Background: an optimization exercise with open tools, aiming at small area. Do not read the settings as production practice. Function was checked by simulation only, so behaviour that the tests miss may differ from the original. The series may have gaps, and a smaller design here may also do less where the tests do not look. No activity file was given, so power comes from the tool's default toggle rates.

==> run_1/congestion.png <==
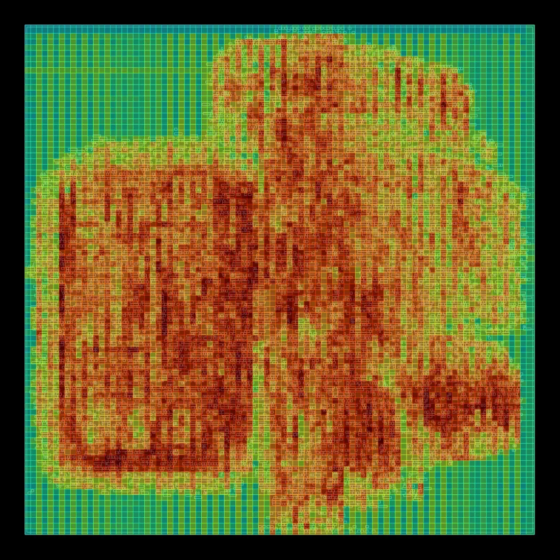
==> run_1/flops_by_reg.png <==
Scale: 1 px per µm.
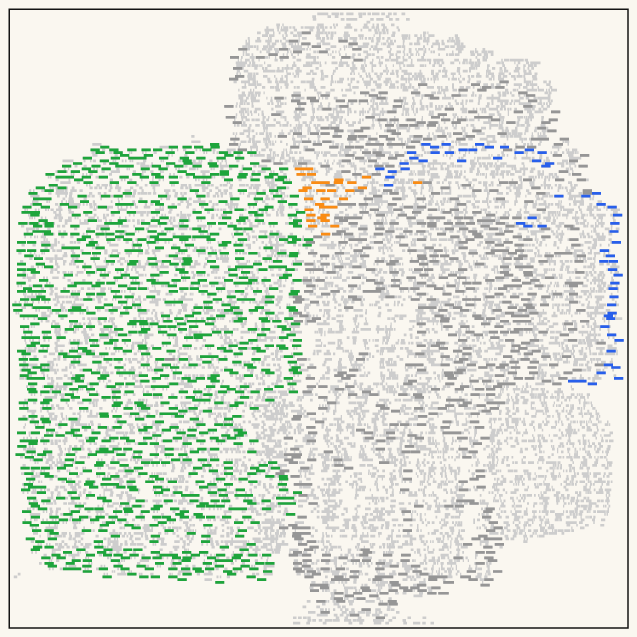
==> run_1/by_instance.png <==
Scale: 1 px per µm.
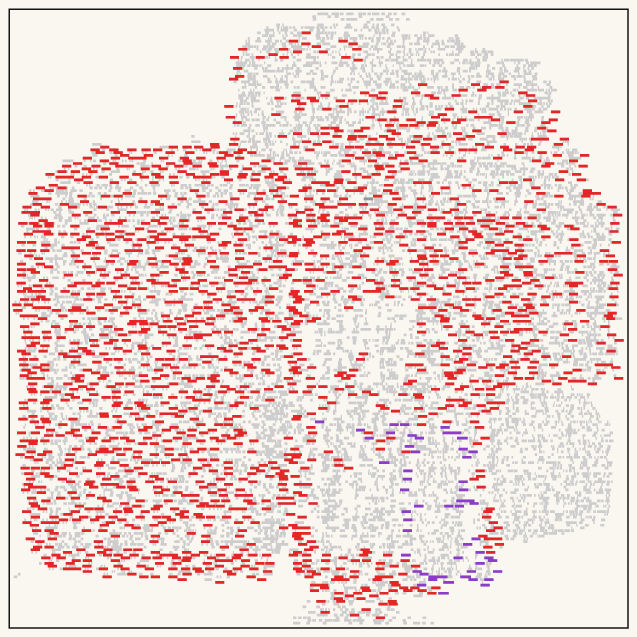
==> design.v <==
module Registrador (
	input wire Clk,
	input wire Reset,
	input wire Load,
	input wire [31:0] Entrada,
	output reg [31:0] Saida
);
always @(posedge Clk or posedge Reset) begin
	if (Reset == 1'b1)
		Saida <= 32'b0;
	else if (Load == 1'b1)
		Saida <= Entrada;
end
endmodule
module Instr_Reg (
	input wire Clk,
	input wire Reset,
	input wire Load_ir,
	input wire [31:0] Entrada,
	output reg [5:0] Instr31_26,
	output reg [4:0] Instr25_21,
	output reg [4:0] Instr20_16,
	output reg [15:0] Instr15_0
);
always @(posedge Clk or posedge Reset) begin
	if (Reset == 1'b1) begin
		Instr31_26 <= 6'b0;
		Instr25_21 <= 5'b0;
		Instr20_16 <= 5'b0;
		Instr15_0  <= 16'b0;
	end
	else if (Load_ir == 1'b1) begin
		Instr31_26 <= Entrada[31:26];
		Instr25_21 <= Entrada[25:21];
		Instr20_16 <= Entrada[20:16];
		Instr15_0  <= Entrada[15:0];
	end
end
endmodule
module Banco_reg (
	input wire Clk,
	input wire Reset,
	input wire RegWrite,
	input wire [4:0] ReadReg1,
	input wire [4:0] ReadReg2,
	input wire [4:0] WriteReg,
	input wire [31:0] WriteData,
	output wire [31:0] ReadData1,
	output wire [31:0] ReadData2
);
reg [31:0] Reg [0:31];
integer i;
assign ReadData1 = Reg[ReadReg1];
assign ReadData2 = Reg[ReadReg2];
always @(posedge Clk or posedge Reset) begin
	if (Reset == 1'b1) begin
		for (i = 0; i < 32; i = i + 1)
			Reg[i] <= 32'b0;
	end
	else if (RegWrite == 1'b1) begin
		Reg[WriteReg] <= WriteData;
	end
end
endmodule
module RegDesloc (
	input wire Clk,
	input wire Reset,
	input wire [2:0] Shift,
	input wire [4:0] N,
	input wire [31:0] Entrada,
	output wire [31:0] Saida
);
reg [31:0] temp;
assign Saida = temp;
always @(posedge Clk or posedge Reset) begin
	if (Reset == 1'b1)
		temp <= 32'b0;
	else begin
		case (Shift)
			3'b001: temp <= Entrada;
			3'b010: temp <= temp << N;
			3'b011: temp <= temp >> N;
			3'b100: temp <= $signed(temp) >>> N;
			3'b101: temp <= (temp >> N) | (temp << (6'd32 - {1'b0, N}));
			3'b110: temp <= (temp << N) | (temp >> (6'd32 - {1'b0, N}));
			default: temp <= temp;
		endcase
	end
end
endmodule
module ula32 (
	input wire [31:0] A,
	input wire [31:0] B,
	input wire [2:0] Seletor,
	output wire [31:0] S,
	output wire Overflow,
	output wire Negativo,
	output wire z,
	output wire Igual,
	output wire Maior,
	output wire Menor
);
reg [31:0] s_temp;
reg [31:0] novo_B;
wire [31:0] soma_temp;
wire [31:0] carry_temp;
wire igual_temp;
wire overflow_temp;
always @(*) begin
	case (Seletor)
		3'b001: novo_B = B;
		3'b100: novo_B = 32'd1;
		default: novo_B = ~B;
	endcase
end
assign soma_temp[0] = A[0] ^ novo_B[0] ^ Seletor[1];
assign carry_temp[0] = (Seletor[1] & (A[0] | novo_B[0])) | (A[0] & novo_B[0]);
genvar k;
generate
	for (k = 1; k < 32; k = k + 1) begin : g_add
		assign soma_temp[k] = A[k] ^ novo_B[k] ^ carry_temp[k-1];
		assign carry_temp[k] = (carry_temp[k-1] & (A[k] | novo_B[k])) | (A[k] & novo_B[k]);
	end
endgenerate
always @(*) begin
	case (Seletor)
		3'b000: s_temp = A;
		3'b001: s_temp = soma_temp;
		3'b010: s_temp = soma_temp;
		3'b011: s_temp = A & B;
		3'b110: s_temp = A ^ B;
		3'b101: s_temp = ~A;
		3'b100: s_temp = soma_temp;
		default: s_temp = 32'b0;
	endcase
end
assign S = s_temp;
assign Negativo = s_temp[31];
assign z = (s_temp == 32'b0);
assign overflow_temp = carry_temp[31] ^ carry_temp[30];
assign Overflow = overflow_temp;
assign igual_temp = (soma_temp == 32'b0) ? ~overflow_temp : 1'b0;
assign Igual = igual_temp;
assign Maior = ((~soma_temp[31] & ~overflow_temp) | (overflow_temp & ~A[31])) & ~igual_temp;
assign Menor = (soma_temp[31] & ~overflow_temp) | (overflow_temp & A[31]);
endmodule
module Mux2to1 (
	input wire [31:0] in1,
	input wire [31:0] in2,
	input wire control,
	output reg [31:0] out
	);
always @* begin
	case (control)
		1'b0: out <= in1;
		1'b1: out <= in2;
	endcase
end
endmodule
module Mux3to1 (
	input wire [31:0] in1,
	input wire [31:0] in2,
	input wire [31:0] in3,
	input wire [1:0] control,
	output reg [31:0] out
	);
always @* begin
	case (control)
		2'b00: out <= in1;
		2'b01: out <= in2;
		2'b10: out <= in3;
		default: out <= 32'b0;
	endcase
end
endmodule
module Mux5to1 (
	input wire [31:0] in1,
	input wire [31:0] in2,
	input wire [31:0] in3,
	input wire [31:0] in4,
	input wire [31:0] in5,
	input wire [2:0] control,
	output reg [31:0] out
	);
always @* begin
	case (control)
		3'b000: out <= in1;
		3'b001: out <= in2;
		3'b010: out <= in3;
		3'b011: out <= in4;
		3'b100: out <= in5;
		default: out <= 32'b0;
	endcase
end
endmodule
module Mux9to1 (
	input wire [31:0] in1,
	input wire [31:0] in2,
	input wire [31:0] in3,
	input wire [31:0] in4,
	input wire [31:0] in5,
	input wire [31:0] in6,
	input wire [31:0] in7,
	input wire [31:0] in8,
	input wire [31:0] in9,
	input wire [3:0] control,
	output reg [31:0] out
	);
always @(*) begin
	case (control)
		4'b0000: out <= in1;
		4'b0001: out <= in2;
		4'b0010: out <= in3;
		4'b0011: out <= in4;
		4'b0100: out <= in5;
		4'b0101: out <= in6;
		4'b0110: out <= in7;
		4'b0111: out <= in8;
		4'b1000: out <= in9;
		default: out <= 32'b0;
	endcase
end
endmodule
module mux4to1 (
	input wire [31:0] in1,
	input wire [31:0] in2,
	input wire [31:0] in3,
	input wire [31:0] in4,
	input wire [1:0] control,
	output reg [31:0] out
	);
always @(*) begin
	case (control)
		2'b00: out <= in1;
		2'b01: out <= in2;
		2'b10: out <= in3;
		2'b11: out <= in4;
	endcase
end
endmodule
module LoadSize(
	input [1:0] LSCtrl,
	input [31:0] Data,
	output reg [31:0] out
);
always @(*)
begin
	case (LSCtrl)
		2'b00: out <= {24'b0, Data[7:0]};
		2'b01: out <= {16'b0, Data[15:0]};
		2'b10: out <= Data[31:0];
		default: out <= 32'b0;
	endcase
end
endmodule
module StoreSize(
	input [1:0] SSControl,
	input [31:0] B,
	input [31:0] Data,
	output reg [31:0] out
);
always @(*)
begin
	case (SSControl)
		2'b00: out <= {Data[31:8], B[7:0]};
		2'b01: out <= {Data[31:16], B[15:0]};
		2'b10: out <= B[31:0];
		default: out <= 32'b0;
	endcase
end
endmodule
module SignExtend16to32 (
	input [15:0] in,
	input SECtrl,
	output reg [31:0] out );
always @* begin
	case (SECtrl)
		1'b0: out = {16'b0, in};
		1'b1: begin
			if (in[15] == 0) out = {16'b0, in};
			else out = {16'b1111111111111111, in};
		end
	endcase
end
endmodule
module SignExtend1to32 (
	input in,
	output [31:0] out
	);
assign out = {31'b0, in};
endmodule
module ShiftLeft16 (
	input [15:0] in, 
	output [31:0] out
	);
assign out = {in, 16'b0};
endmodule
module ShiftLeft2 (
	input [31:0] in,
	output [31:0] out 
	);
assign out = in << 2;
endmodule
module ShiftLeft26to28 (
	input [25:0] in,
	output [27:0] out );
assign out = {in, 2'b0};
endmodule
module mult (
	input [31:0] A,
	input [31:0] B,
	input clk,
	input start,
	input reset,
	output reg [31:0] HI,
	output reg [31:0] LO
	);
parameter INITIAL = 2'b00;
parameter LOAD = 2'b01;
parameter MULT = 2'b10;
parameter DONE = 2'b11;
reg [1:0] state;
reg [63:0] PROD;
reg [31:0] MPLIER;
reg [63:0] MCAND;
reg [6:0] contador;
reg negative;
always @ (posedge clk or posedge reset) begin
	if (reset == 1'b1) begin
		state <= INITIAL;
		PROD <= 0;
		MPLIER <= 0;
		MCAND  <= 0;
		HI <= 0;
		LO <= 0;
		contador <= 0;
		negative <= 0;
	end
	else begin
		case (state)
			INITIAL: begin
				if (start == 1) begin
					state <= LOAD;
				end
				PROD <= 0;
				MPLIER <= 0;
				MCAND  <= 0;
			end
			LOAD: begin
				contador <= 0;
				if (A[31] == 1) begin
					MPLIER <= ~A + 1;
					if (B[31] == 1) begin
						MCAND <= {32'b0, ~B + 1};
						negative <= 0;
					end
					else begin
						MCAND <= B;
						negative <= 1;
					end
				end
				else begin
					MPLIER <= A;
					if (B[31] == 1) begin
						MCAND <= {32'b0, ~B + 1};
						negative <= 1;
					end
					else begin
						MCAND <= B;
						negative <= 0;
					end
				end
				state <= MULT;
			end
			MULT: begin
				if (contador < 6'b100000) begin
					if (MPLIER[0] == 1)
						PROD <= PROD + MCAND;
					MPLIER <= MPLIER >> 1;
					MCAND <= MCAND << 1;
				end
				else begin
					if (negative == 1)
						PROD <= ~PROD + 1;
					else begin
						if (MPLIER[0] == 1)
							PROD <= PROD + MCAND;
						MPLIER <= MPLIER >> 1;
						MCAND <= MCAND << 1;
					end
					state <= DONE;
				end
				contador <= contador + 1;
			end
			DONE: begin
				HI <= PROD[63:32];
				LO <= PROD[31:0];
				state <= INITIAL;
			end
		endcase
	end
end
endmodule
module Div (
	input [31:0] A,
	input [31:0] B,
	input clk,
	input start,
	input reset,
	output reg [31:0] HI,
	output reg [31:0] LO,
	output reg div0
);
parameter INITIAL = 2'b00;
parameter LOAD = 2'b01;
parameter DIV = 2'b10;
parameter DONE = 2'b11;
reg [1:0] state;
reg [31:0] Quotient;
reg [63:0] Divisor;
reg [63:0] Remainder;
reg [7:0] contador;
reg negativeA;
reg negativeB;
reg [31:0] q_n;
reg [63:0] r_n;
always @(*) begin
	q_n = Quotient;
	r_n = Remainder;
	if (contador < 33) begin
		r_n = Remainder - Divisor;
		if (r_n[63] == 1) begin
			r_n = r_n + Divisor;
			q_n = {Quotient[30:0], 1'b0};
		end
		else begin
			q_n = {Quotient[30:0], 1'b1};
		end
	end
	else begin
		if (negativeA == 0) begin
			if (negativeB == 1)
				q_n = ~Quotient + 1;
		end
		else begin
			r_n = ~Remainder + 1;
			if (negativeB == 0)
				q_n = ~Quotient + 1;
		end
	end
end
always @(posedge clk or posedge reset) begin
	if (reset == 1) begin
		state <= INITIAL;
		Quotient <= 0;
		Divisor <= 0;
		Remainder <= 0;
		contador <= 0;
		negativeA <= 0;
		negativeB <= 0;
		HI <= 0;
		LO <= 0;
		div0 <= 0;
	end
	else begin
		case (state)
			INITIAL: begin
				if (start == 1) begin
					state <= LOAD;
				end
				Quotient <= 0;
				Divisor <= 0;
				Remainder <= 0;
				div0 <= 0;
			end
			LOAD: begin
				contador <= 0;
				if (B == 32'b0) begin
					div0 <= 1;
					state <= INITIAL;
				end
				else begin
					if (A[31] == 1) begin
						Remainder <= {32'b0, ~A + 32'd1};
						negativeA <= 1;
					end
					else begin
						Remainder <= {32'b0, A};
						negativeA <= 0;
					end
					if (B[31] == 1) begin
						Divisor <= {~B + 32'd1, 32'b0};
						negativeB <= 1;
					end
					else begin
						Divisor <= {B, 32'b0};
						negativeB <= 0;
					end
					state <= DIV;
				end	
			end
			DIV: begin
				Quotient <= q_n;
				Remainder <= r_n;
				if (contador < 33)
					Divisor <= Divisor >> 1;
				else
					state <= DONE;
				contador <= contador + 1;
			end
			DONE: begin
				HI <= Remainder[31:0];
				LO <= Quotient;
				state <= INITIAL;
			end
		endcase
	end
end
endmodule
module DIVMULT (
	input wire [31:0] A,
	input wire [31:0] B,
	input wire MDControl,
	input wire clk,
	input wire start,
	input wire reset,
	output wire div0,
	output wire [31:0] HI,
	output wire [31:0] LO
	);
wire [31:0] wMtoHI;
wire [31:0] wMtoLO;
wire [31:0] wDtoHI;
wire [31:0] wDtoLO;
mult m(A, B, clk, start, reset, wMtoHI, wMtoLO);
wire wDdiv0;
Div d(A, B, clk, start, reset, wDtoHI, wDtoLO, wDdiv0);
assign div0 = MDControl & wDdiv0;
assign HI = (!MDControl) ? wMtoHI : wDtoHI;
assign LO = (!MDControl) ? wMtoLO : wDtoLO;
endmodule
module CPU(
		input wire clk,
		input wire reset,
		input wire MemCtrl,
		input wire PCCtrl,
		input wire MDCtrl,
		input wire SECtrl,
		input wire ShiftSrc,
		input wire ShiftAmt,
		input wire IRWrite,
		input wire RegWrite,
		input wire ALUOutCtrl,
		input wire EPCCtrl,
		input wire HILOWrite,
		input wire [1:0] IorD,
		input wire [1:0] ALUSrcA,
		input wire [1:0] ALUSrcB,
		input wire [1:0] RegDst,
		input wire [1:0] LSCtrl,
		input wire [1:0] SSCtrl,
		input wire [1:0] ExcptCtrl,
		input wire [2:0] ShiftCtrl,
		input wire [2:0] PCSrc,
		input wire [2:0] ALUCtrl,
		input wire [3:0] DataSrc,
		output wire eqf,
		output wire gtf,
		output wire ov,
		output wire div0,
		output wire [5:0] funct,
		output wire [5:0] opCode,
		output wire [31:0] wPCOut,
		output wire [31:0] wALUResult,
		output wire [31:0] wShiftRegOut,
		input wire [31:0] wMemOut,
		input wire start,
		output wire [31:0] wMemAddr,
		output wire [31:0] wMemWData
);
wire [31:0] wPCData;
Registrador PC(clk, reset, PCCtrl, wPCData, wPCOut);
wire [31:0] wIorD;
wire [31:0] wALUOut;
wire [31:0] wExcep;
mux4to1 IorDMux(wPCOut, wALUResult, wALUOut, wExcep, IorD, wIorD);
wire [31:0] wSSOut;
assign wMemAddr = wIorD;
assign wMemWData = wSSOut;
wire exc1;
wire exc2;
wire exc3;
assign exc1 = 1'b1;
assign exc2 = 1'b0;
assign exc3 = 1'b1;
Mux3to1 ExcptCtrlMux(exc1, exc2, exc3, ExcptCtrl, wExcep);
wire [4:0] rs;
wire [4:0] rt;
wire [15:0] immediate;
assign funct = immediate[5:0];
Instr_Reg IR(clk, reset, IRWrite, wMemOut, opCode, rs, rt, immediate);
wire [4:0] rdst3;
wire [4:0] rdst4;
assign rdst3 = 30;
assign rdst4 = 31;
wire [4:0] wRegDstOut;
mux4to1 RegDstMux(rt, immediate[15:11], rdst3, rdst4, RegDst, wRegDstOut);
wire [31:0] wLSOut;
wire [31:0] wHIOut;
wire [31:0] wLOOut;
wire [31:0] wSE1Out;
wire [31:0] wSE16Out;
wire [31:0] wSL16Out;
wire [31:0] wDataSrcOut;
Mux9to1 DataSrcMux(wALUOut, wLSOut, wHIOut, wLOOut, wSE1Out, wSE16Out, wSL16Out, wExcep, wShiftRegOut, DataSrc, wDataSrcOut);
wire [31:0] wA;
wire [31:0] wB;
Banco_reg BR(clk, reset, RegWrite, rs, rt, wRegDstOut, wDataSrcOut, wA, wB);
wire loadA;
assign loadA = 1;
wire [31:0] wAOut;
Registrador A(clk, reset, loadA, wA, wAOut);
wire loadB;
assign loadB = 1;
wire [31:0] wBOut;
Registrador B(clk, reset, loadB, wB, wBOut);
wire [31:0] wAluSrcAOut;
Mux3to1 ALUSrcAMux(wPCOut, wAOut, wLSOut, ALUSrcA, wAluSrcAOut);
wire [31:0] wAluSrcBOut;
wire [31:0] wSL2Out;
wire [31:0] w4;
assign w4 = 32'b00000000000000000000000000000100;
mux4to1 ALUSrcBMux(wBOut, w4, wSE16Out, wSL2Out, ALUSrcB, wAluSrcBOut);
wire neg;
wire z;
wire ltf;
ula32 ULA(wAluSrcAOut, wAluSrcBOut, ALUCtrl, wALUResult, ov, neg, z, eqf, gtf, ltf);
Registrador ALUOut(clk, reset, ALUOutCtrl, wALUResult, wALUOut);
wire [31:0] wEPCOut;
Registrador EPC(clk, reset, EPCCtrl, wALUResult, wEPCOut);
wire [27:0] wSL26Out;
wire [31:0] wPCSrc2;
assign wPCSrc2 = {wPCOut[31:28], wSL26Out[27:0]};
Mux5to1 PCSrcMux(wALUResult, wALUOut, wPCSrc2, wLSOut, wEPCOut, PCSrc, wPCData);
wire [25:0] wSL26In;
assign wSL26In = {rs, rt, immediate};
ShiftLeft26to28 SL26(wSL26In, wSL26Out);
ShiftLeft2 SL2(wSE16Out, wSL2Out);
wire MDRLoad;
assign MDRLoad = 1;
wire [31:0] wMDROut;
Registrador MDR(clk, reset, MDRLoad, wMemOut, wMDROut);
StoreSize SS(SSCtrl, wBOut, wMDROut, wSSOut);
LoadSize LS(LSCtrl, wMDROut, wLSOut);
wire [31:0] wHIIn;
wire [31:0] wLOIn;
DIVMULT DM(wAOut, wBOut, MDCtrl, clk, start, reset, div0, wHIIn, wLOIn);
Registrador HI(clk, reset, HILOWrite, wHIIn, wHIOut);
Registrador LO(clk, reset, HILOWrite, wLOIn, wLOOut);
SignExtend1to32 SE1(ltf, wSE1Out);
SignExtend16to32 SE16(immediate, SECtrl, wSE16Out);
ShiftLeft16 SL16(immediate, wSL16Out);
wire [31:0] wShiftSrcOut;
Mux2to1 ShiftSrcMux(wAOut, wBOut, ShiftSrc, wShiftSrcOut);
wire [31:0] wShiftAmtOut;
Mux2to1 ShiftAmtMux(wBOut[4:0], immediate[10:6], ShiftAmt, wShiftAmtOut);
RegDesloc SR(clk, reset, ShiftCtrl, wShiftAmtOut, wShiftSrcOut, wShiftRegOut);
endmodule
module uControl(
		input clk,
		input reset,
		input eqf,
		input gtf,
		input ov,
		input div0,
		input [5:0] funct,
		input [5:0] opCode,
		output reg MemCtrl,
		output reg PCCtrl,
		output reg MDCtrl,
		output reg SECtrl,
		output reg ShiftSrc,
		output reg ShiftAmt,
		output reg IRWrite,
		output reg RegWrite,
		output reg ALUOutCtrl,
		output reg EPCCtrl,
		output reg HILOWrite,
		output reg [1:0] IorD,
		output reg [1:0] ALUSrcA,
		output reg [1:0] ALUSrcB,
		output reg [1:0] RegDst,
		output reg [1:0] LSCtrl,
		output reg [1:0] SSCtrl,
		output reg [1:0] ExcptCtrl,
		output reg [2:0] ShiftCtrl,
		output reg [2:0] PCSrc,
		output reg [2:0] ALUCtrl,
		output reg [3:0] DataSrc,
		output reg start
);
	parameter stateSTART				= 5'b00000;
	parameter stateSHIFT				= 5'b00001;
	parameter stateSSAVE				= 5'b00010;
	parameter stateRESULT			= 5'b00011;
	parameter stateRSAVE				= 5'b00100;
	parameter stateISAVE				= 5'b00101;
	parameter stateJR					= 5'b00110;
	parameter stateBREAK				= 5'b00111;
	parameter stateSLT				= 5'b01000;
	parameter stateJAL				= 5'b01001;
	parameter stateWAIT				= 5'b01010;
	parameter stateLS					= 5'b01011;
	parameter stateMEMWAIT			= 5'b01100;
	parameter stateHILO				= 5'b01101;
	parameter stateMEM				= 5'b01110;
	parameter stateBEQM				= 5'b01111;
	parameter stateBEQM2				= 5'b10000;
	parameter stateBRANCH			= 5'b10001;
	parameter stateEXCP				= 5'b10010;
	parameter stateOF					= 5'b10011;
	parameter stateDIV0				= 5'b10100;			
	parameter stateOPCODE			= 5'b10101;
	parameter stateEXCP2				= 5'b10110;
	parameter stateEXCP3				= 5'b10111;
	parameter stateEXCP4				= 5'b11000;
	parameter stateOP					= 5'b11001;
	parameter stateSTART2			= 5'b11010;
	parameter stateSTART3			= 5'b11011;
	parameter stateSTART4			= 5'b11100;
	parameter stateSTART5			= 5'b11101;
	parameter stateBRANCH2				= 5'b11110;
	parameter stateMEMWAIT2				= 5'b11111;
	parameter ulaSA 					= 3'b000;
	parameter ulaADD 					= 3'b001;
	parameter ulaSUB 					= 3'b010;
	parameter ulaAND 					= 3'b011;
	parameter ADD 						= 	{ 1'b0, 6'b100000 };
	parameter AND 						= 	{ 1'b0, 6'b100100 };
	parameter DIV 						= 	{ 1'b0, 6'b011010 };
	parameter MULT						= 	{ 1'b0, 6'b011000 };
	parameter JR 						= 	{ 1'b0, 6'b001000 };
	parameter MFHI 					= 	{ 1'b0, 6'b010000 };
	parameter MFLO 					= 	{ 1'b0, 6'b010010 };
	parameter SLL						=	{ 1'b0, 6'b000000 };
	parameter SLLV						=	{ 1'b0, 6'b000100 };
	parameter SLT						=	{ 1'b0, 6'b101010 };
	parameter SRA						=	{ 1'b0, 6'b000011 };
	parameter SRAV						=	{ 1'b0, 6'b000111 };
	parameter SRL 						=	{ 1'b0, 6'b000010 };
	parameter SUB 						= 	{ 1'b0, 6'b100010 };
	parameter BREAK 					=	{ 1'b0, 6'b001101 };
	parameter RTE						=	{ 1'b0, 6'b010011 };
	parameter ADDI 					= 	{ 1'b1, 6'b001000 };
	parameter ADDIU 					= 	{ 1'b1, 6'b001001 };
	parameter BEQ 						= 	{ 1'b1, 6'b000100 };
	parameter BNE						= 	{ 1'b1, 6'b000101 };
	parameter BLE 						= 	{ 1'b1, 6'b000110 };
	parameter BGT	 					= 	{ 1'b1, 6'b000111	};
	parameter BEQM 					= 	{ 1'b1, 6'b000001 };
	parameter LB						=	{ 1'b1, 6'b100000 };
	parameter LH						=	{ 1'b1, 6'b100001 };
	parameter LUI						=	{ 1'b1, 6'b001111 };
	parameter LW						=	{ 1'b1, 6'b100011	};
	parameter SB						=	{ 1'b1, 6'b101000 };
	parameter SH 						=	{ 1'b1, 6'b101001 };
	parameter SLTI						= 	{ 1'b1, 6'b001010	};
	parameter SW	 					=	{ 1'b1, 6'b101011 };
	parameter J							=	{ 1'b1, 6'b000010	};
	parameter JAL						=	{ 1'b1, 6'b000011	};
	reg [6:0] op;
	reg [4:0] currentState;
	reg mwait;
	reg BEQMCtrl;
	reg BEQMCtrl2;
	reg [7:0] counter;
	reg mdrFlag;
	reg  n_MemCtrl;
	reg  n_PCCtrl;
	reg  n_MDCtrl;
	reg  n_SECtrl;
	reg  n_ShiftSrc;
	reg  n_ShiftAmt;
	reg  n_IRWrite;
	reg  n_RegWrite;
	reg  n_ALUOutCtrl;
	reg  n_EPCCtrl;
	reg  n_HILOWrite;
	reg [1:0] n_IorD;
	reg [1:0] n_ALUSrcA;
	reg [1:0] n_ALUSrcB;
	reg [1:0] n_RegDst;
	reg [1:0] n_LSCtrl;
	reg [1:0] n_SSCtrl;
	reg [1:0] n_ExcptCtrl;
	reg [2:0] n_ShiftCtrl;
	reg [2:0] n_PCSrc;
	reg [2:0] n_ALUCtrl;
	reg [3:0] n_DataSrc;
	reg  n_start;
	reg [4:0] n_currentState;
	reg  n_mwait;
	reg  n_BEQMCtrl;
	reg  n_BEQMCtrl2;
	reg [7:0] n_counter;
	reg  n_mdrFlag;
	always @(*) begin
		n_MemCtrl = MemCtrl;
		n_PCCtrl = PCCtrl;
		n_MDCtrl = MDCtrl;
		n_SECtrl = SECtrl;
		n_ShiftSrc = ShiftSrc;
		n_ShiftAmt = ShiftAmt;
		n_IRWrite = IRWrite;
		n_RegWrite = RegWrite;
		n_ALUOutCtrl = ALUOutCtrl;
		n_EPCCtrl = EPCCtrl;
		n_HILOWrite = HILOWrite;
		n_IorD = IorD;
		n_ALUSrcA = ALUSrcA;
		n_ALUSrcB = ALUSrcB;
		n_RegDst = RegDst;
		n_LSCtrl = LSCtrl;
		n_SSCtrl = SSCtrl;
		n_ExcptCtrl = ExcptCtrl;
		n_ShiftCtrl = ShiftCtrl;
		n_PCSrc = PCSrc;
		n_ALUCtrl = ALUCtrl;
		n_DataSrc = DataSrc;
		n_start = start;
		n_currentState = currentState;
		n_mwait = mwait;
		n_BEQMCtrl = BEQMCtrl;
		n_BEQMCtrl2 = BEQMCtrl2;
		n_counter = counter;
		n_mdrFlag = mdrFlag;
		op = 7'b0;
		begin
			op = !opCode ? {1'b0, funct} : {1'b1, opCode};
			case (n_currentState)
				stateSTART:
				begin
					n_PCCtrl = 0;
					n_MDCtrl = 0;
					n_SECtrl = 0;
					n_ShiftSrc = 0;
					n_ShiftAmt = 0;
					n_IRWrite = 0;
					n_RegWrite = 0;
					n_ALUOutCtrl = 0;
					n_EPCCtrl = 0;
					n_HILOWrite = 0;
					n_RegDst = 2'b00;
					n_LSCtrl = 2'b00;
					n_SSCtrl = 2'b00;
					n_ExcptCtrl = 2'b00;
					n_ShiftCtrl = 3'b000;
					n_PCSrc = 3'b000;
					n_DataSrc = 4'b0000;
					n_IorD = 2'b00;
					n_MemCtrl = 1'b0;
					n_ALUSrcA = 2'b00;
					n_ALUSrcB = 2'b01;
					n_ALUCtrl = 3'b001;
					n_currentState = stateSTART2;
				end
				stateSTART2:
				begin
					n_currentState = stateSTART3;
				end
				stateSTART3:
				begin
					n_PCSrc = 3'b000;
					n_PCCtrl = 1'b1;
					n_IRWrite = 1'b1;
					n_SECtrl = 1'b0;
					n_currentState = stateSTART4;
				end
				stateSTART4:
				begin
					n_PCCtrl = 1'b0;
					n_IRWrite = 0;
					n_ALUSrcA = 2'b00;
					n_ALUSrcB = 2'b11;
					n_ALUCtrl = 3'b001;
					n_currentState = stateSTART5;
				end
				stateSTART5:
				begin
					n_ALUOutCtrl = 1'b1;
					n_currentState = stateOP;
				end
				stateSHIFT:
				begin
					case (op)
						SLL, SLLV:
						begin
							n_ShiftCtrl = 3'b010;
						end
						SRA, SRAV:
						begin
							n_ShiftCtrl = 3'b100;
						end
						SRL:
						begin
							n_ShiftCtrl = 3'b011;
						end
					endcase
					n_currentState = stateSSAVE;
				end
				stateSSAVE:
				begin
					n_ShiftCtrl = 3'b000;
					n_DataSrc = 4'b1000;
					n_RegDst = 2'b01;
					n_RegWrite = 1'b1;
					n_currentState = stateWAIT;
				end
				stateRESULT:
				begin
					n_ALUOutCtrl = 1'b1;
					case (op)
						ADD, SUB, AND:
						begin
							if(ov) n_currentState = stateEXCP;
							else n_currentState = stateRSAVE;
						end
						ADDI, ADDIU:
						begin
							if(ov) n_currentState = stateEXCP;
							n_currentState = stateISAVE;
						end
						JAL:
						begin
							n_currentState = stateJAL;
						end
						LB, LH, LW, SB, SH, SW:
						begin 
							n_currentState = stateMEM;
						end
					endcase
				end
				stateRSAVE:
				begin
					n_DataSrc = 4'b0000;
					n_RegDst = 2'b01;
					n_RegWrite = 1'b1;
					n_currentState = stateWAIT;
				end
				stateISAVE:
				begin
					n_DataSrc = 4'b0000;
					n_RegDst = 2'b00;
					n_RegWrite = 1'b1;
					n_currentState = stateWAIT;
				end
				stateJR, stateBREAK:
				begin
					n_PCSrc = 3'b000;
					n_PCCtrl = 1'b1;
					n_currentState = stateWAIT;
				end
				stateSLT:
				begin
					n_DataSrc = 4'b0100;
					n_RegDst = 2'b01;
					n_RegWrite = 1'b1;
					n_currentState = stateWAIT;
				end
				stateJAL:
				begin
					n_DataSrc = 4'b0000;
					n_RegWrite = 1'b1;
					n_RegDst = 2'b11;
					n_PCSrc = 3'b010;
					n_PCCtrl = 1'b1;
					n_currentState = stateWAIT;
				end
				stateWAIT:
				begin
					n_PCCtrl = 0;
					n_currentState = stateSTART;
				end
				stateLS:
				begin
					case (op)
						LB:
						begin
							n_LSCtrl = 2'b00;
							n_RegDst = 2'b00;
							n_DataSrc = 4'b0001;
							n_RegWrite = 1'b1;
						end
						LH:
						begin
							n_LSCtrl = 2'b01;
							n_RegDst = 2'b00;
							n_DataSrc = 4'b0001;
							n_RegWrite = 1'b1;
						end
						LW:	
						begin
							n_LSCtrl = 2'b10;
							n_RegDst = 2'b00;
							n_DataSrc = 4'b0001;
							n_RegWrite = 1'b1;
						end
						SB:
						begin
							n_SSCtrl = 2'b00;
							n_MemCtrl =  1'b1;
							n_IorD = 2'b10;
						end
						SH:
						begin
							n_SSCtrl = 2'b01;
							n_MemCtrl =  1'b1;
							n_IorD = 2'b10;
						end
						SW:
						begin
							n_SSCtrl = 2'b10;
							n_MemCtrl =  1'b1;
							n_IorD = 2'b10;
						end
					endcase
					if(n_mwait) begin
						n_currentState = stateLS;
						n_mwait = 0;
					end
					else begin 
						n_currentState = stateWAIT;
					end
				end
				stateMEMWAIT2:
				begin
					n_currentState = stateLS;
					n_mwait = 1;
				end
				stateMEMWAIT:
				begin
					case (op)
						LB, LH, LW, SB, SH, SW:
						begin
							if(!n_mwait)
								n_currentState = stateMEMWAIT2;
							else begin
								n_currentState = stateMEMWAIT;
								n_mwait = 0;
							end		
						end
						BEQM:
						begin
							n_currentState = stateBEQM2;
						end
						DIV, MULT:
						begin
							if(!div0) begin
								n_start = 0;
								if(n_counter < 40)
									n_counter = n_counter + 1;
								else 
									n_currentState = stateHILO;
							end
							else n_currentState = stateEXCP;
						end
					endcase
				end
				stateHILO:
				begin
					n_HILOWrite = 1'b1;
					n_currentState = stateWAIT;
				end
				stateMEM:
				begin
					n_mwait = 1;
					n_IorD = 2'b10;
					n_MemCtrl = 1'b0;
					n_currentState = stateMEMWAIT;
				end
				stateBEQM:
				begin
					n_ALUOutCtrl = 1'b0;
					n_IorD = 2'b01;
					n_MemCtrl = 1'b0;
					n_currentState = stateMEMWAIT;
				end
				stateBEQM2:
				begin
					if(!n_BEQMCtrl) begin
						n_BEQMCtrl = 1;
						n_LSCtrl = 2'b10;
						n_ALUSrcA = 2'b10;
						n_ALUSrcB = 2'b00;
						n_ALUCtrl = 3'b111;
					end
					else 
					if(n_BEQMCtrl && !n_BEQMCtrl2) begin
				n_BEQMCtrl2 = 1;
				end
					else begin
						if (eqf)
								n_currentState = stateBRANCH;
						else
								n_currentState = stateWAIT;
					end
				end
				stateBRANCH:
				begin
					n_PCSrc = 2'b001;
					n_PCCtrl = 1'b1;
					n_currentState = stateWAIT;
				end
				stateEXCP:
				begin
					n_ALUSrcA = 2'b00;
					n_ALUSrcB = 2'b01;
					n_ALUCtrl = 3'b010;
					case (op)
						ADD, SUB, ADDI:
						begin
							n_currentState = stateOF;
						end
						DIV:
						begin
							n_currentState = stateDIV0;
						end
						default:
						begin
							n_currentState = stateOPCODE;
						end
					endcase
				end
				stateOF:
				begin
					n_EPCCtrl = 1'b1;
					n_ExcptCtrl = 2'b01;
					n_MemCtrl = 1'b0; 
					n_IorD = 2'b11;
					n_currentState = stateEXCP2;
				end
				stateDIV0:
				begin
					n_EPCCtrl = 1'b1;
					n_ExcptCtrl = 2'b10;
					n_MemCtrl = 1'b0;
					n_IorD = 2'b11;
					n_currentState = stateEXCP2;
				end
				stateOPCODE:
				begin
					n_EPCCtrl = 1'b1;
					n_ExcptCtrl = 2'b00;
					n_MemCtrl = 1'b0;
					n_IorD = 2'b11;
					n_currentState = stateEXCP2;
				end
				stateEXCP2:
				begin
					if(!n_mdrFlag) begin
						n_mdrFlag = 1'b1;
						n_currentState = stateEXCP2;
					end	
					else begin
						n_currentState = stateEXCP3;
						n_mdrFlag = 1'b0;
					end
				end
				stateEXCP3:
				begin
					n_LSCtrl = 2'b00;
					n_ALUSrcA = 2'b10;
					n_ALUCtrl = 3'b000;
					n_currentState = stateEXCP4;
				end
				stateEXCP4:
				begin
					n_PCSrc = 3'b000;
					n_PCCtrl = 1'b1;
					n_currentState = stateWAIT;
				end
				stateBRANCH2:
				begin
					if (
							(op == BEQ && eqf == 1'b1) || (op == BNE && eqf == 1'b0) ||
							(op == BGT && gtf == 1'b1) || (op == BLE && (eqf == 1'b1 || gtf == 1'b0))
						) n_currentState = stateBRANCH;
					else
						n_currentState = stateWAIT;
				end
				stateOP:
				begin
					n_ALUOutCtrl = 0;
					case (op)
						ADD:
						begin
							n_ALUSrcA = 2'b01;
							n_ALUSrcB = 2'b00;
							n_ALUCtrl = 3'b001;
							n_currentState = ov ? stateEXCP : stateRESULT;
						end
						AND:
						begin
							n_ALUSrcA = 2'b01;
							n_ALUSrcB = 2'b00;
							n_ALUCtrl = ulaAND;
							n_currentState = stateRESULT;
						end
						DIV:
						begin
							n_MDCtrl = 1'b1;
							n_start = 1'b1;
							n_counter = 0;
							n_currentState = div0 ? stateEXCP : stateMEMWAIT;
						end
						MULT:
						begin
							n_MDCtrl = 1'b0;
							n_start = 1'b1;
							n_counter = 0;
							n_currentState = stateMEMWAIT;
						end
						JR:
						begin
							n_ALUSrcA = 2'b01;
							n_ALUCtrl = ulaSA;
							n_currentState = stateJR;
						end
						MFHI:
						begin
							n_DataSrc = 4'b0010;
							n_RegDst = 2'b01;
							n_RegWrite = 1'b1;
							n_currentState = stateWAIT;
						end
						MFLO:
						begin
							n_DataSrc = 4'b0011;
							n_RegDst = 2'b01;
							n_RegWrite = 1'b1;
							n_currentState = stateWAIT;
						end
						SLL, SRA, SRL:
						begin
							n_ShiftSrc = 1'b1;
							n_ShiftAmt = 1'b1;
							n_ShiftCtrl = 3'b001;
							n_currentState = stateSHIFT;
						end
						SLLV, SRAV:
						begin
							n_ShiftSrc = 1'b0;
							n_ShiftAmt = 1'b0;
							n_ShiftCtrl = 3'b001;
							n_currentState = stateSHIFT;
						end
						SLT:
						begin
							n_ALUSrcA = 2'b01;
							n_ALUSrcB = 1'b00;
							n_ALUCtrl = 3'b111;
							n_currentState = stateSLT;
						end
						SUB:
						begin
							n_ALUSrcA = 2'b01;
							n_ALUSrcB = 2'b00;
							n_ALUCtrl = ulaSUB;
							n_currentState = ov ? stateEXCP : stateRESULT;
						end
						BREAK:
						begin
							n_ALUSrcA = 2'b00;
							n_ALUSrcB = 2'b01;
							n_ALUCtrl = 3'b010;
							n_currentState = stateBREAK;
						end
						RTE:
						begin
							n_PCSrc = 3'b100;
							n_PCCtrl = 1'b1;
							n_currentState = stateWAIT;
						end
						ADDI:
						begin
							n_ALUSrcA = 2'b01;
							n_ALUSrcB = 2'b10;
							n_SECtrl = 1'b1;
							n_ALUCtrl = 3'b001;
							n_currentState = ov ? stateEXCP : stateRESULT;
						end
						ADDIU:
						begin
							n_ALUSrcA = 2'b01;
							n_ALUSrcB = 2'b10;
							n_SECtrl = 1'b0;
							n_ALUCtrl = 3'b001;
							n_currentState = stateRESULT;
						end
						BEQ, BNE, BLE, BGT:
						begin
							n_ALUSrcA = 2'b01;
							n_ALUSrcB = 2'b00;
							n_ALUCtrl = 3'b111;
							n_currentState = stateBRANCH2;
						end
						BEQM:
						begin
							n_ALUSrcA = 2'b01;
							n_ALUOutCtrl = 1'b0;
							n_ALUCtrl = 3'b000;
							n_currentState = stateBEQM;
						end
						LB, LH, LW, SB, SH, SW:
						begin
							n_ALUSrcA = 2'b01;
							n_ALUSrcB = 2'b10;
							n_SECtrl = 1'b0;
							n_ALUCtrl = 3'b001;
							n_currentState = stateRESULT;
						end
						LUI:
						begin
							n_DataSrc = 4'b0110;
							n_RegDst = 2'b00;
							n_RegWrite = 1'b1;
							n_currentState = stateWAIT;
						end
						SLTI:
						begin
							n_SECtrl = 1'b1;
							n_ALUSrcB = 2'b10;
							n_ALUSrcA= 2'b01;
							n_ALUCtrl = 3'b111;
							n_currentState = stateSLT;
						end
						J:
						begin
							n_PCSrc = 3'b010;
							n_PCCtrl = 1'b1;
							n_currentState = stateWAIT;
						end
						JAL:
						begin
							n_ALUSrcA = 2'b00;
							n_ALUCtrl = 3'b000;
							n_currentState = stateRESULT;
						end
						default:
						begin
							n_currentState = stateEXCP;
						end
					endcase
				end
			endcase		
		end
	end
	always @ (posedge clk or posedge reset) begin
		if(reset) begin
			currentState <= stateSTART;
			mwait <= 0;
			BEQMCtrl <= 0;
			BEQMCtrl2 <= 0;
			counter <= 0;
			mdrFlag <= 0;
			start <= 0;
			MemCtrl <= 0;
			PCCtrl <= 0;
			MDCtrl <= 0;
			SECtrl <= 0;
			ShiftSrc <= 0;
			ShiftAmt <= 0;
			IRWrite <= 0;
			RegWrite <= 0;
			ALUOutCtrl <= 0;
			EPCCtrl <= 0;
			HILOWrite <= 0;
			IorD <= 2'b00;
			ALUSrcA <= 2'b00;
			ALUSrcB <= 2'b00;
			RegDst <= 2'b00;
			LSCtrl <= 2'b00;
			SSCtrl <= 2'b00;
			ExcptCtrl <= 2'b00;
			ShiftCtrl <= 3'b000;
			PCSrc <= 3'b000;
			ALUCtrl <= 3'b000;
			DataSrc <= 4'b0000;
		end
		else begin
			MemCtrl <= n_MemCtrl;
			PCCtrl <= n_PCCtrl;
			MDCtrl <= n_MDCtrl;
			SECtrl <= n_SECtrl;
			ShiftSrc <= n_ShiftSrc;
			ShiftAmt <= n_ShiftAmt;
			IRWrite <= n_IRWrite;
			RegWrite <= n_RegWrite;
			ALUOutCtrl <= n_ALUOutCtrl;
			EPCCtrl <= n_EPCCtrl;
			HILOWrite <= n_HILOWrite;
			IorD <= n_IorD;
			ALUSrcA <= n_ALUSrcA;
			ALUSrcB <= n_ALUSrcB;
			RegDst <= n_RegDst;
			LSCtrl <= n_LSCtrl;
			SSCtrl <= n_SSCtrl;
			ExcptCtrl <= n_ExcptCtrl;
			ShiftCtrl <= n_ShiftCtrl;
			PCSrc <= n_PCSrc;
			ALUCtrl <= n_ALUCtrl;
			DataSrc <= n_DataSrc;
			start <= n_start;
			currentState <= n_currentState;
			mwait <= n_mwait;
			BEQMCtrl <= n_BEQMCtrl;
			BEQMCtrl2 <= n_BEQMCtrl2;
			counter <= n_counter;
			mdrFlag <= n_mdrFlag;
		end
	end
endmodule
module uc_cpu (
	input wire clk,
	input wire reset,
	input wire [31:0] mem_rdata,
	output wire [31:0] mem_addr,
	output wire [31:0] mem_wdata,
	output wire mem_wr,
	output wire [31:0] pc
);
wire MemCtrl;
wire PCCtrl;
wire MDCtrl;
wire SECtrl;
wire ShiftSrc;
wire ShiftAmt;
wire IRWrite;
wire RegWrite;
wire ALUOutCtrl;
wire EPCCtrl;
wire HILOWrite;
wire [1:0] IorD;
wire [1:0] ALUSrcA;
wire [1:0] ALUSrcB;
wire [1:0] RegDst;
wire [1:0] LSCtrl;
wire [1:0] SSCtrl;
wire [1:0] ExcptCtrl;
wire [2:0] ShiftCtrl;
wire [2:0] PCSrc;
wire [2:0] ALUCtrl;
wire [3:0] DataSrc;
wire eqf;
wire gtf;
wire ov;
wire div0;
wire [5:0] funct;
wire [5:0] opCode;
wire start;
wire [31:0] wALUResult;
wire [31:0] wShiftRegOut;
assign mem_wr = MemCtrl;
CPU cpu(clk, reset, MemCtrl, PCCtrl, MDCtrl, SECtrl, ShiftSrc, ShiftAmt, IRWrite, RegWrite, ALUOutCtrl, EPCCtrl, HILOWrite, IorD,
			ALUSrcA, ALUSrcB, RegDst, LSCtrl, SSCtrl, ExcptCtrl, ShiftCtrl, PCSrc, ALUCtrl, DataSrc, eqf, gtf, ov, div0, funct, opCode, pc, wALUResult, wShiftRegOut, mem_rdata, start,
			mem_addr, mem_wdata);
uControl uc(clk, reset, eqf, gtf, ov, div0, funct, opCode, MemCtrl, PCCtrl, MDCtrl, SECtrl, ShiftSrc, ShiftAmt, IRWrite, RegWrite, ALUOutCtrl, EPCCtrl, HILOWrite, IorD,
			ALUSrcA, ALUSrcB, RegDst, LSCtrl, SSCtrl, ExcptCtrl, ShiftCtrl, PCSrc, ALUCtrl, DataSrc, start);
endmodule
==> run.sh <==
#!/bin/bash
# synth_recipe.tcl (not shown) runs the flow's synth.tcl, then flattens the netlist and writes it again
# the make line also repeats each setting of config.mk as NAME=value (left out here)
make -C /OpenROAD-flow-scripts/flow DESIGN_CONFIG=/design/flow/config.mk WORK_HOME=/design/flow/orfs CLKGATE_MAP_FILE= SYNTH_SCRIPT=/design/flow/synth_recipe.tcl finish
==> config.mk <==
export PLATFORM = sky130hd
export DESIGN_NAME = uc_cpu
export DESIGN_NICKNAME = uc_cpu
export VERILOG_FILES = /design/flow/design.v
export SDC_FILE = /design/flow/constraint.sdc
export NUM_CORES = 4
export LEC_CHECK = 0
export CAP_MARGIN = 20
export CORE_MARGIN = 2
export CORE_UTILIZATION = 30
export PLACE_DENSITY = 0.45
export SLEW_MARGIN = 20
==> constraint.sdc <==
create_clock -name core_clock -period 20.0 [get_ports {clk}]
set_input_delay 4.0000 -clock core_clock [delete_from_list [all_inputs] [get_ports {clk}]]
set_output_delay 4.0000 -clock core_clock [all_outputs]
set_load 0.01 [all_outputs]
==> impl_summary.txt, run 1 <==
----------------------------------------------------
[Yosys]
  Post-Synthesis Cells ... 13200
  Number of synthesis warnings ... 28
  Fraction of the yosys area taken by sequential cells ... 41.5%
  Number of nets produced by synthesis ... 13500
  Synth Area in Simple Gates ... 15.2%
  Flip-flop and latch count after synthesis ... 1869
  Area share of the largest cell type after synthesis ... 41.5%

[Timing]
  Post-layout min period ... 19.40 ns
  Setup total negative slack ... 0 ns
  Max Transition Viols Final ... 0
  Final setup viols ... 0
  Max frequency ... 0.0516 GHz
  Slew margin rel. ... 9.74%

[Floorplanning]
  Horizontal extent of the die ... 617 µm
  Standard-cell row count ... 225
  Effective utilization at floorplan ... 30.1%
  Die Outline Area ... 381000 µm²

[Finish]
  Area Overhead vs Synth ... 13.6%
  Number of flip-flops in the largest register ... 1024
  Fraction of final layout cells sized beyond drive strength 1 ... 9.41%
  Most used cells in the layout excluding fill and tap cells ... 1856 x sky130_fd_sc_hd__dfrtp_1, 1650 x sky130_fd_sc_hd__nand2_1, 1324 x sky130_fd_sc_hd__o21ai_0, 1169 x sky130_fd_sc_hd__a21oi_1, 1118 x sky130_fd_sc_hd__nor2_1
  FILL cells ... 39100

[Global routing]
  Global Route Usage Sum ... 32.4%
  Via count of the first global-routing pass ... 105000

[Pwr]
  Total power consumption of the routed design ... 0.0293 W
  Cell Pwr Density ... 228 nW/µm²

[Worst hold path]
  Hold worst-path end ... cpu.DM.m.MPLIER[2]

[Routing]
  Final wirelength ... 639000 µm
  Sum of met2 wire segment lengths after detailed routing ... 274000 µm
  Routed via count divided by cell count ... 6.23
  Number of antenna-violating nets in the routed design ... 0
  Number of DRC violations after detailed-routing iteration 0 ... 15000

[Setup path]
  Start-to-end type of the worst setup path ... register to output pin
  Number of cell instances on the worst register-to-register path ... 48
  Worst setup path endpoint ... mem_addr[31]
  WP data arrival ... 15.40 ns
  Crit Reg-Reg Endpoint ... uc.currentState[0]
  Worst R2R Setup Slack ... 5.34 ns

[Clock network]
  Sinks on Clock Net ... 1869
  Clock edge transition at the registers on the reported setup and hold paths ... 0.07 ns
  Number of hold-repair buffers added at the cts stage ... 0

[Placement]
  Total cell area at the placement stage ... 120000 µm²
  Count of buffers from port buffering ... 130

[Outcome]
  Outcome ... finished clean

----------------------------------------------------
## Picture notes: congestion.png
met2 Track Usage GR: 48.8%
busiest layer in global routing: met2
met1 GRT Util: 41.4%

## Picture notes: flops_by_reg.png
legend:
  cpu.BR.Reg:
    colour: green
    flops: 1024
  cpu.DM.m.MPLIER:
    colour: orange
    flops: 32
  cpu.DM.m.MCAND:
    colour: blue
    flops: 64
not coloured: 749

## Picture notes: by_instance.png
legend:
  uc:
    colour: purple
    flops: 54
  cpu:
    colour: red
    flops: 1814
    where: widely spread

## run 1: where the power goes
part	switching [W]	total [W]	internal (W)
logic	0.0123	0.0178	0.00554
clock network	0.00185	0.00441	0.00256
registers	0.00190	0.00704	0.00513
## run 1: cells in the mapped netlist (all sizes together), types with 36 or more instances
library cell / number
a211oi: 87
a21o: 165
a21oi: 1176
a221oi: 377
a22o: 398
a22oi: 478
a31oi: 112
a32o: 36
a32oi: 40
and2: 65
and3: 63
buf: 94
clkbuf: 1014
dfrtp: 1869
fa: 36
ha: 239
inv: 240
mux2: 223
mux2i: 344
nand2: 1672
nand2b: 58
nand3: 237
nand4: 197
nor2: 1190
nor2b: 46
nor3: 159
nor4: 45
o211ai: 65
o21a: 51
o21ai: 1331
o22ai: 164
o31ai: 41
o32a: 65
or3: 61
xnor2: 171
xor2: 101
## run 1: worst min-delay path, cell delays in order (launching register included)
cell and delay [ns]:
sky130_fd_sc_hd__dfrtp_1 0.35, sky130_fd_sc_hd__nand2_1 0.05, sky130_fd_sc_hd__nand2_1 0.05
## run 1: metrics by stage
step	std cells	setup slack, ns
3_5_place_dp	17500	1.54
2_1_floorplan	13200	-9.93
4_1_cts	17900	0.441
3_3_place_gp	17500	1.50
6_report	18000	0.602
5_1_grt	17900	0.0412
## run 1: area by class of cell
type	count	area, µm²	share of cell area, %
inverters	242	912	0.712
diodes	26	65.1	0.0508
clock inverters	89	1180	0.917
repair buffers	487	4080	3.18
multi-input cells	9935	62400	48.7
well taps	4994	6250	4.87
flip-flops and latches	1869	46800	36.5
clock buffers	317	6490	5.06
## run 1: timing repair
item,4_1_cts,5_1_grt
buffers inserted,0,1
endpoints found under the setup margin,0,1
endpoints found under the hold margin,0,0
resized for setup,0,1
## run 1: logic make-up (layout without fill, tap and decap cells)
| logic type | count (synthesis) | in the layout |
|---|---|---|
| AOI/OAI and AO/OA | 4883 | 4883 |
| and+or+nand+nor | 3936 | 3936 |
| DFF | 1869 | 1869 |
| buffers and inverters | 1350 | 1135 |
| muxes | 568 | 568 |
| adders and majority gates | 276 | 276 |
| xor gates and xnor gates | 272 | 272 |
| other | 0 | 26 |
## run 1: metal layers
metal  vias up  GRT usage, %
met5         -         0.114
met2      6565          48.8
met3      1853          7.79
met1     55700          41.4
met4        54          21.4
li1      47700             -
==> run_1/routing.png <==
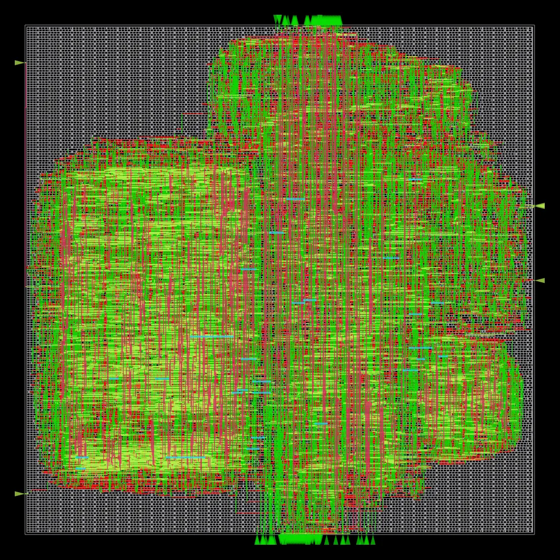

--- run 2 (changed files replaced; the others as in run 1) ---
==> design.v <==
module Banco_reg (
	input wire Clk,
	input wire Reset,
	input wire RegWrite,
	input wire [4:0] ReadReg,
	input wire [4:0] WriteReg,
	input wire [31:0] WriteData,
	output reg [31:0] ReadData
);
reg [1023:0] rf;
reg [31:0] valid;
wire [31:0] wsel;
wire [31:0] rsel;
genvar r;
generate
	for (r = 0; r < 32; r = r + 1) begin : g_reg
		assign wsel[r] = RegWrite & (WriteReg == r);
		assign rsel[r] = valid[r] & (ReadReg == r);
	end
endgenerate
always @(posedge Clk or posedge Reset) begin
	if (Reset)
		valid <= 32'b0;
	else
		valid <= valid | wsel;
end
integer i;
always @(posedge Clk) begin
	for (i = 0; i < 32; i = i + 1)
		if (wsel[i])
			rf[32*i +: 32] <= WriteData;
end
always @(*) begin
	ReadData = 32'b0;
	for (i = 0; i < 32; i = i + 1)
		ReadData = ReadData | ({32{rsel[i]}} & rf[32*i +: 32]);
end
endmodule
module ula32 (
	input wire [31:0] A,
	input wire [31:0] B,
	input wire [2:0] Seletor,
	output reg [31:0] S,
	output wire Overflow,
	output wire Igual,
	output wire Maior,
	output wire Menor
);
wire inv = Seletor[1] | ~Seletor[0];
wire [31:0] nb = B ^ {32{inv}};
wire [31:0] soma;
wire [32:0] c;
assign c[0] = Seletor[1];
genvar k;
generate
	for (k = 0; k < 32; k = k + 1) begin : g_add
		assign soma[k] = A[k] ^ nb[k] ^ c[k];
		assign c[k+1] = (A[k] & nb[k]) | (c[k] & (A[k] ^ nb[k]));
	end
endgenerate
always @(*) begin
	if (Seletor[2])
		S = 32'b0;
	else case (Seletor[1:0])
		2'b00: S = A;
		2'b11: S = A & B;
		default: S = soma;
	endcase
end
assign Overflow = c[32] ^ c[31];
assign Igual = (soma == 32'b0) & ~Overflow;
assign Maior = ((~soma[31] & ~Overflow) | (Overflow & ~A[31])) & ~Igual;
assign Menor = (soma[31] & ~Overflow) | (Overflow & A[31]);
endmodule
module DIVMULT (
	input wire clk,
	input wire reset,
	input wire [31:0] A,
	input wire [31:0] B,
	input wire active,
	input wire isdiv,
	input wire bzero,
	input wire [5:0] cnt,
	output wire [31:0] HI,
	output wire [31:0] LO,
	output reg valid
);
reg [31:0] ph;
reg [31:0] pl;
wire run = active & ~(isdiv & bzero);
wire ld = run & (cnt == 6'd0);
wire m_step = run & ~isdiv & (cnt >= 6'd1) & (cnt <= 6'd32);
wire m_last = (cnt == 6'd32);
wire d_step = run & isdiv & (cnt >= 6'd2) & (cnt <= 6'd33);
wire neg_lo = run & isdiv & (((cnt == 6'd1) & A[31]) | ((cnt == 6'd34) & (A[31] ^ B[31])));
wire neg_hi = run & isdiv & (cnt == 6'd35) & A[31];
reg [31:0] x;
reg [31:0] y;
reg cin;
always @(*) begin
	if (d_step) begin
		x = {ph[30:0], pl[31]};
		y = B ^ {32{~B[31]}};
		cin = ~B[31];
	end
	else if (m_step) begin
		x = ph;
		y = pl[0] ? (B ^ {32{m_last}}) : 32'b0;
		cin = pl[0] & m_last;
	end
	else begin
		x = 32'b0;
		y = neg_lo ? ~pl : ~ph;
		cin = 1'b1;
	end
end
wire [31:0] sum;
wire [32:0] c;
assign c[0] = cin;
genvar k;
generate
	for (k = 0; k < 32; k = k + 1) begin : g_add
		assign sum[k] = x[k] ^ y[k] ^ c[k];
		assign c[k+1] = (x[k] & y[k]) | (c[k] & (x[k] ^ y[k]));
	end
endgenerate
wire co = c[32];
wire s32 = x[31] ^ y[31] ^ co;
always @(posedge clk) begin
	if (ld) begin
		ph <= 32'b0;
		pl <= A;
	end
	else if (m_step) begin
		ph <= {s32, sum[31:1]};
		pl <= {sum[0], pl[31:1]};
	end
	else if (d_step) begin
		ph <= co ? sum : x;
		pl <= {pl[30:0], co};
	end
	else if (neg_lo)
		pl <= sum;
	else if (neg_hi)
		ph <= sum;
end
always @(posedge clk or posedge reset) begin
	if (reset)
		valid <= 1'b0;
	else if (ld)
		valid <= 1'b1;
end
assign HI = ph;
assign LO = pl;
endmodule
module CPU(
		input wire clk,
		input wire reset,
		input wire PCCtrl,
		input wire SECtrl,
		input wire IRWrite,
		input wire RegWrite,
		input wire ALUOutCtrl,
		input wire EPCCtrl,
		input wire exc0,
		input wire bload,
		input wire md_active,
		input wire [5:0] md_cnt,
		input wire [1:0] IorD,
		input wire [1:0] ALUSrcA,
		input wire [1:0] ALUSrcB,
		input wire [1:0] RegDst,
		input wire [1:0] LSCtrl,
		input wire [1:0] SSCtrl,
		input wire [2:0] PCSrc,
		input wire [2:0] ALUCtrl,
		input wire [3:0] DataSrc,
		output wire eqf,
		output wire gtf,
		output wire ov,
		output wire bzero,
		output wire [5:0] funct,
		output wire [5:0] opCode,
		output wire [31:0] wPCOut,
		input wire [31:0] wMemOut,
		output reg [31:0] wMemAddr,
		output reg [31:0] wMemWData
);
reg [31:0] PC;
reg [31:0] IR;
reg [31:0] A;
reg [31:0] B;
reg [31:0] MDR;
reg [31:0] ALUOut;
reg [31:0] EPC;
reg epc_valid;
wire [31:0] aluS;
reg [31:0] pcnext;
assign wPCOut = PC;
assign opCode = IR[31:26];
assign funct = IR[5:0];
wire [4:0] rs = IR[25:21];
wire [4:0] rt = IR[20:16];
wire [4:0] rd = IR[15:11];
wire [15:0] imm = IR[15:0];
wire [31:0] rdata;
reg [4:0] waddr;
reg [31:0] wdata;
Banco_reg BR(clk, reset, RegWrite, bload ? rt : rs, waddr, wdata, rdata);
always @(posedge clk) begin
	A <= rdata;
	if (bload)
		B <= rdata;
	MDR <= wMemOut;
	if (IRWrite)
		IR <= wMemOut;
	if (ALUOutCtrl)
		ALUOut <= aluS;
	if (EPCCtrl)
		EPC <= aluS;
end
always @(posedge clk or posedge reset) begin
	if (reset) begin
		PC <= 32'b0;
		epc_valid <= 1'b0;
	end
	else begin
		if (PCCtrl)
			PC <= pcnext;
		if (EPCCtrl)
			epc_valid <= 1'b1;
	end
end
reg [31:0] LSOut;
always @(*) begin
	case (LSCtrl)
		2'b00: LSOut = {24'b0, MDR[7:0]};
		2'b01: LSOut = {16'b0, MDR[15:0]};
		default: LSOut = MDR;
	endcase
end
always @(*) begin
	case (SSCtrl)
		2'b00: wMemWData = {MDR[31:8], B[7:0]};
		2'b01: wMemWData = {MDR[31:16], B[15:0]};
		default: wMemWData = B;
	endcase
end
reg [31:0] srcA;
reg [31:0] srcB;
wire [31:0] se16 = {{16{SECtrl & imm[15]}}, imm};
always @(*) begin
	case (ALUSrcA)
		2'b00: srcA = PC;
		2'b01: srcA = A;
		default: srcA = LSOut;
	endcase
	case (ALUSrcB)
		2'b00: srcB = B;
		2'b01: srcB = 32'd4;
		2'b10: srcB = se16;
		default: srcB = {14'b0, imm, 2'b00};
	endcase
end
wire ltf;
ula32 ULA(srcA, srcB, ALUCtrl, aluS, ov, eqf, gtf, ltf);
always @(*) begin
	case (IorD)
		2'b00: wMemAddr = PC;
		2'b01: wMemAddr = aluS;
		2'b10: wMemAddr = ALUOut;
		default: wMemAddr = {31'b0, ~exc0};
	endcase
end
always @(*) begin
	case (PCSrc[1:0])
		2'b00: pcnext = PCSrc[2] ? (epc_valid ? EPC : 32'b0) : aluS;
		2'b01: pcnext = ALUOut;
		default: pcnext = {PC[31:28], IR[25:0], 2'b00};
	endcase
end
wire [31:0] shsrc = funct[2] ? A : B;
wire [4:0] shamt = funct[2] ? B[4:0] : imm[10:6];
wire left = ~funct[1];
wire fill = funct[0] & shsrc[31];
reg [31:0] shx;
reg [31:0] shout;
integer i;
always @(*) begin
	for (i = 0; i < 32; i = i + 1)
		shx[i] = left ? shsrc[31 - i] : shsrc[i];
end
wire [31:0] shy = $signed({fill, shx}) >>> shamt;
always @(*) begin
	for (i = 0; i < 32; i = i + 1)
		shout[i] = left ? shy[31 - i] : shy[i];
end
wire [31:0] HI;
wire [31:0] LO;
wire hl_valid;
assign bzero = (B == 32'b0);
DIVMULT DM(clk, reset, A, B, md_active, funct[1], bzero, md_cnt, HI, LO, hl_valid);
always @(*) begin
	case (RegDst)
		2'b00: waddr = rt;
		2'b01: waddr = rd;
		2'b10: waddr = 5'd30;
		default: waddr = 5'd31;
	endcase
	case (DataSrc)
		4'b0000: wdata = ALUOut;
		4'b0001: wdata = LSOut;
		4'b0010: wdata = hl_valid ? HI : 32'b0;
		4'b0011: wdata = hl_valid ? LO : 32'b0;
		4'b0100: wdata = {31'b0, ltf};
		4'b0110: wdata = {imm, 16'b0};
		default: wdata = shout;
	endcase
end
endmodule
module uControl(
		input clk,
		input reset,
		input eqf,
		input gtf,
		input ov,
		input bzero,
		input [5:0] funct,
		input [5:0] opCode,
		output reg MemCtrl,
		output reg PCCtrl,
		output reg MDCtrl,
		output reg SECtrl,
		output reg ShiftSrc,
		output reg ShiftAmt,
		output reg IRWrite,
		output reg RegWrite,
		output reg ALUOutCtrl,
		output reg EPCCtrl,
		output reg HILOWrite,
		output reg [1:0] IorD,
		output reg [1:0] ALUSrcA,
		output reg [1:0] ALUSrcB,
		output reg [1:0] RegDst,
		output reg [1:0] LSCtrl,
		output reg [1:0] SSCtrl,
		output reg [1:0] ExcptCtrl,
		output reg [2:0] ShiftCtrl,
		output reg [2:0] PCSrc,
		output reg [2:0] ALUCtrl,
		output reg [3:0] DataSrc,
		output reg start,
		output wire bload,
		output wire md_active,
		output wire [5:0] md_cnt
);
	parameter stateSTART				= 5'b00000;
	parameter stateSHIFT				= 5'b00001;
	parameter stateSSAVE				= 5'b00010;
	parameter stateRESULT			= 5'b00011;
	parameter stateRSAVE				= 5'b00100;
	parameter stateISAVE				= 5'b00101;
	parameter stateJR					= 5'b00110;
	parameter stateBREAK				= 5'b00111;
	parameter stateSLT				= 5'b01000;
	parameter stateJAL				= 5'b01001;
	parameter stateWAIT				= 5'b01010;
	parameter stateLS					= 5'b01011;
	parameter stateMEMWAIT			= 5'b01100;
	parameter stateHILO				= 5'b01101;
	parameter stateMEM				= 5'b01110;
	parameter stateBEQM				= 5'b01111;
	parameter stateBEQM2				= 5'b10000;
	parameter stateBRANCH			= 5'b10001;
	parameter stateEXCP				= 5'b10010;
	parameter stateOF					= 5'b10011;
	parameter stateDIV0				= 5'b10100;			
	parameter stateOPCODE			= 5'b10101;
	parameter stateEXCP2				= 5'b10110;
	parameter stateEXCP3				= 5'b10111;
	parameter stateEXCP4				= 5'b11000;
	parameter stateOP					= 5'b11001;
	parameter stateSTART2			= 5'b11010;
	parameter stateSTART3			= 5'b11011;
	parameter stateSTART4			= 5'b11100;
	parameter stateSTART5			= 5'b11101;
	parameter stateBRANCH2				= 5'b11110;
	parameter stateMEMWAIT2				= 5'b11111;
	parameter ulaSA 					= 3'b000;
	parameter ulaADD 					= 3'b001;
	parameter ulaSUB 					= 3'b010;
	parameter ulaAND 					= 3'b011;
	parameter ADD 						= 	{ 1'b0, 6'b100000 };
	parameter AND 						= 	{ 1'b0, 6'b100100 };
	parameter DIV 						= 	{ 1'b0, 6'b011010 };
	parameter MULT						= 	{ 1'b0, 6'b011000 };
	parameter JR 						= 	{ 1'b0, 6'b001000 };
	parameter MFHI 					= 	{ 1'b0, 6'b010000 };
	parameter MFLO 					= 	{ 1'b0, 6'b010010 };
	parameter SLL						=	{ 1'b0, 6'b000000 };
	parameter SLLV						=	{ 1'b0, 6'b000100 };
	parameter SLT						=	{ 1'b0, 6'b101010 };
	parameter SRA						=	{ 1'b0, 6'b000011 };
	parameter SRAV						=	{ 1'b0, 6'b000111 };
	parameter SRL 						=	{ 1'b0, 6'b000010 };
	parameter SUB 						= 	{ 1'b0, 6'b100010 };
	parameter BREAK 					=	{ 1'b0, 6'b001101 };
	parameter RTE						=	{ 1'b0, 6'b010011 };
	parameter ADDI 					= 	{ 1'b1, 6'b001000 };
	parameter ADDIU 					= 	{ 1'b1, 6'b001001 };
	parameter BEQ 						= 	{ 1'b1, 6'b000100 };
	parameter BNE						= 	{ 1'b1, 6'b000101 };
	parameter BLE 						= 	{ 1'b1, 6'b000110 };
	parameter BGT	 					= 	{ 1'b1, 6'b000111	};
	parameter BEQM 					= 	{ 1'b1, 6'b000001 };
	parameter LB						=	{ 1'b1, 6'b100000 };
	parameter LH						=	{ 1'b1, 6'b100001 };
	parameter LUI						=	{ 1'b1, 6'b001111 };
	parameter LW						=	{ 1'b1, 6'b100011	};
	parameter SB						=	{ 1'b1, 6'b101000 };
	parameter SH 						=	{ 1'b1, 6'b101001 };
	parameter SLTI						= 	{ 1'b1, 6'b001010	};
	parameter SW	 					=	{ 1'b1, 6'b101011 };
	parameter J							=	{ 1'b1, 6'b000010	};
	parameter JAL						=	{ 1'b1, 6'b000011	};
	wire [6:0] op = (opCode == 6'b0) ? {1'b0, funct} : {1'b1, opCode};
	reg [4:0] currentState;
	reg mwait;
	reg BEQMCtrl;
	reg BEQMCtrl2;
	reg [5:0] counter;
	reg mdrFlag;
	wire div0 = (currentState == stateMEMWAIT) && (op == DIV) && (counter == 6'd2) && bzero;
	assign bload = (currentState == stateSTART5);
	assign md_active = (currentState == stateMEMWAIT) && (op == DIV || op == MULT);
	assign md_cnt = counter;
	reg  n_MemCtrl;
	reg  n_PCCtrl;
	reg  n_MDCtrl;
	reg  n_SECtrl;
	reg  n_ShiftSrc;
	reg  n_ShiftAmt;
	reg  n_IRWrite;
	reg  n_RegWrite;
	reg  n_ALUOutCtrl;
	reg  n_EPCCtrl;
	reg  n_HILOWrite;
	reg [1:0] n_IorD;
	reg [1:0] n_ALUSrcA;
	reg [1:0] n_ALUSrcB;
	reg [1:0] n_RegDst;
	reg [1:0] n_LSCtrl;
	reg [1:0] n_SSCtrl;
	reg [1:0] n_ExcptCtrl;
	reg [2:0] n_ShiftCtrl;
	reg [2:0] n_PCSrc;
	reg [2:0] n_ALUCtrl;
	reg [3:0] n_DataSrc;
	reg  n_start;
	reg [4:0] n_currentState;
	reg  n_mwait;
	reg  n_BEQMCtrl;
	reg  n_BEQMCtrl2;
	reg [5:0] n_counter;
	reg  n_mdrFlag;
	always @(*) begin
		n_MemCtrl = MemCtrl;
		n_PCCtrl = PCCtrl;
		n_MDCtrl = MDCtrl;
		n_SECtrl = SECtrl;
		n_ShiftSrc = ShiftSrc;
		n_ShiftAmt = ShiftAmt;
		n_IRWrite = IRWrite;
		n_RegWrite = RegWrite;
		n_ALUOutCtrl = ALUOutCtrl;
		n_EPCCtrl = EPCCtrl;
		n_HILOWrite = HILOWrite;
		n_IorD = IorD;
		n_ALUSrcA = ALUSrcA;
		n_ALUSrcB = ALUSrcB;
		n_RegDst = RegDst;
		n_LSCtrl = LSCtrl;
		n_SSCtrl = SSCtrl;
		n_ExcptCtrl = ExcptCtrl;
		n_ShiftCtrl = ShiftCtrl;
		n_PCSrc = PCSrc;
		n_ALUCtrl = ALUCtrl;
		n_DataSrc = DataSrc;
		n_start = start;
		n_currentState = currentState;
		n_mwait = mwait;
		n_BEQMCtrl = BEQMCtrl;
		n_BEQMCtrl2 = BEQMCtrl2;
		n_counter = counter;
		n_mdrFlag = mdrFlag;
		begin
			case (n_currentState)
				stateSTART:
				begin
					n_PCCtrl = 0;
					n_MDCtrl = 0;
					n_SECtrl = 0;
					n_ShiftSrc = 0;
					n_ShiftAmt = 0;
					n_IRWrite = 0;
					n_RegWrite = 0;
					n_ALUOutCtrl = 0;
					n_EPCCtrl = 0;
					n_HILOWrite = 0;
					n_RegDst = 2'b00;
					n_LSCtrl = 2'b00;
					n_SSCtrl = 2'b00;
					n_ExcptCtrl = 2'b00;
					n_ShiftCtrl = 3'b000;
					n_PCSrc = 3'b000;
					n_DataSrc = 4'b0000;
					n_IorD = 2'b00;
					n_MemCtrl = 1'b0;
					n_ALUSrcA = 2'b00;
					n_ALUSrcB = 2'b01;
					n_ALUCtrl = 3'b001;
					n_currentState = stateSTART2;
				end
				stateSTART2:
				begin
					n_currentState = stateSTART3;
				end
				stateSTART3:
				begin
					n_PCSrc = 3'b000;
					n_PCCtrl = 1'b1;
					n_IRWrite = 1'b1;
					n_SECtrl = 1'b0;
					n_currentState = stateSTART4;
				end
				stateSTART4:
				begin
					n_PCCtrl = 1'b0;
					n_IRWrite = 0;
					n_ALUSrcA = 2'b00;
					n_ALUSrcB = 2'b11;
					n_ALUCtrl = 3'b001;
					n_currentState = stateSTART5;
				end
				stateSTART5:
				begin
					n_ALUOutCtrl = 1'b1;
					n_currentState = stateOP;
				end
				stateSHIFT:
				begin
					case (op)
						SLL, SLLV:
						begin
							n_ShiftCtrl = 3'b010;
						end
						SRA, SRAV:
						begin
							n_ShiftCtrl = 3'b100;
						end
						SRL:
						begin
							n_ShiftCtrl = 3'b011;
						end
					endcase
					n_currentState = stateSSAVE;
				end
				stateSSAVE:
				begin
					n_ShiftCtrl = 3'b000;
					n_DataSrc = 4'b1000;
					n_RegDst = 2'b01;
					n_RegWrite = 1'b1;
					n_currentState = stateWAIT;
				end
				stateRESULT:
				begin
					n_ALUOutCtrl = 1'b1;
					case (op)
						ADD, SUB, AND:
						begin
							if(ov) n_currentState = stateEXCP;
							else n_currentState = stateRSAVE;
						end
						ADDI, ADDIU:
						begin
							if(ov) n_currentState = stateEXCP;
							n_currentState = stateISAVE;
						end
						JAL:
						begin
							n_currentState = stateJAL;
						end
						LB, LH, LW, SB, SH, SW:
						begin 
							n_currentState = stateMEM;
						end
					endcase
				end
				stateRSAVE:
				begin
					n_DataSrc = 4'b0000;
					n_RegDst = 2'b01;
					n_RegWrite = 1'b1;
					n_currentState = stateWAIT;
				end
				stateISAVE:
				begin
					n_DataSrc = 4'b0000;
					n_RegDst = 2'b00;
					n_RegWrite = 1'b1;
					n_currentState = stateWAIT;
				end
				stateJR, stateBREAK:
				begin
					n_PCSrc = 3'b000;
					n_PCCtrl = 1'b1;
					n_currentState = stateWAIT;
				end
				stateSLT:
				begin
					n_DataSrc = 4'b0100;
					n_RegDst = 2'b01;
					n_RegWrite = 1'b1;
					n_currentState = stateWAIT;
				end
				stateJAL:
				begin
					n_DataSrc = 4'b0000;
					n_RegWrite = 1'b1;
					n_RegDst = 2'b11;
					n_PCSrc = 3'b010;
					n_PCCtrl = 1'b1;
					n_currentState = stateWAIT;
				end
				stateWAIT:
				begin
					n_PCCtrl = 0;
					n_currentState = stateSTART;
				end
				stateLS:
				begin
					case (op)
						LB:
						begin
							n_LSCtrl = 2'b00;
							n_RegDst = 2'b00;
							n_DataSrc = 4'b0001;
							n_RegWrite = 1'b1;
						end
						LH:
						begin
							n_LSCtrl = 2'b01;
							n_RegDst = 2'b00;
							n_DataSrc = 4'b0001;
							n_RegWrite = 1'b1;
						end
						LW:	
						begin
							n_LSCtrl = 2'b10;
							n_RegDst = 2'b00;
							n_DataSrc = 4'b0001;
							n_RegWrite = 1'b1;
						end
						SB:
						begin
							n_SSCtrl = 2'b00;
							n_MemCtrl =  1'b1;
							n_IorD = 2'b10;
						end
						SH:
						begin
							n_SSCtrl = 2'b01;
							n_MemCtrl =  1'b1;
							n_IorD = 2'b10;
						end
						SW:
						begin
							n_SSCtrl = 2'b10;
							n_MemCtrl =  1'b1;
							n_IorD = 2'b10;
						end
					endcase
					if(n_mwait) begin
						n_currentState = stateLS;
						n_mwait = 0;
					end
					else begin 
						n_currentState = stateWAIT;
					end
				end
				stateMEMWAIT2:
				begin
					n_currentState = stateLS;
					n_mwait = 1;
				end
				stateMEMWAIT:
				begin
					case (op)
						LB, LH, LW, SB, SH, SW:
						begin
							if(!n_mwait)
								n_currentState = stateMEMWAIT2;
							else begin
								n_currentState = stateMEMWAIT;
								n_mwait = 0;
							end		
						end
						BEQM:
						begin
							n_currentState = stateBEQM2;
						end
						DIV, MULT:
						begin
							if(!div0) begin
								n_start = 0;
								if(n_counter < 40)
									n_counter = n_counter + 1;
								else 
									n_currentState = stateHILO;
							end
							else n_currentState = stateEXCP;
						end
					endcase
				end
				stateHILO:
				begin
					n_HILOWrite = 1'b1;
					n_currentState = stateWAIT;
				end
				stateMEM:
				begin
					n_mwait = 1;
					n_IorD = 2'b10;
					n_MemCtrl = 1'b0;
					n_currentState = stateMEMWAIT;
				end
				stateBEQM:
				begin
					n_ALUOutCtrl = 1'b0;
					n_IorD = 2'b01;
					n_MemCtrl = 1'b0;
					n_currentState = stateMEMWAIT;
				end
				stateBEQM2:
				begin
					if(!n_BEQMCtrl) begin
						n_BEQMCtrl = 1;
						n_LSCtrl = 2'b10;
						n_ALUSrcA = 2'b10;
						n_ALUSrcB = 2'b00;
						n_ALUCtrl = 3'b111;
					end
					else 
					if(n_BEQMCtrl && !n_BEQMCtrl2) begin
				n_BEQMCtrl2 = 1;
				end
					else begin
						if (eqf)
								n_currentState = stateBRANCH;
						else
								n_currentState = stateWAIT;
					end
				end
				stateBRANCH:
				begin
					n_PCSrc = 2'b001;
					n_PCCtrl = 1'b1;
					n_currentState = stateWAIT;
				end
				stateEXCP:
				begin
					n_ALUSrcA = 2'b00;
					n_ALUSrcB = 2'b01;
					n_ALUCtrl = 3'b010;
					case (op)
						ADD, SUB, ADDI:
						begin
							n_currentState = stateOF;
						end
						DIV:
						begin
							n_currentState = stateDIV0;
						end
						default:
						begin
							n_currentState = stateOPCODE;
						end
					endcase
				end
				stateOF:
				begin
					n_EPCCtrl = 1'b1;
					n_ExcptCtrl = 2'b01;
					n_MemCtrl = 1'b0; 
					n_IorD = 2'b11;
					n_currentState = stateEXCP2;
				end
				stateDIV0:
				begin
					n_EPCCtrl = 1'b1;
					n_ExcptCtrl = 2'b10;
					n_MemCtrl = 1'b0;
					n_IorD = 2'b11;
					n_currentState = stateEXCP2;
				end
				stateOPCODE:
				begin
					n_EPCCtrl = 1'b1;
					n_ExcptCtrl = 2'b00;
					n_MemCtrl = 1'b0;
					n_IorD = 2'b11;
					n_currentState = stateEXCP2;
				end
				stateEXCP2:
				begin
					if(!n_mdrFlag) begin
						n_mdrFlag = 1'b1;
						n_currentState = stateEXCP2;
					end	
					else begin
						n_currentState = stateEXCP3;
						n_mdrFlag = 1'b0;
					end
				end
				stateEXCP3:
				begin
					n_LSCtrl = 2'b00;
					n_ALUSrcA = 2'b10;
					n_ALUCtrl = 3'b000;
					n_currentState = stateEXCP4;
				end
				stateEXCP4:
				begin
					n_PCSrc = 3'b000;
					n_PCCtrl = 1'b1;
					n_currentState = stateWAIT;
				end
				stateBRANCH2:
				begin
					if (
							(op == BEQ && eqf == 1'b1) || (op == BNE && eqf == 1'b0) ||
							(op == BGT && gtf == 1'b1) || (op == BLE && (eqf == 1'b1 || gtf == 1'b0))
						) n_currentState = stateBRANCH;
					else
						n_currentState = stateWAIT;
				end
				stateOP:
				begin
					n_ALUOutCtrl = 0;
					case (op)
						ADD:
						begin
							n_ALUSrcA = 2'b01;
							n_ALUSrcB = 2'b00;
							n_ALUCtrl = 3'b001;
							n_currentState = ov ? stateEXCP : stateRESULT;
						end
						AND:
						begin
							n_ALUSrcA = 2'b01;
							n_ALUSrcB = 2'b00;
							n_ALUCtrl = ulaAND;
							n_currentState = stateRESULT;
						end
						DIV:
						begin
							n_MDCtrl = 1'b1;
							n_start = 1'b1;
							n_counter = 0;
							n_currentState = div0 ? stateEXCP : stateMEMWAIT;
						end
						MULT:
						begin
							n_MDCtrl = 1'b0;
							n_start = 1'b1;
							n_counter = 0;
							n_currentState = stateMEMWAIT;
						end
						JR:
						begin
							n_ALUSrcA = 2'b01;
							n_ALUCtrl = ulaSA;
							n_currentState = stateJR;
						end
						MFHI:
						begin
							n_DataSrc = 4'b0010;
							n_RegDst = 2'b01;
							n_RegWrite = 1'b1;
							n_currentState = stateWAIT;
						end
						MFLO:
						begin
							n_DataSrc = 4'b0011;
							n_RegDst = 2'b01;
							n_RegWrite = 1'b1;
							n_currentState = stateWAIT;
						end
						SLL, SRA, SRL:
						begin
							n_ShiftSrc = 1'b1;
							n_ShiftAmt = 1'b1;
							n_ShiftCtrl = 3'b001;
							n_currentState = stateSHIFT;
						end
						SLLV, SRAV:
						begin
							n_ShiftSrc = 1'b0;
							n_ShiftAmt = 1'b0;
							n_ShiftCtrl = 3'b001;
							n_currentState = stateSHIFT;
						end
						SLT:
						begin
							n_ALUSrcA = 2'b01;
							n_ALUSrcB = 1'b00;
							n_ALUCtrl = 3'b111;
							n_currentState = stateSLT;
						end
						SUB:
						begin
							n_ALUSrcA = 2'b01;
							n_ALUSrcB = 2'b00;
							n_ALUCtrl = ulaSUB;
							n_currentState = ov ? stateEXCP : stateRESULT;
						end
						BREAK:
						begin
							n_ALUSrcA = 2'b00;
							n_ALUSrcB = 2'b01;
							n_ALUCtrl = 3'b010;
							n_currentState = stateBREAK;
						end
						RTE:
						begin
							n_PCSrc = 3'b100;
							n_PCCtrl = 1'b1;
							n_currentState = stateWAIT;
						end
						ADDI:
						begin
							n_ALUSrcA = 2'b01;
							n_ALUSrcB = 2'b10;
							n_SECtrl = 1'b1;
							n_ALUCtrl = 3'b001;
							n_currentState = ov ? stateEXCP : stateRESULT;
						end
						ADDIU:
						begin
							n_ALUSrcA = 2'b01;
							n_ALUSrcB = 2'b10;
							n_SECtrl = 1'b0;
							n_ALUCtrl = 3'b001;
							n_currentState = stateRESULT;
						end
						BEQ, BNE, BLE, BGT:
						begin
							n_ALUSrcA = 2'b01;
							n_ALUSrcB = 2'b00;
							n_ALUCtrl = 3'b111;
							n_currentState = stateBRANCH2;
						end
						BEQM:
						begin
							n_ALUSrcA = 2'b01;
							n_ALUOutCtrl = 1'b0;
							n_ALUCtrl = 3'b000;
							n_currentState = stateBEQM;
						end
						LB, LH, LW, SB, SH, SW:
						begin
							n_ALUSrcA = 2'b01;
							n_ALUSrcB = 2'b10;
							n_SECtrl = 1'b0;
							n_ALUCtrl = 3'b001;
							n_currentState = stateRESULT;
						end
						LUI:
						begin
							n_DataSrc = 4'b0110;
							n_RegDst = 2'b00;
							n_RegWrite = 1'b1;
							n_currentState = stateWAIT;
						end
						SLTI:
						begin
							n_SECtrl = 1'b1;
							n_ALUSrcB = 2'b10;
							n_ALUSrcA= 2'b01;
							n_ALUCtrl = 3'b111;
							n_currentState = stateSLT;
						end
						J:
						begin
							n_PCSrc = 3'b010;
							n_PCCtrl = 1'b1;
							n_currentState = stateWAIT;
						end
						JAL:
						begin
							n_ALUSrcA = 2'b00;
							n_ALUCtrl = 3'b000;
							n_currentState = stateRESULT;
						end
						default:
						begin
							n_currentState = stateEXCP;
						end
					endcase
				end
			endcase		
		end
	end
	always @ (posedge clk or posedge reset) begin
		if(reset) begin
			currentState <= stateSTART;
			mwait <= 0;
			BEQMCtrl <= 0;
			BEQMCtrl2 <= 0;
			counter <= 0;
			mdrFlag <= 0;
			start <= 0;
			MemCtrl <= 0;
			PCCtrl <= 0;
			MDCtrl <= 0;
			SECtrl <= 0;
			ShiftSrc <= 0;
			ShiftAmt <= 0;
			IRWrite <= 0;
			RegWrite <= 0;
			ALUOutCtrl <= 0;
			EPCCtrl <= 0;
			HILOWrite <= 0;
			IorD <= 2'b00;
			ALUSrcA <= 2'b00;
			ALUSrcB <= 2'b00;
			RegDst <= 2'b00;
			LSCtrl <= 2'b00;
			SSCtrl <= 2'b00;
			ExcptCtrl <= 2'b00;
			ShiftCtrl <= 3'b000;
			PCSrc <= 3'b000;
			ALUCtrl <= 3'b000;
			DataSrc <= 4'b0000;
		end
		else begin
			MemCtrl <= n_MemCtrl;
			PCCtrl <= n_PCCtrl;
			MDCtrl <= n_MDCtrl;
			SECtrl <= n_SECtrl;
			ShiftSrc <= n_ShiftSrc;
			ShiftAmt <= n_ShiftAmt;
			IRWrite <= n_IRWrite;
			RegWrite <= n_RegWrite;
			ALUOutCtrl <= n_ALUOutCtrl;
			EPCCtrl <= n_EPCCtrl;
			HILOWrite <= n_HILOWrite;
			IorD <= n_IorD;
			ALUSrcA <= n_ALUSrcA;
			ALUSrcB <= n_ALUSrcB;
			RegDst <= n_RegDst;
			LSCtrl <= n_LSCtrl;
			SSCtrl <= n_SSCtrl;
			ExcptCtrl <= n_ExcptCtrl;
			ShiftCtrl <= n_ShiftCtrl;
			PCSrc <= n_PCSrc;
			ALUCtrl <= n_ALUCtrl;
			DataSrc <= n_DataSrc;
			start <= n_start;
			currentState <= n_currentState;
			mwait <= n_mwait;
			BEQMCtrl <= n_BEQMCtrl;
			BEQMCtrl2 <= n_BEQMCtrl2;
			counter <= n_counter;
			mdrFlag <= n_mdrFlag;
		end
	end
endmodule
module uc_cpu (
	input wire clk,
	input wire reset,
	input wire [31:0] mem_rdata,
	output wire [31:0] mem_addr,
	output wire [31:0] mem_wdata,
	output wire mem_wr,
	output wire [31:0] pc
);
wire MemCtrl;
wire PCCtrl;
wire MDCtrl;
wire SECtrl;
wire ShiftSrc;
wire ShiftAmt;
wire IRWrite;
wire RegWrite;
wire ALUOutCtrl;
wire EPCCtrl;
wire HILOWrite;
wire [1:0] IorD;
wire [1:0] ALUSrcA;
wire [1:0] ALUSrcB;
wire [1:0] RegDst;
wire [1:0] LSCtrl;
wire [1:0] SSCtrl;
wire [1:0] ExcptCtrl;
wire [2:0] ShiftCtrl;
wire [2:0] PCSrc;
wire [2:0] ALUCtrl;
wire [3:0] DataSrc;
wire eqf;
wire gtf;
wire ov;
wire bzero;
wire [5:0] funct;
wire [5:0] opCode;
wire start;
wire bload;
wire md_active;
wire [5:0] md_cnt;
assign mem_wr = MemCtrl;
CPU cpu(clk, reset, PCCtrl, SECtrl, IRWrite, RegWrite, ALUOutCtrl, EPCCtrl, ExcptCtrl[0], bload, md_active, md_cnt,
		IorD, ALUSrcA, ALUSrcB, RegDst, LSCtrl, SSCtrl, PCSrc, ALUCtrl, DataSrc,
		eqf, gtf, ov, bzero, funct, opCode, pc, mem_rdata, mem_addr, mem_wdata);
uControl uc(clk, reset, eqf, gtf, ov, bzero, funct, opCode, MemCtrl, PCCtrl, MDCtrl, SECtrl, ShiftSrc, ShiftAmt, IRWrite, RegWrite, ALUOutCtrl, EPCCtrl, HILOWrite, IorD,
			ALUSrcA, ALUSrcB, RegDst, LSCtrl, SSCtrl, ExcptCtrl, ShiftCtrl, PCSrc, ALUCtrl, DataSrc, start, bload, md_active, md_cnt);
endmodule
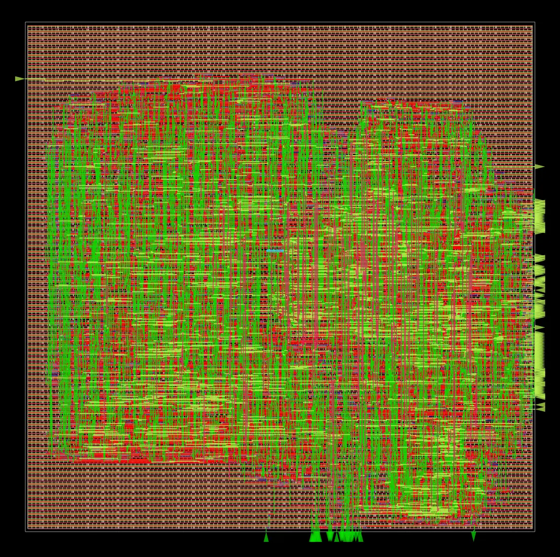
(run_2/routing.png)
sum of met2 wire segment lengths after detailed routing: 134000 µm
Global Route Usage Sum: 26.3%
routed length on met1: 121000 µm

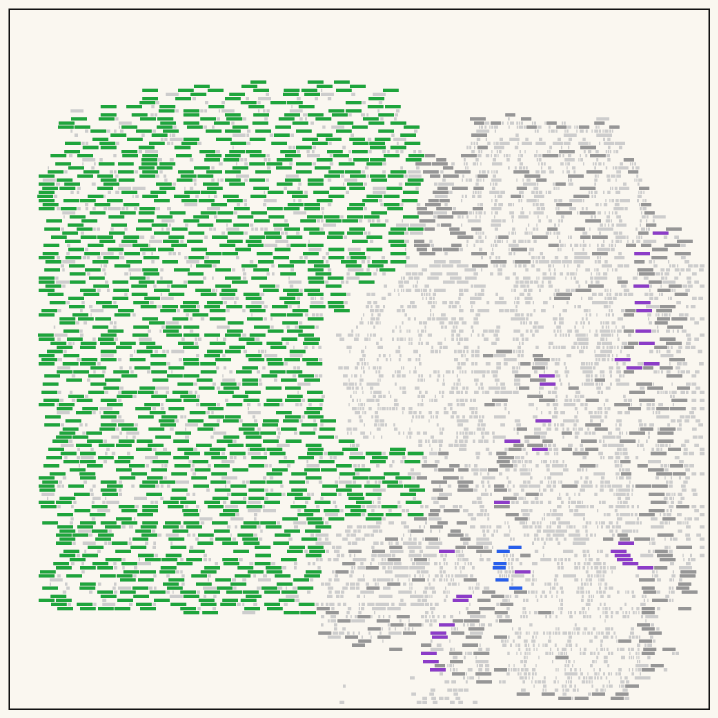
(run_2/flops_by_reg.png)
Scale: 1.5 px per µm.
legend:
  uc.counter:
    colour: blue
    flops: 6
  cpu.IR:
    colour: purple
    flops: 32
  cpu.BR.rf:
    colour: green
    flops: 1024

==> run 2 against run 1 <==
Clock power fell by 35%. Synthesized cell count is 62% lower. Fmax shrank 0.50%. Sequential cell count is 478 lower. Combinational power decreased by about 80%. Sequential share of layout area increased by 17 points. Area after synthesis fell by 43%. Register-to-register slack worse by 3.1 ns. Worst hold slack worse by 0.022 ns. Clock skew decreased by 0.046 ns. Power shrank 64%. First-iteration DRC count down 51%. Largest cell class is now sequential cells. Largest power group is now registers.
==> impl_summary.txt, run 2 <==
----------------------------------------------------
[Outcome]
  Outcome ... finished clean

[Floorplanning]
  Effective utilization at floorplan ... 30.2%
  Die Outline Area ... 217000 µm²
  Horizontal extent of the die ... 466 µm
  Vertical die dimension ... 466 µm
  Standard-cell row count ... 169
  IO Pins ... 131
  Placeable core region ... 212000 µm²

[Timing]
  Slew margin rel. ... 14.6%
  Post-layout min period ... 19.50 ns
  Worst slew pin tran ... 1.28 ns
  Final setup viols ... 0
  Max Transition Viols Final ... 0
  Setup WS post-layout ... 0.504 ns
  Max frequency ... 0.0513 GHz

[Finish]
  Fraction of final layout cells sized beyond drive strength 1 ... 13.2%
  Area Overhead vs Synth ... 16.9%
  Non-Filler Cell Area, Final ... 74700 µm²
  Number of flip-flops in the largest register ... 1024
  Register name with the most flops ... cpu.BR.rf
  FILL cells ... 20700
  Most used cells in the layout excluding fill and tap cells ... 1184 x sky130_fd_sc_hd__edfxtp_1, 541 x sky130_fd_sc_hd__a22oi_1, 347 x sky130_fd_sc_hd__nand2_1, 249 x sky130_fd_sc_hd__a21oi_1, 217 x sky130_fd_sc_hd__nor2_1

[Clock network]
  Clock tree from TritonCTS ... built
  Buffers inserted by post-CTS timing repair ... 0
  Sinks on Clock Net ... 1391
  Number of hold-repair buffers added at the cts stage ... 0
  Clock edge transition at the registers on the reported setup and hold paths ... 0.06 ns

[Job]
  Max capacitance violation total ... 0

[Routing]
  Number of DRC violations after detailed-routing iteration 0 ... 7369
  Post-detailed-route DRC marker count ... 0
  Routed via count divided by cell count ... 6.10
  Final wirelength ... 293000 µm
  Number of antenna-violating nets in the routed design ... 0
  Average wire per standard cell ... 36.3 µm

[Yosys]
  Most numerous cell types in the synthesized netlist ... 1184 x sky130_fd_sc_hd__edfxtp_1, 541 x sky130_fd_sc_hd__a22oi_1, 347 x sky130_fd_sc_hd__nand2_1, 338 x sky130_fd_sc_hd__clkbuf_1, 252 x sky130_fd_sc_hd__nor2_1
  Most common cell in the synthesized netlist ... sky130_fd_sc_hd__edfxtp_1
  Count of unique library cells instantiated by Yosys ... 92
  Number of nets produced by synthesis ... 5136
  Flip-flop and latch count after synthesis ... 1391
  Number of synthesis warnings ... 5
  Post-Synthesis Cells ... 5027
  Number of synthesized flops with an enable pin ... 1184
  Fraction of the yosys area taken by sequential cells ... 63.0%
  Area share of the largest cell type after synthesis ... 55.6%

[Setup path]
  WP data arrival ... 15.50 ns
  Dominant cell type by count on the critical path ... sky130_fd_sc_hd__fa_2
  Total buffers and inverters traversed by the critical path ... 5
  Start-to-end type of the worst setup path ... register to output pin
  Number of cell instances on the worst register-to-register path ... 48
  Largest driver fanout on the critical path ... 2
  Cell at the slowest stage of the critical path ... sky130_fd_sc_hd__fa_1

[Placement]
  Total cell area at the placement stage ... 69500 µm²
  Count of buffers from port buffering ... 130
  Worst-case setup slack after placement ... 0.0812 ns

[Global routing]
  Via count of the first global-routing pass ... 46500
  Remaining global-route overflow ... 0

[Pwr]
  Cell Pwr Density ... 142 nW/µm²

----------------------------------------------------
## run 2: changes by cell type after synthesis, sizes merged, moves of 165 or more
cell    before   now
a22o       398    39
ha         239     9
mux2       223    58
clkbuf    1014   340
a21oi     1176   251
dfrtp     1869   111
edfxtp       0  1184
mux2i      344   170
nand2     1672   347
o21ai     1331   194
a221oi     377    70
nor2      1190   252
## run 2: final timing paths
path / slack (ns) / startpoint / end
max: 0.50 / uc.ALUSrcB[1] / mem_addr[31]
min: 0.45 / cpu.epc_valid / cpu.epc_valid
max reg2reg: 2.28 / cpu.B[31] / cpu.DM.ph[4]
min reg2reg: 0.45 / cpu.epc_valid / cpu.epc_valid
max in group asynchronous: 14.88 / reset / uc.IorD[1]
min in group asynchronous: 3.66 / reset / cpu.BR.valid[4]
## run 2: what timing repair did
action                     CTS  global route
cloned                       0             0
pin swaps                    1             1
resized for setup           15            11
setup endpoints to repair    4             3
## run 2: power breakdown
part / switching [W] / internal, W
registers: 0.000317 / 0.00392
clock network: 0.00126 / 0.00162
logic: 0.00243 / 0.00110
## run 2: per-stage QoR
stage                     hold slack [ns]  util, %  setup TNS (ns)  cells  power [W]
after floorplan                     0.424        -               0   5027    0.00602
after global placement              0.443     32.8               0   7776    0.00770
after detailed placement            0.445     32.8               0   7779    0.00771
after CTS                           0.460     35.2         -0.0227   8067     0.0106
after global routing                0.475     35.3               0   8070     0.0110
final                               0.453     35.3               0   8072     0.0106
## run 2: routing by layer
layer / track usage (%) / part of all wire, %
met5: 0 / 0.0044
met4: 11.0 / 4.7
met3: 5.04 / 8.3
met2: 41.6 / 46
met1: 35.4 / 41
## run 2: cell families (layout without fill, tap and decap cells)
logic type,count (synthesis),in the layout,synth area share [%]
AO/OA/AOI/OAI,1591,1591,17.6
flip-flops,1391,1391,63.0
AND/OR/NAND/NOR,1155,1155,8.88
buffers and inverters,519,740,3.19
multiplexers,254,254,4.60
adder cells (fa/ha/maj),75,75,2.24
XOR/XNOR,42,42,0.575
other,0,3,0
## run 2: area by class of cell
class	count	area [µm²]	share of cell area [%]
diodes	3	7.51	0.0100
clock buffers	204	4210	5.63
clock inverters	84	890	1.19
inverters	104	393	0.526
multi-input cells	3117	22500	30.1
flip-flops and latches	1391	40300	53.9
well taps	2821	3530	4.72
repair buffers	348	2950	3.94
==> run_2/io_fan.png <==
Scale: 1.5 px per µm.
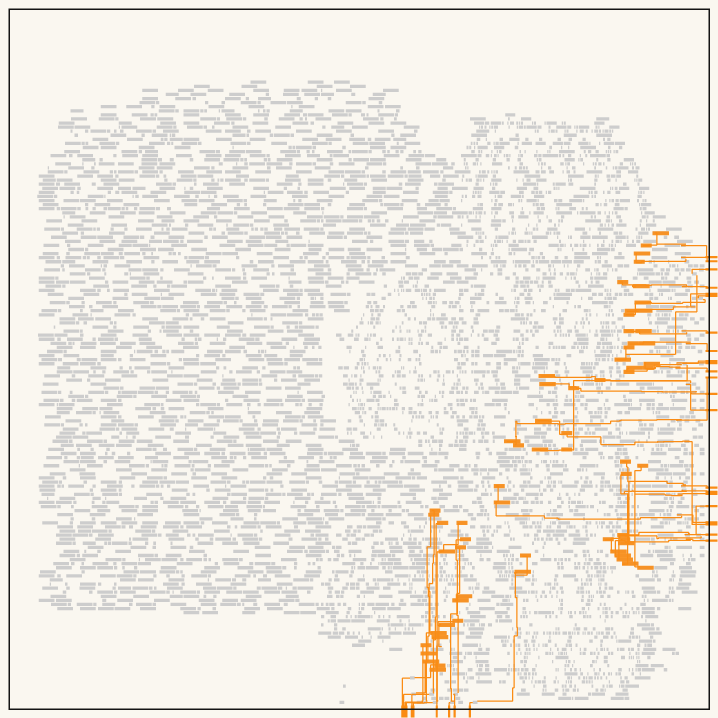

==> run 3: too many edits to list; what changed since run 2 <==
design.v: 1127 -> 819 lines; modules unchanged: 1
  ula32: edited, 36 -> 40 lines
  DIVMULT: edited, 81 -> 65 lines
  CPU: edited, 165 -> 174 lines
  uControl: edited, 759 -> 461 lines
  uc_cpu: edited, 48 -> 41 lines
==> module ula32 as of run 3 <==
module ula32 (
	input wire [31:0] A,
	input wire [31:0] B,
	input wire [2:0] Seletor,
	input wire ovr,
	input wire ovr_inv,
	output reg [31:0] S,
	output wire [31:0] soma,
	output wire co,
	output wire Overflow,
	output wire Igual,
	output wire Maior,
	output wire Menor
);
wire inv = ovr ? ovr_inv : (Seletor[1] | ~Seletor[0]);
wire [31:0] nb = B ^ {32{inv}};
wire [32:0] c;
assign c[0] = ovr ? ovr_inv : Seletor[1];
genvar k;
generate
	for (k = 0; k < 32; k = k + 1) begin : g_add
		assign soma[k] = A[k] ^ nb[k] ^ c[k];
		assign c[k+1] = (A[k] & nb[k]) | (c[k] & (A[k] ^ nb[k]));
	end
endgenerate
always @(*) begin
	if (Seletor[2])
		S = 32'b0;
	else case (Seletor[1:0])
		2'b00: S = A;
		2'b11: S = A & B;
		default: S = soma;
	endcase
end
assign co = c[32];
assign Overflow = c[32] ^ c[31];
assign Igual = (soma == 32'b0) & ~Overflow;
assign Maior = ((~soma[31] & ~Overflow) | (Overflow & ~A[31])) & ~Igual;
assign Menor = (soma[31] & ~Overflow) | (Overflow & A[31]);
endmodule
==> module CPU as of run 3 <==
module CPU(
		input wire clk,
		input wire reset,
		input wire PCCtrl,
		input wire IRWrite,
		input wire RegWrite,
		input wire ALUOutCtrl,
		input wire EPCCtrl,
		input wire exc0,
		input wire bload,
		input wire md_active,
		input wire [5:0] md_cnt,
		input wire [1:0] IorD,
		input wire [1:0] ALUSrcA,
		input wire [1:0] ALUSrcB,
		input wire [1:0] RegDst,
		input wire [1:0] LSCtrl,
		input wire [1:0] SSCtrl,
		input wire [2:0] PCSrc,
		input wire [2:0] ALUCtrl,
		input wire [3:0] DataSrc,
		output wire eqf,
		output wire gtf,
		output wire ov,
		output wire bzero,
		output wire [5:0] funct,
		output wire [5:0] opCode,
		output wire [31:0] wPCOut,
		input wire [31:0] wMemOut,
		output reg [31:0] wMemAddr,
		output reg [31:0] wMemWData
);
reg [31:0] PC;
reg [31:0] IR;
reg [31:0] A;
reg [31:0] B;
reg [31:0] MDR;
reg [31:0] ALUOut;
reg [7:0] EPC;
reg epc_valid;
wire [31:0] aluS;
reg [31:0] pcnext;
assign wPCOut = PC;
assign opCode = IR[31:26];
assign funct = IR[5:0];
wire [4:0] rs = IR[25:21];
wire [4:0] rt = IR[20:16];
wire [4:0] rd = IR[15:11];
wire [15:0] imm = IR[15:0];
wire [31:0] rdata;
reg [4:0] waddr;
reg [31:0] wdata;
Banco_reg BR(clk, reset, RegWrite, bload ? rt : rs, waddr, wdata, rdata);
always @(posedge clk) begin
	A <= rdata;
	if (bload)
		B <= rdata;
	MDR <= wMemOut;
	if (IRWrite)
		IR <= wMemOut;
	if (ALUOutCtrl)
		ALUOut <= aluS;
	if (EPCCtrl)
		EPC <= aluS[7:0];
end
always @(posedge clk or posedge reset) begin
	if (reset) begin
		PC <= 32'b0;
		epc_valid <= 1'b0;
	end
	else begin
		if (PCCtrl)
			PC <= pcnext;
		if (EPCCtrl)
			epc_valid <= 1'b1;
	end
end
reg [31:0] LSOut;
always @(*) begin
	case (LSCtrl)
		2'b00: LSOut = {24'b0, MDR[7:0]};
		2'b01: LSOut = {16'b0, MDR[15:0]};
		default: LSOut = MDR;
	endcase
end
always @(*) begin
	case (SSCtrl)
		2'b00: wMemWData = {MDR[31:8], B[7:0]};
		2'b01: wMemWData = {MDR[31:16], B[15:0]};
		default: wMemWData = B;
	endcase
end
reg [31:0] srcA;
reg [31:0] srcB;
wire sext = (opCode[5:3] == 3'b001) & ~opCode[2] & ~opCode[0];
wire [31:0] se16 = {{16{sext & imm[15]}}, imm};
wire md_xph, md_xsh, md_yb, md_ylo, md_yhi, md_inv, md_cin;
wire [31:0] md_xshift;
wire [31:0] HI;
wire [31:0] LO;
always @(*) begin
	if (md_active)
		srcA = md_xph ? HI : md_xsh ? md_xshift : 32'b0;
	else case (ALUSrcA)
		2'b00: srcA = PC;
		2'b01: srcA = A;
		default: srcA = LSOut;
	endcase
	if (md_active)
		srcB = md_yb ? B : md_ylo ? LO : md_yhi ? HI : 32'b0;
	else case (ALUSrcB)
		2'b00: srcB = B;
		2'b01: srcB = 32'd4;
		2'b10: srcB = se16;
		default: srcB = {14'b0, imm, 2'b00};
	endcase
end
wire ltf;
wire [31:0] soma;
wire co;
ula32 ULA(srcA, srcB, ALUCtrl, md_active, md_inv, aluS, soma, co, ov, eqf, gtf, ltf);
always @(*) begin
	case (IorD)
		2'b00: wMemAddr = PC;
		2'b01: wMemAddr = ALUCtrl[2] ? 32'b0 : A;
		2'b10: wMemAddr = ALUOut;
		default: wMemAddr = {31'b0, ~exc0};
	endcase
end
always @(*) begin
	case (PCSrc[1:0])
		2'b00: pcnext = PCSrc[2] ? {24'b0, epc_valid ? EPC : 8'b0} : aluS;
		2'b01: pcnext = ALUOut;
		default: pcnext = {PC[31:28], IR[25:0], 2'b00};
	endcase
end
wire [31:0] shsrc = funct[2] ? A : B;
wire [4:0] shamt = funct[2] ? B[4:0] : imm[10:6];
wire left = ~funct[1];
wire fill = funct[0] & shsrc[31];
reg [31:0] shx;
reg [31:0] shout;
integer i;
always @(*) begin
	for (i = 0; i < 32; i = i + 1)
		shx[i] = left ? shsrc[31 - i] : shsrc[i];
end
wire [31:0] shy = $signed({fill, shx}) >>> shamt;
always @(*) begin
	for (i = 0; i < 32; i = i + 1)
		shout[i] = left ? shy[31 - i] : shy[i];
end
wire hl_valid;
assign bzero = (B == 32'b0);
DIVMULT DM(clk, reset, A, B, md_active, funct[1], bzero, md_cnt, soma, co,
		md_xph, md_xsh, md_yb, md_ylo, md_yhi, md_inv, md_cin, md_xshift, HI, LO, hl_valid);
always @(*) begin
	case (RegDst)
		2'b00: waddr = rt;
		2'b01: waddr = rd;
		2'b10: waddr = 5'd30;
		default: waddr = 5'd31;
	endcase
	case (DataSrc)
		4'b0000: wdata = ALUOut;
		4'b0001: wdata = LSOut;
		4'b0010: wdata = hl_valid ? HI : 32'b0;
		4'b0011: wdata = hl_valid ? LO : 32'b0;
		4'b0100: wdata = {31'b0, ltf};
		4'b0110: wdata = {imm, 16'b0};
		default: wdata = shout;
	endcase
end
endmodule
==> module DIVMULT as of run 3 <==
module DIVMULT (
	input wire clk,
	input wire reset,
	input wire [31:0] A,
	input wire [31:0] B,
	input wire active,
	input wire isdiv,
	input wire bzero,
	input wire [5:0] cnt,
	input wire [31:0] sum,
	input wire co,
	output wire xph,
	output wire xsh,
	output wire yb,
	output wire ylo,
	output wire yhi,
	output wire inv,
	output wire cin,
	output wire [31:0] xshift,
	output reg [31:0] HI,
	output reg [31:0] LO,
	output reg valid
);
wire run = active & ~(isdiv & bzero);
wire ld = run & (cnt == 6'd0);
wire m_step = run & ~isdiv & (cnt >= 6'd1) & (cnt <= 6'd32);
wire m_last = (cnt == 6'd32);
wire d_step = run & isdiv & (cnt >= 6'd2) & (cnt <= 6'd33);
wire neg_lo = run & isdiv & (((cnt == 6'd1) & A[31]) | ((cnt == 6'd34) & (A[31] ^ B[31])));
wire neg_hi = run & isdiv & (cnt == 6'd35) & A[31];
wire m_add = m_step & LO[0];
assign xshift = {HI[30:0], LO[31]};
assign xph = m_step;
assign xsh = d_step;
assign yb = m_add | d_step;
assign ylo = neg_lo;
assign yhi = neg_hi;
assign inv = (m_add & m_last) | (d_step & ~B[31]) | neg_lo | neg_hi;
assign cin = inv;
wire s32 = HI[31] ^ (m_add & (B[31] ^ m_last)) ^ co;
always @(posedge clk) begin
	if (ld) begin
		HI <= 32'b0;
		LO <= A;
	end
	else if (m_step) begin
		HI <= {s32, sum[31:1]};
		LO <= {sum[0], LO[31:1]};
	end
	else if (d_step) begin
		HI <= co ? sum : xshift;
		LO <= {LO[30:0], co};
	end
	else if (neg_lo)
		LO <= sum;
	else if (neg_hi)
		HI <= sum;
end
always @(posedge clk or posedge reset) begin
	if (reset)
		valid <= 1'b0;
	else if (ld)
		valid <= 1'b1;
end
endmodule
--- a/config.mk
+++ b/config.mk
@@ -9,4 +9,7 @@
 export CORE_MARGIN = 2
 export CORE_UTILIZATION = 30
+export CTS_BUF_LIST = sky130_fd_sc_hd__clkbuf_16
+export CTS_CLUSTER_DIAMETER = 90
+export CTS_CLUSTER_SIZE = 25
 export PLACE_DENSITY = 0.45
 export SLEW_MARGIN = 20
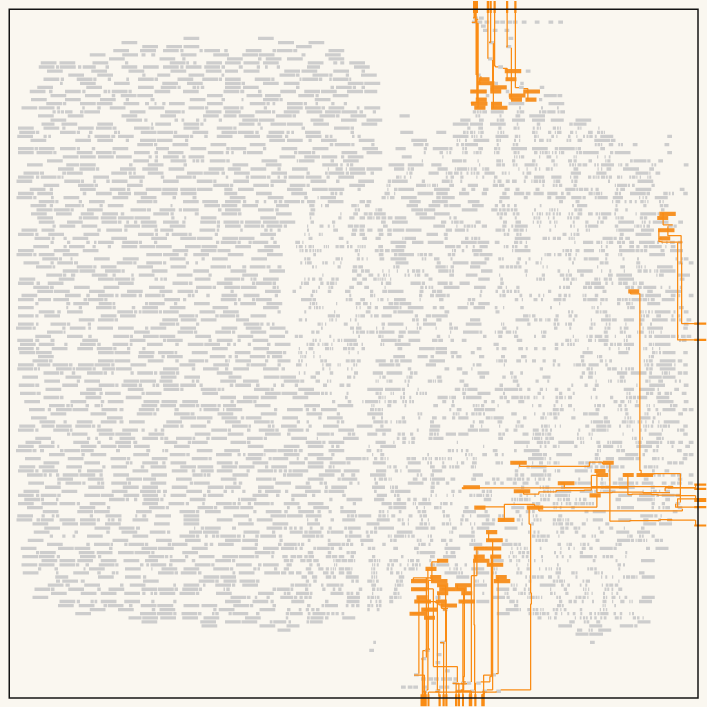
(run_3/io_fan.png)
Scale: 1.5 px per µm.
legend:
  mem_rdata:
    colour: orange
    bits: 32
    direction: input
    edge: 16 bottom, 8 right, 8 top
    end_cells: 64
    buffers: 32
    wire: 3300 µm

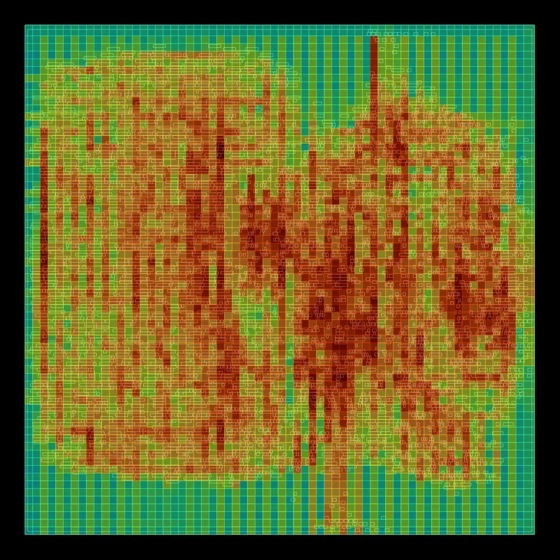
(run_3/congestion.png)
met2 Track Usage GR: 46.1%
average wire per standard cell: 40.1 µm
final design utilization: 34.0%

==> run 3 against run 2 <==
Still clean. Register-to-register slack worse by 1.5 ns. Wire length grew 4.4%. Clock skew fell by 0.023 ns. Worst hold slack improved by 0.017 ns. Global-route usage grew 2.0 points. Clock power fell by 36%. Count of clock-buffer cells in the layout is 128 lower. First-iteration DRC count shrank 10%. Final area decreased by 6.7%. Synthesized cell count down 3.6%. Non-clock buffer count up 5. Area after synthesis shrank 3.2%. Largest cell class unchanged.
==> impl_summary.txt, run 3 <==
----------------------------------------------------
[Outcome]
  Outcome ... finished clean

[Pwr]
  Sequential logic power ... 0.00433 W
  Switching component of the power ... 0.00462 W
  Internal power ... 0.00637 W
  Switching Share ... 42.1%
  Power group with the largest share ... combinational logic
  Sequential fraction of design power ... 39.4%

[Timing]
  Max Transition Viols Final ... 0
  Post-layout min period ... 19.22 ns
  Setup WS post-layout ... 0.782 ns
  Worst slew pin tran ... 1.25 ns
  Final setup viols ... 0
  Slew margin rel. ... 17.0%
  WHS ... 0.470 ns

[Setup path]
  Largest driver fanout on the critical path ... 7
  Critical R2R Launch ... cpu.B[16]
  Start-to-end type of the worst setup path ... register to register
  Dominant cell type by count on the critical path ... sky130_fd_sc_hd__fa_1
  WP data arrival ... 19.82 ns
  Worst R2R Setup Slack ... 0.78 ns

[Placement]
  Total cell area at the placement stage ... 67200 µm²
  Total instance count after detailed placement ... 7495
  Worst-case setup slack after placement ... 0.506 ns
  Count of buffers from port buffering ... 130

[Floorplanning]
  Horizontal extent of the die ... 458 µm
  Standard-cell row count ... 166
  Placeable core region ... 205000 µm²

[Yosys]
  Number of nets produced by synthesis ... 4919
  Count of unique library cells instantiated by Yosys ... 89
  Post-Synthesis Cells ... 4844
  Most numerous cell types in the synthesized netlist ... 1167 x sky130_fd_sc_hd__edfxtp_1, 496 x sky130_fd_sc_hd__a22oi_1, 326 x sky130_fd_sc_hd__nor2_1, 310 x sky130_fd_sc_hd__clkbuf_1, 293 x sky130_fd_sc_hd__nand2_1
  Number of synthesized flops with an enable pin ... 1167
  Area share of the largest cell type after synthesis ... 56.6%
  Number of synthesis warnings ... 5

[Finish]
  Number of flip-flops in the largest register ... 1024
  Register name with the most flops ... cpu.BR.rf
  Area Overhead vs Synth ... 12.6%
  Non-Filler Cell Area, Final ... 69700 µm²
  Most used cells in the layout excluding fill and tap cells ... 1167 x sky130_fd_sc_hd__edfxtp_1, 496 x sky130_fd_sc_hd__a22oi_1, 291 x sky130_fd_sc_hd__nor2_1, 290 x sky130_fd_sc_hd__nand2_1, 233 x sky130_fd_sc_hd__o21ai_0
  Post-route non-filler standard cell count ... 7616

[Clock network]
  Clock edge transition at the registers on the reported setup and hold paths ... 0.11 ns
  Clock tree from TritonCTS ... built
  Number of hold-repair buffers added at the cts stage ... 0

[Worst hold path]
  Startpoint of the lowest-slack hold path ... cpu.BR.valid[24]

[Routing]
  Post-detailed-route DRC marker count ... 0
  Routed via count divided by cell count ... 6.21
  Number of antenna-violating nets in the routed design ... 0

[Global routing]
  Remaining global-route overflow ... 0
  Via count of the first global-routing pass ... 44400

----------------------------------------------------
==> run 3: cell types whose count changed in the layout (fill, tap and decap cells not counted), sizes merged, moves of 35 or more <==
cell / before / now
a21oi: 251 / 168
nor2: 252 / 328
o21ai: 194 / 257
o211ai: 49 / 90
a31oi: 75 / 18
nand2: 347 / 293
nand3: 104 / 167
clkinv: 65 / 15
clkbuf: 205 / 77
o2111ai: 38 / 3
inv: 109 / 65
nor3: 75 / 39
a22oi: 541 / 496
o21a: 7 / 60
==> run 3: metrics by stage <==
step	utilization [%]	total power (W)
after floorplan	-	0.00692
after global placement	32.8	0.00910
after detailed placement	32.8	0.00912
after CTS	34.0	0.0109
after global routing	34.0	0.0114
final	34.0	0.0110
==> run 3: final cells by class <==
type                            instances  area, µm²
Fill cell                           20100     135000
Antenna cell                            4       10.0
Tap cell                             2688       3360
Timing Repair Buffer                  353       2990
Clock buffer                           76       1900
Clock inverter                         39        546
Multi-Input combinational cell       3049      21200
Inverter                               42        160
Sequential cell                      1365      39500
==> run 3: logic make-up (layout without fill, tap and decap cells) <==
logic type	after synthesis	in the layout	share of synthesized area [%]
compound gates	1508	1508	17.2
flops	1365	1365	63.8
simple gates	1210	1210	9.55
buf+inv	430	510	2.76
mux	242	242	4.71
xor+xnor	48	48	0.679
fa+ha+maj	41	41	1.23
other cells	0	4	0
==> run 3: how the worst max path moves through the flow <==
stage | start | to | slack [ns] | depth (start not counted)
4_1_cts | cpu.B[16] | uc.state[1] | 0.43 | 49
3_5_place_dp | cpu.B[16] | uc.state[3] | 0.51 | 49
5_1_grt | uc.counter[0] | uc.state[1] | 0.04 | 51
3_3_place_gp | cpu.B[11] | uc.state[1] | 0.53 | 49
6_report | cpu.B[16] | uc.state[1] | 0.78 | 49
2_1_floorplan | cpu.IR[29] | uc.state[1] | 2.27 | 53
==> run 3: routing by layer <==
metal	share of wire, %	global-route usage [%]	routed length, µm	up-vias
met3	7.3	4.79	22400	517
met5	0.0043	0	13	-
met4	5.5	12.8	16800	2
li1	-	-	-	19300
met2	47	46.1	143000	2406
met1	41	37.0	124000	25100
==> run 3: critical path, delay by kind of cell, from the launching register on <==
family          cells  cell delay, ns
simple gates        5            1.69
buf+inv             3            0.25
xor+xnor            2            0.41
fa+ha+maj          32           14.34
flops               1            0.52
compound gates      7            1.82
==> run 3: timing repair <==
item,in CTS,in global routing
setup endpoints to repair,0,4
gates resized for setup,0,4
setup buffers,0,1

## what the ideal ports hide
The flow's constraints put no driver on any port. The routed layouts listed below were extracted and timed again, unchanged, in two steps. Step 1 (the two cells are an assumption about what drives the block):
set clk [get_ports {clk}]
set_driving_cell -lib_cell sky130_fd_sc_hd__clkbuf_16 $clk
set_driving_cell -lib_cell sky130_fd_sc_hd__buf_2 [delete_from_list [all_inputs] $clk]
Step 2, shift: input delay + t, output delay - t, t = (earliest + latest rising clock arrival at the registers) / 2. This alone moves slack from input paths to output paths. Slacks: ideal ports / drivers / drivers and shift; pairs: ideal ports / drivers.
run	t, ns	slack for setup (ns)	worst setup path after step 2
run 1	1.042	0.602 / 0.494 / 1.537	register to output
run 2	0.909	0.504 / 0.406 / 1.315	register to output
run 3	0.839	0.782 / 0.782 / 0.782	register to register
After both steps every run listed still meets setup and hold.
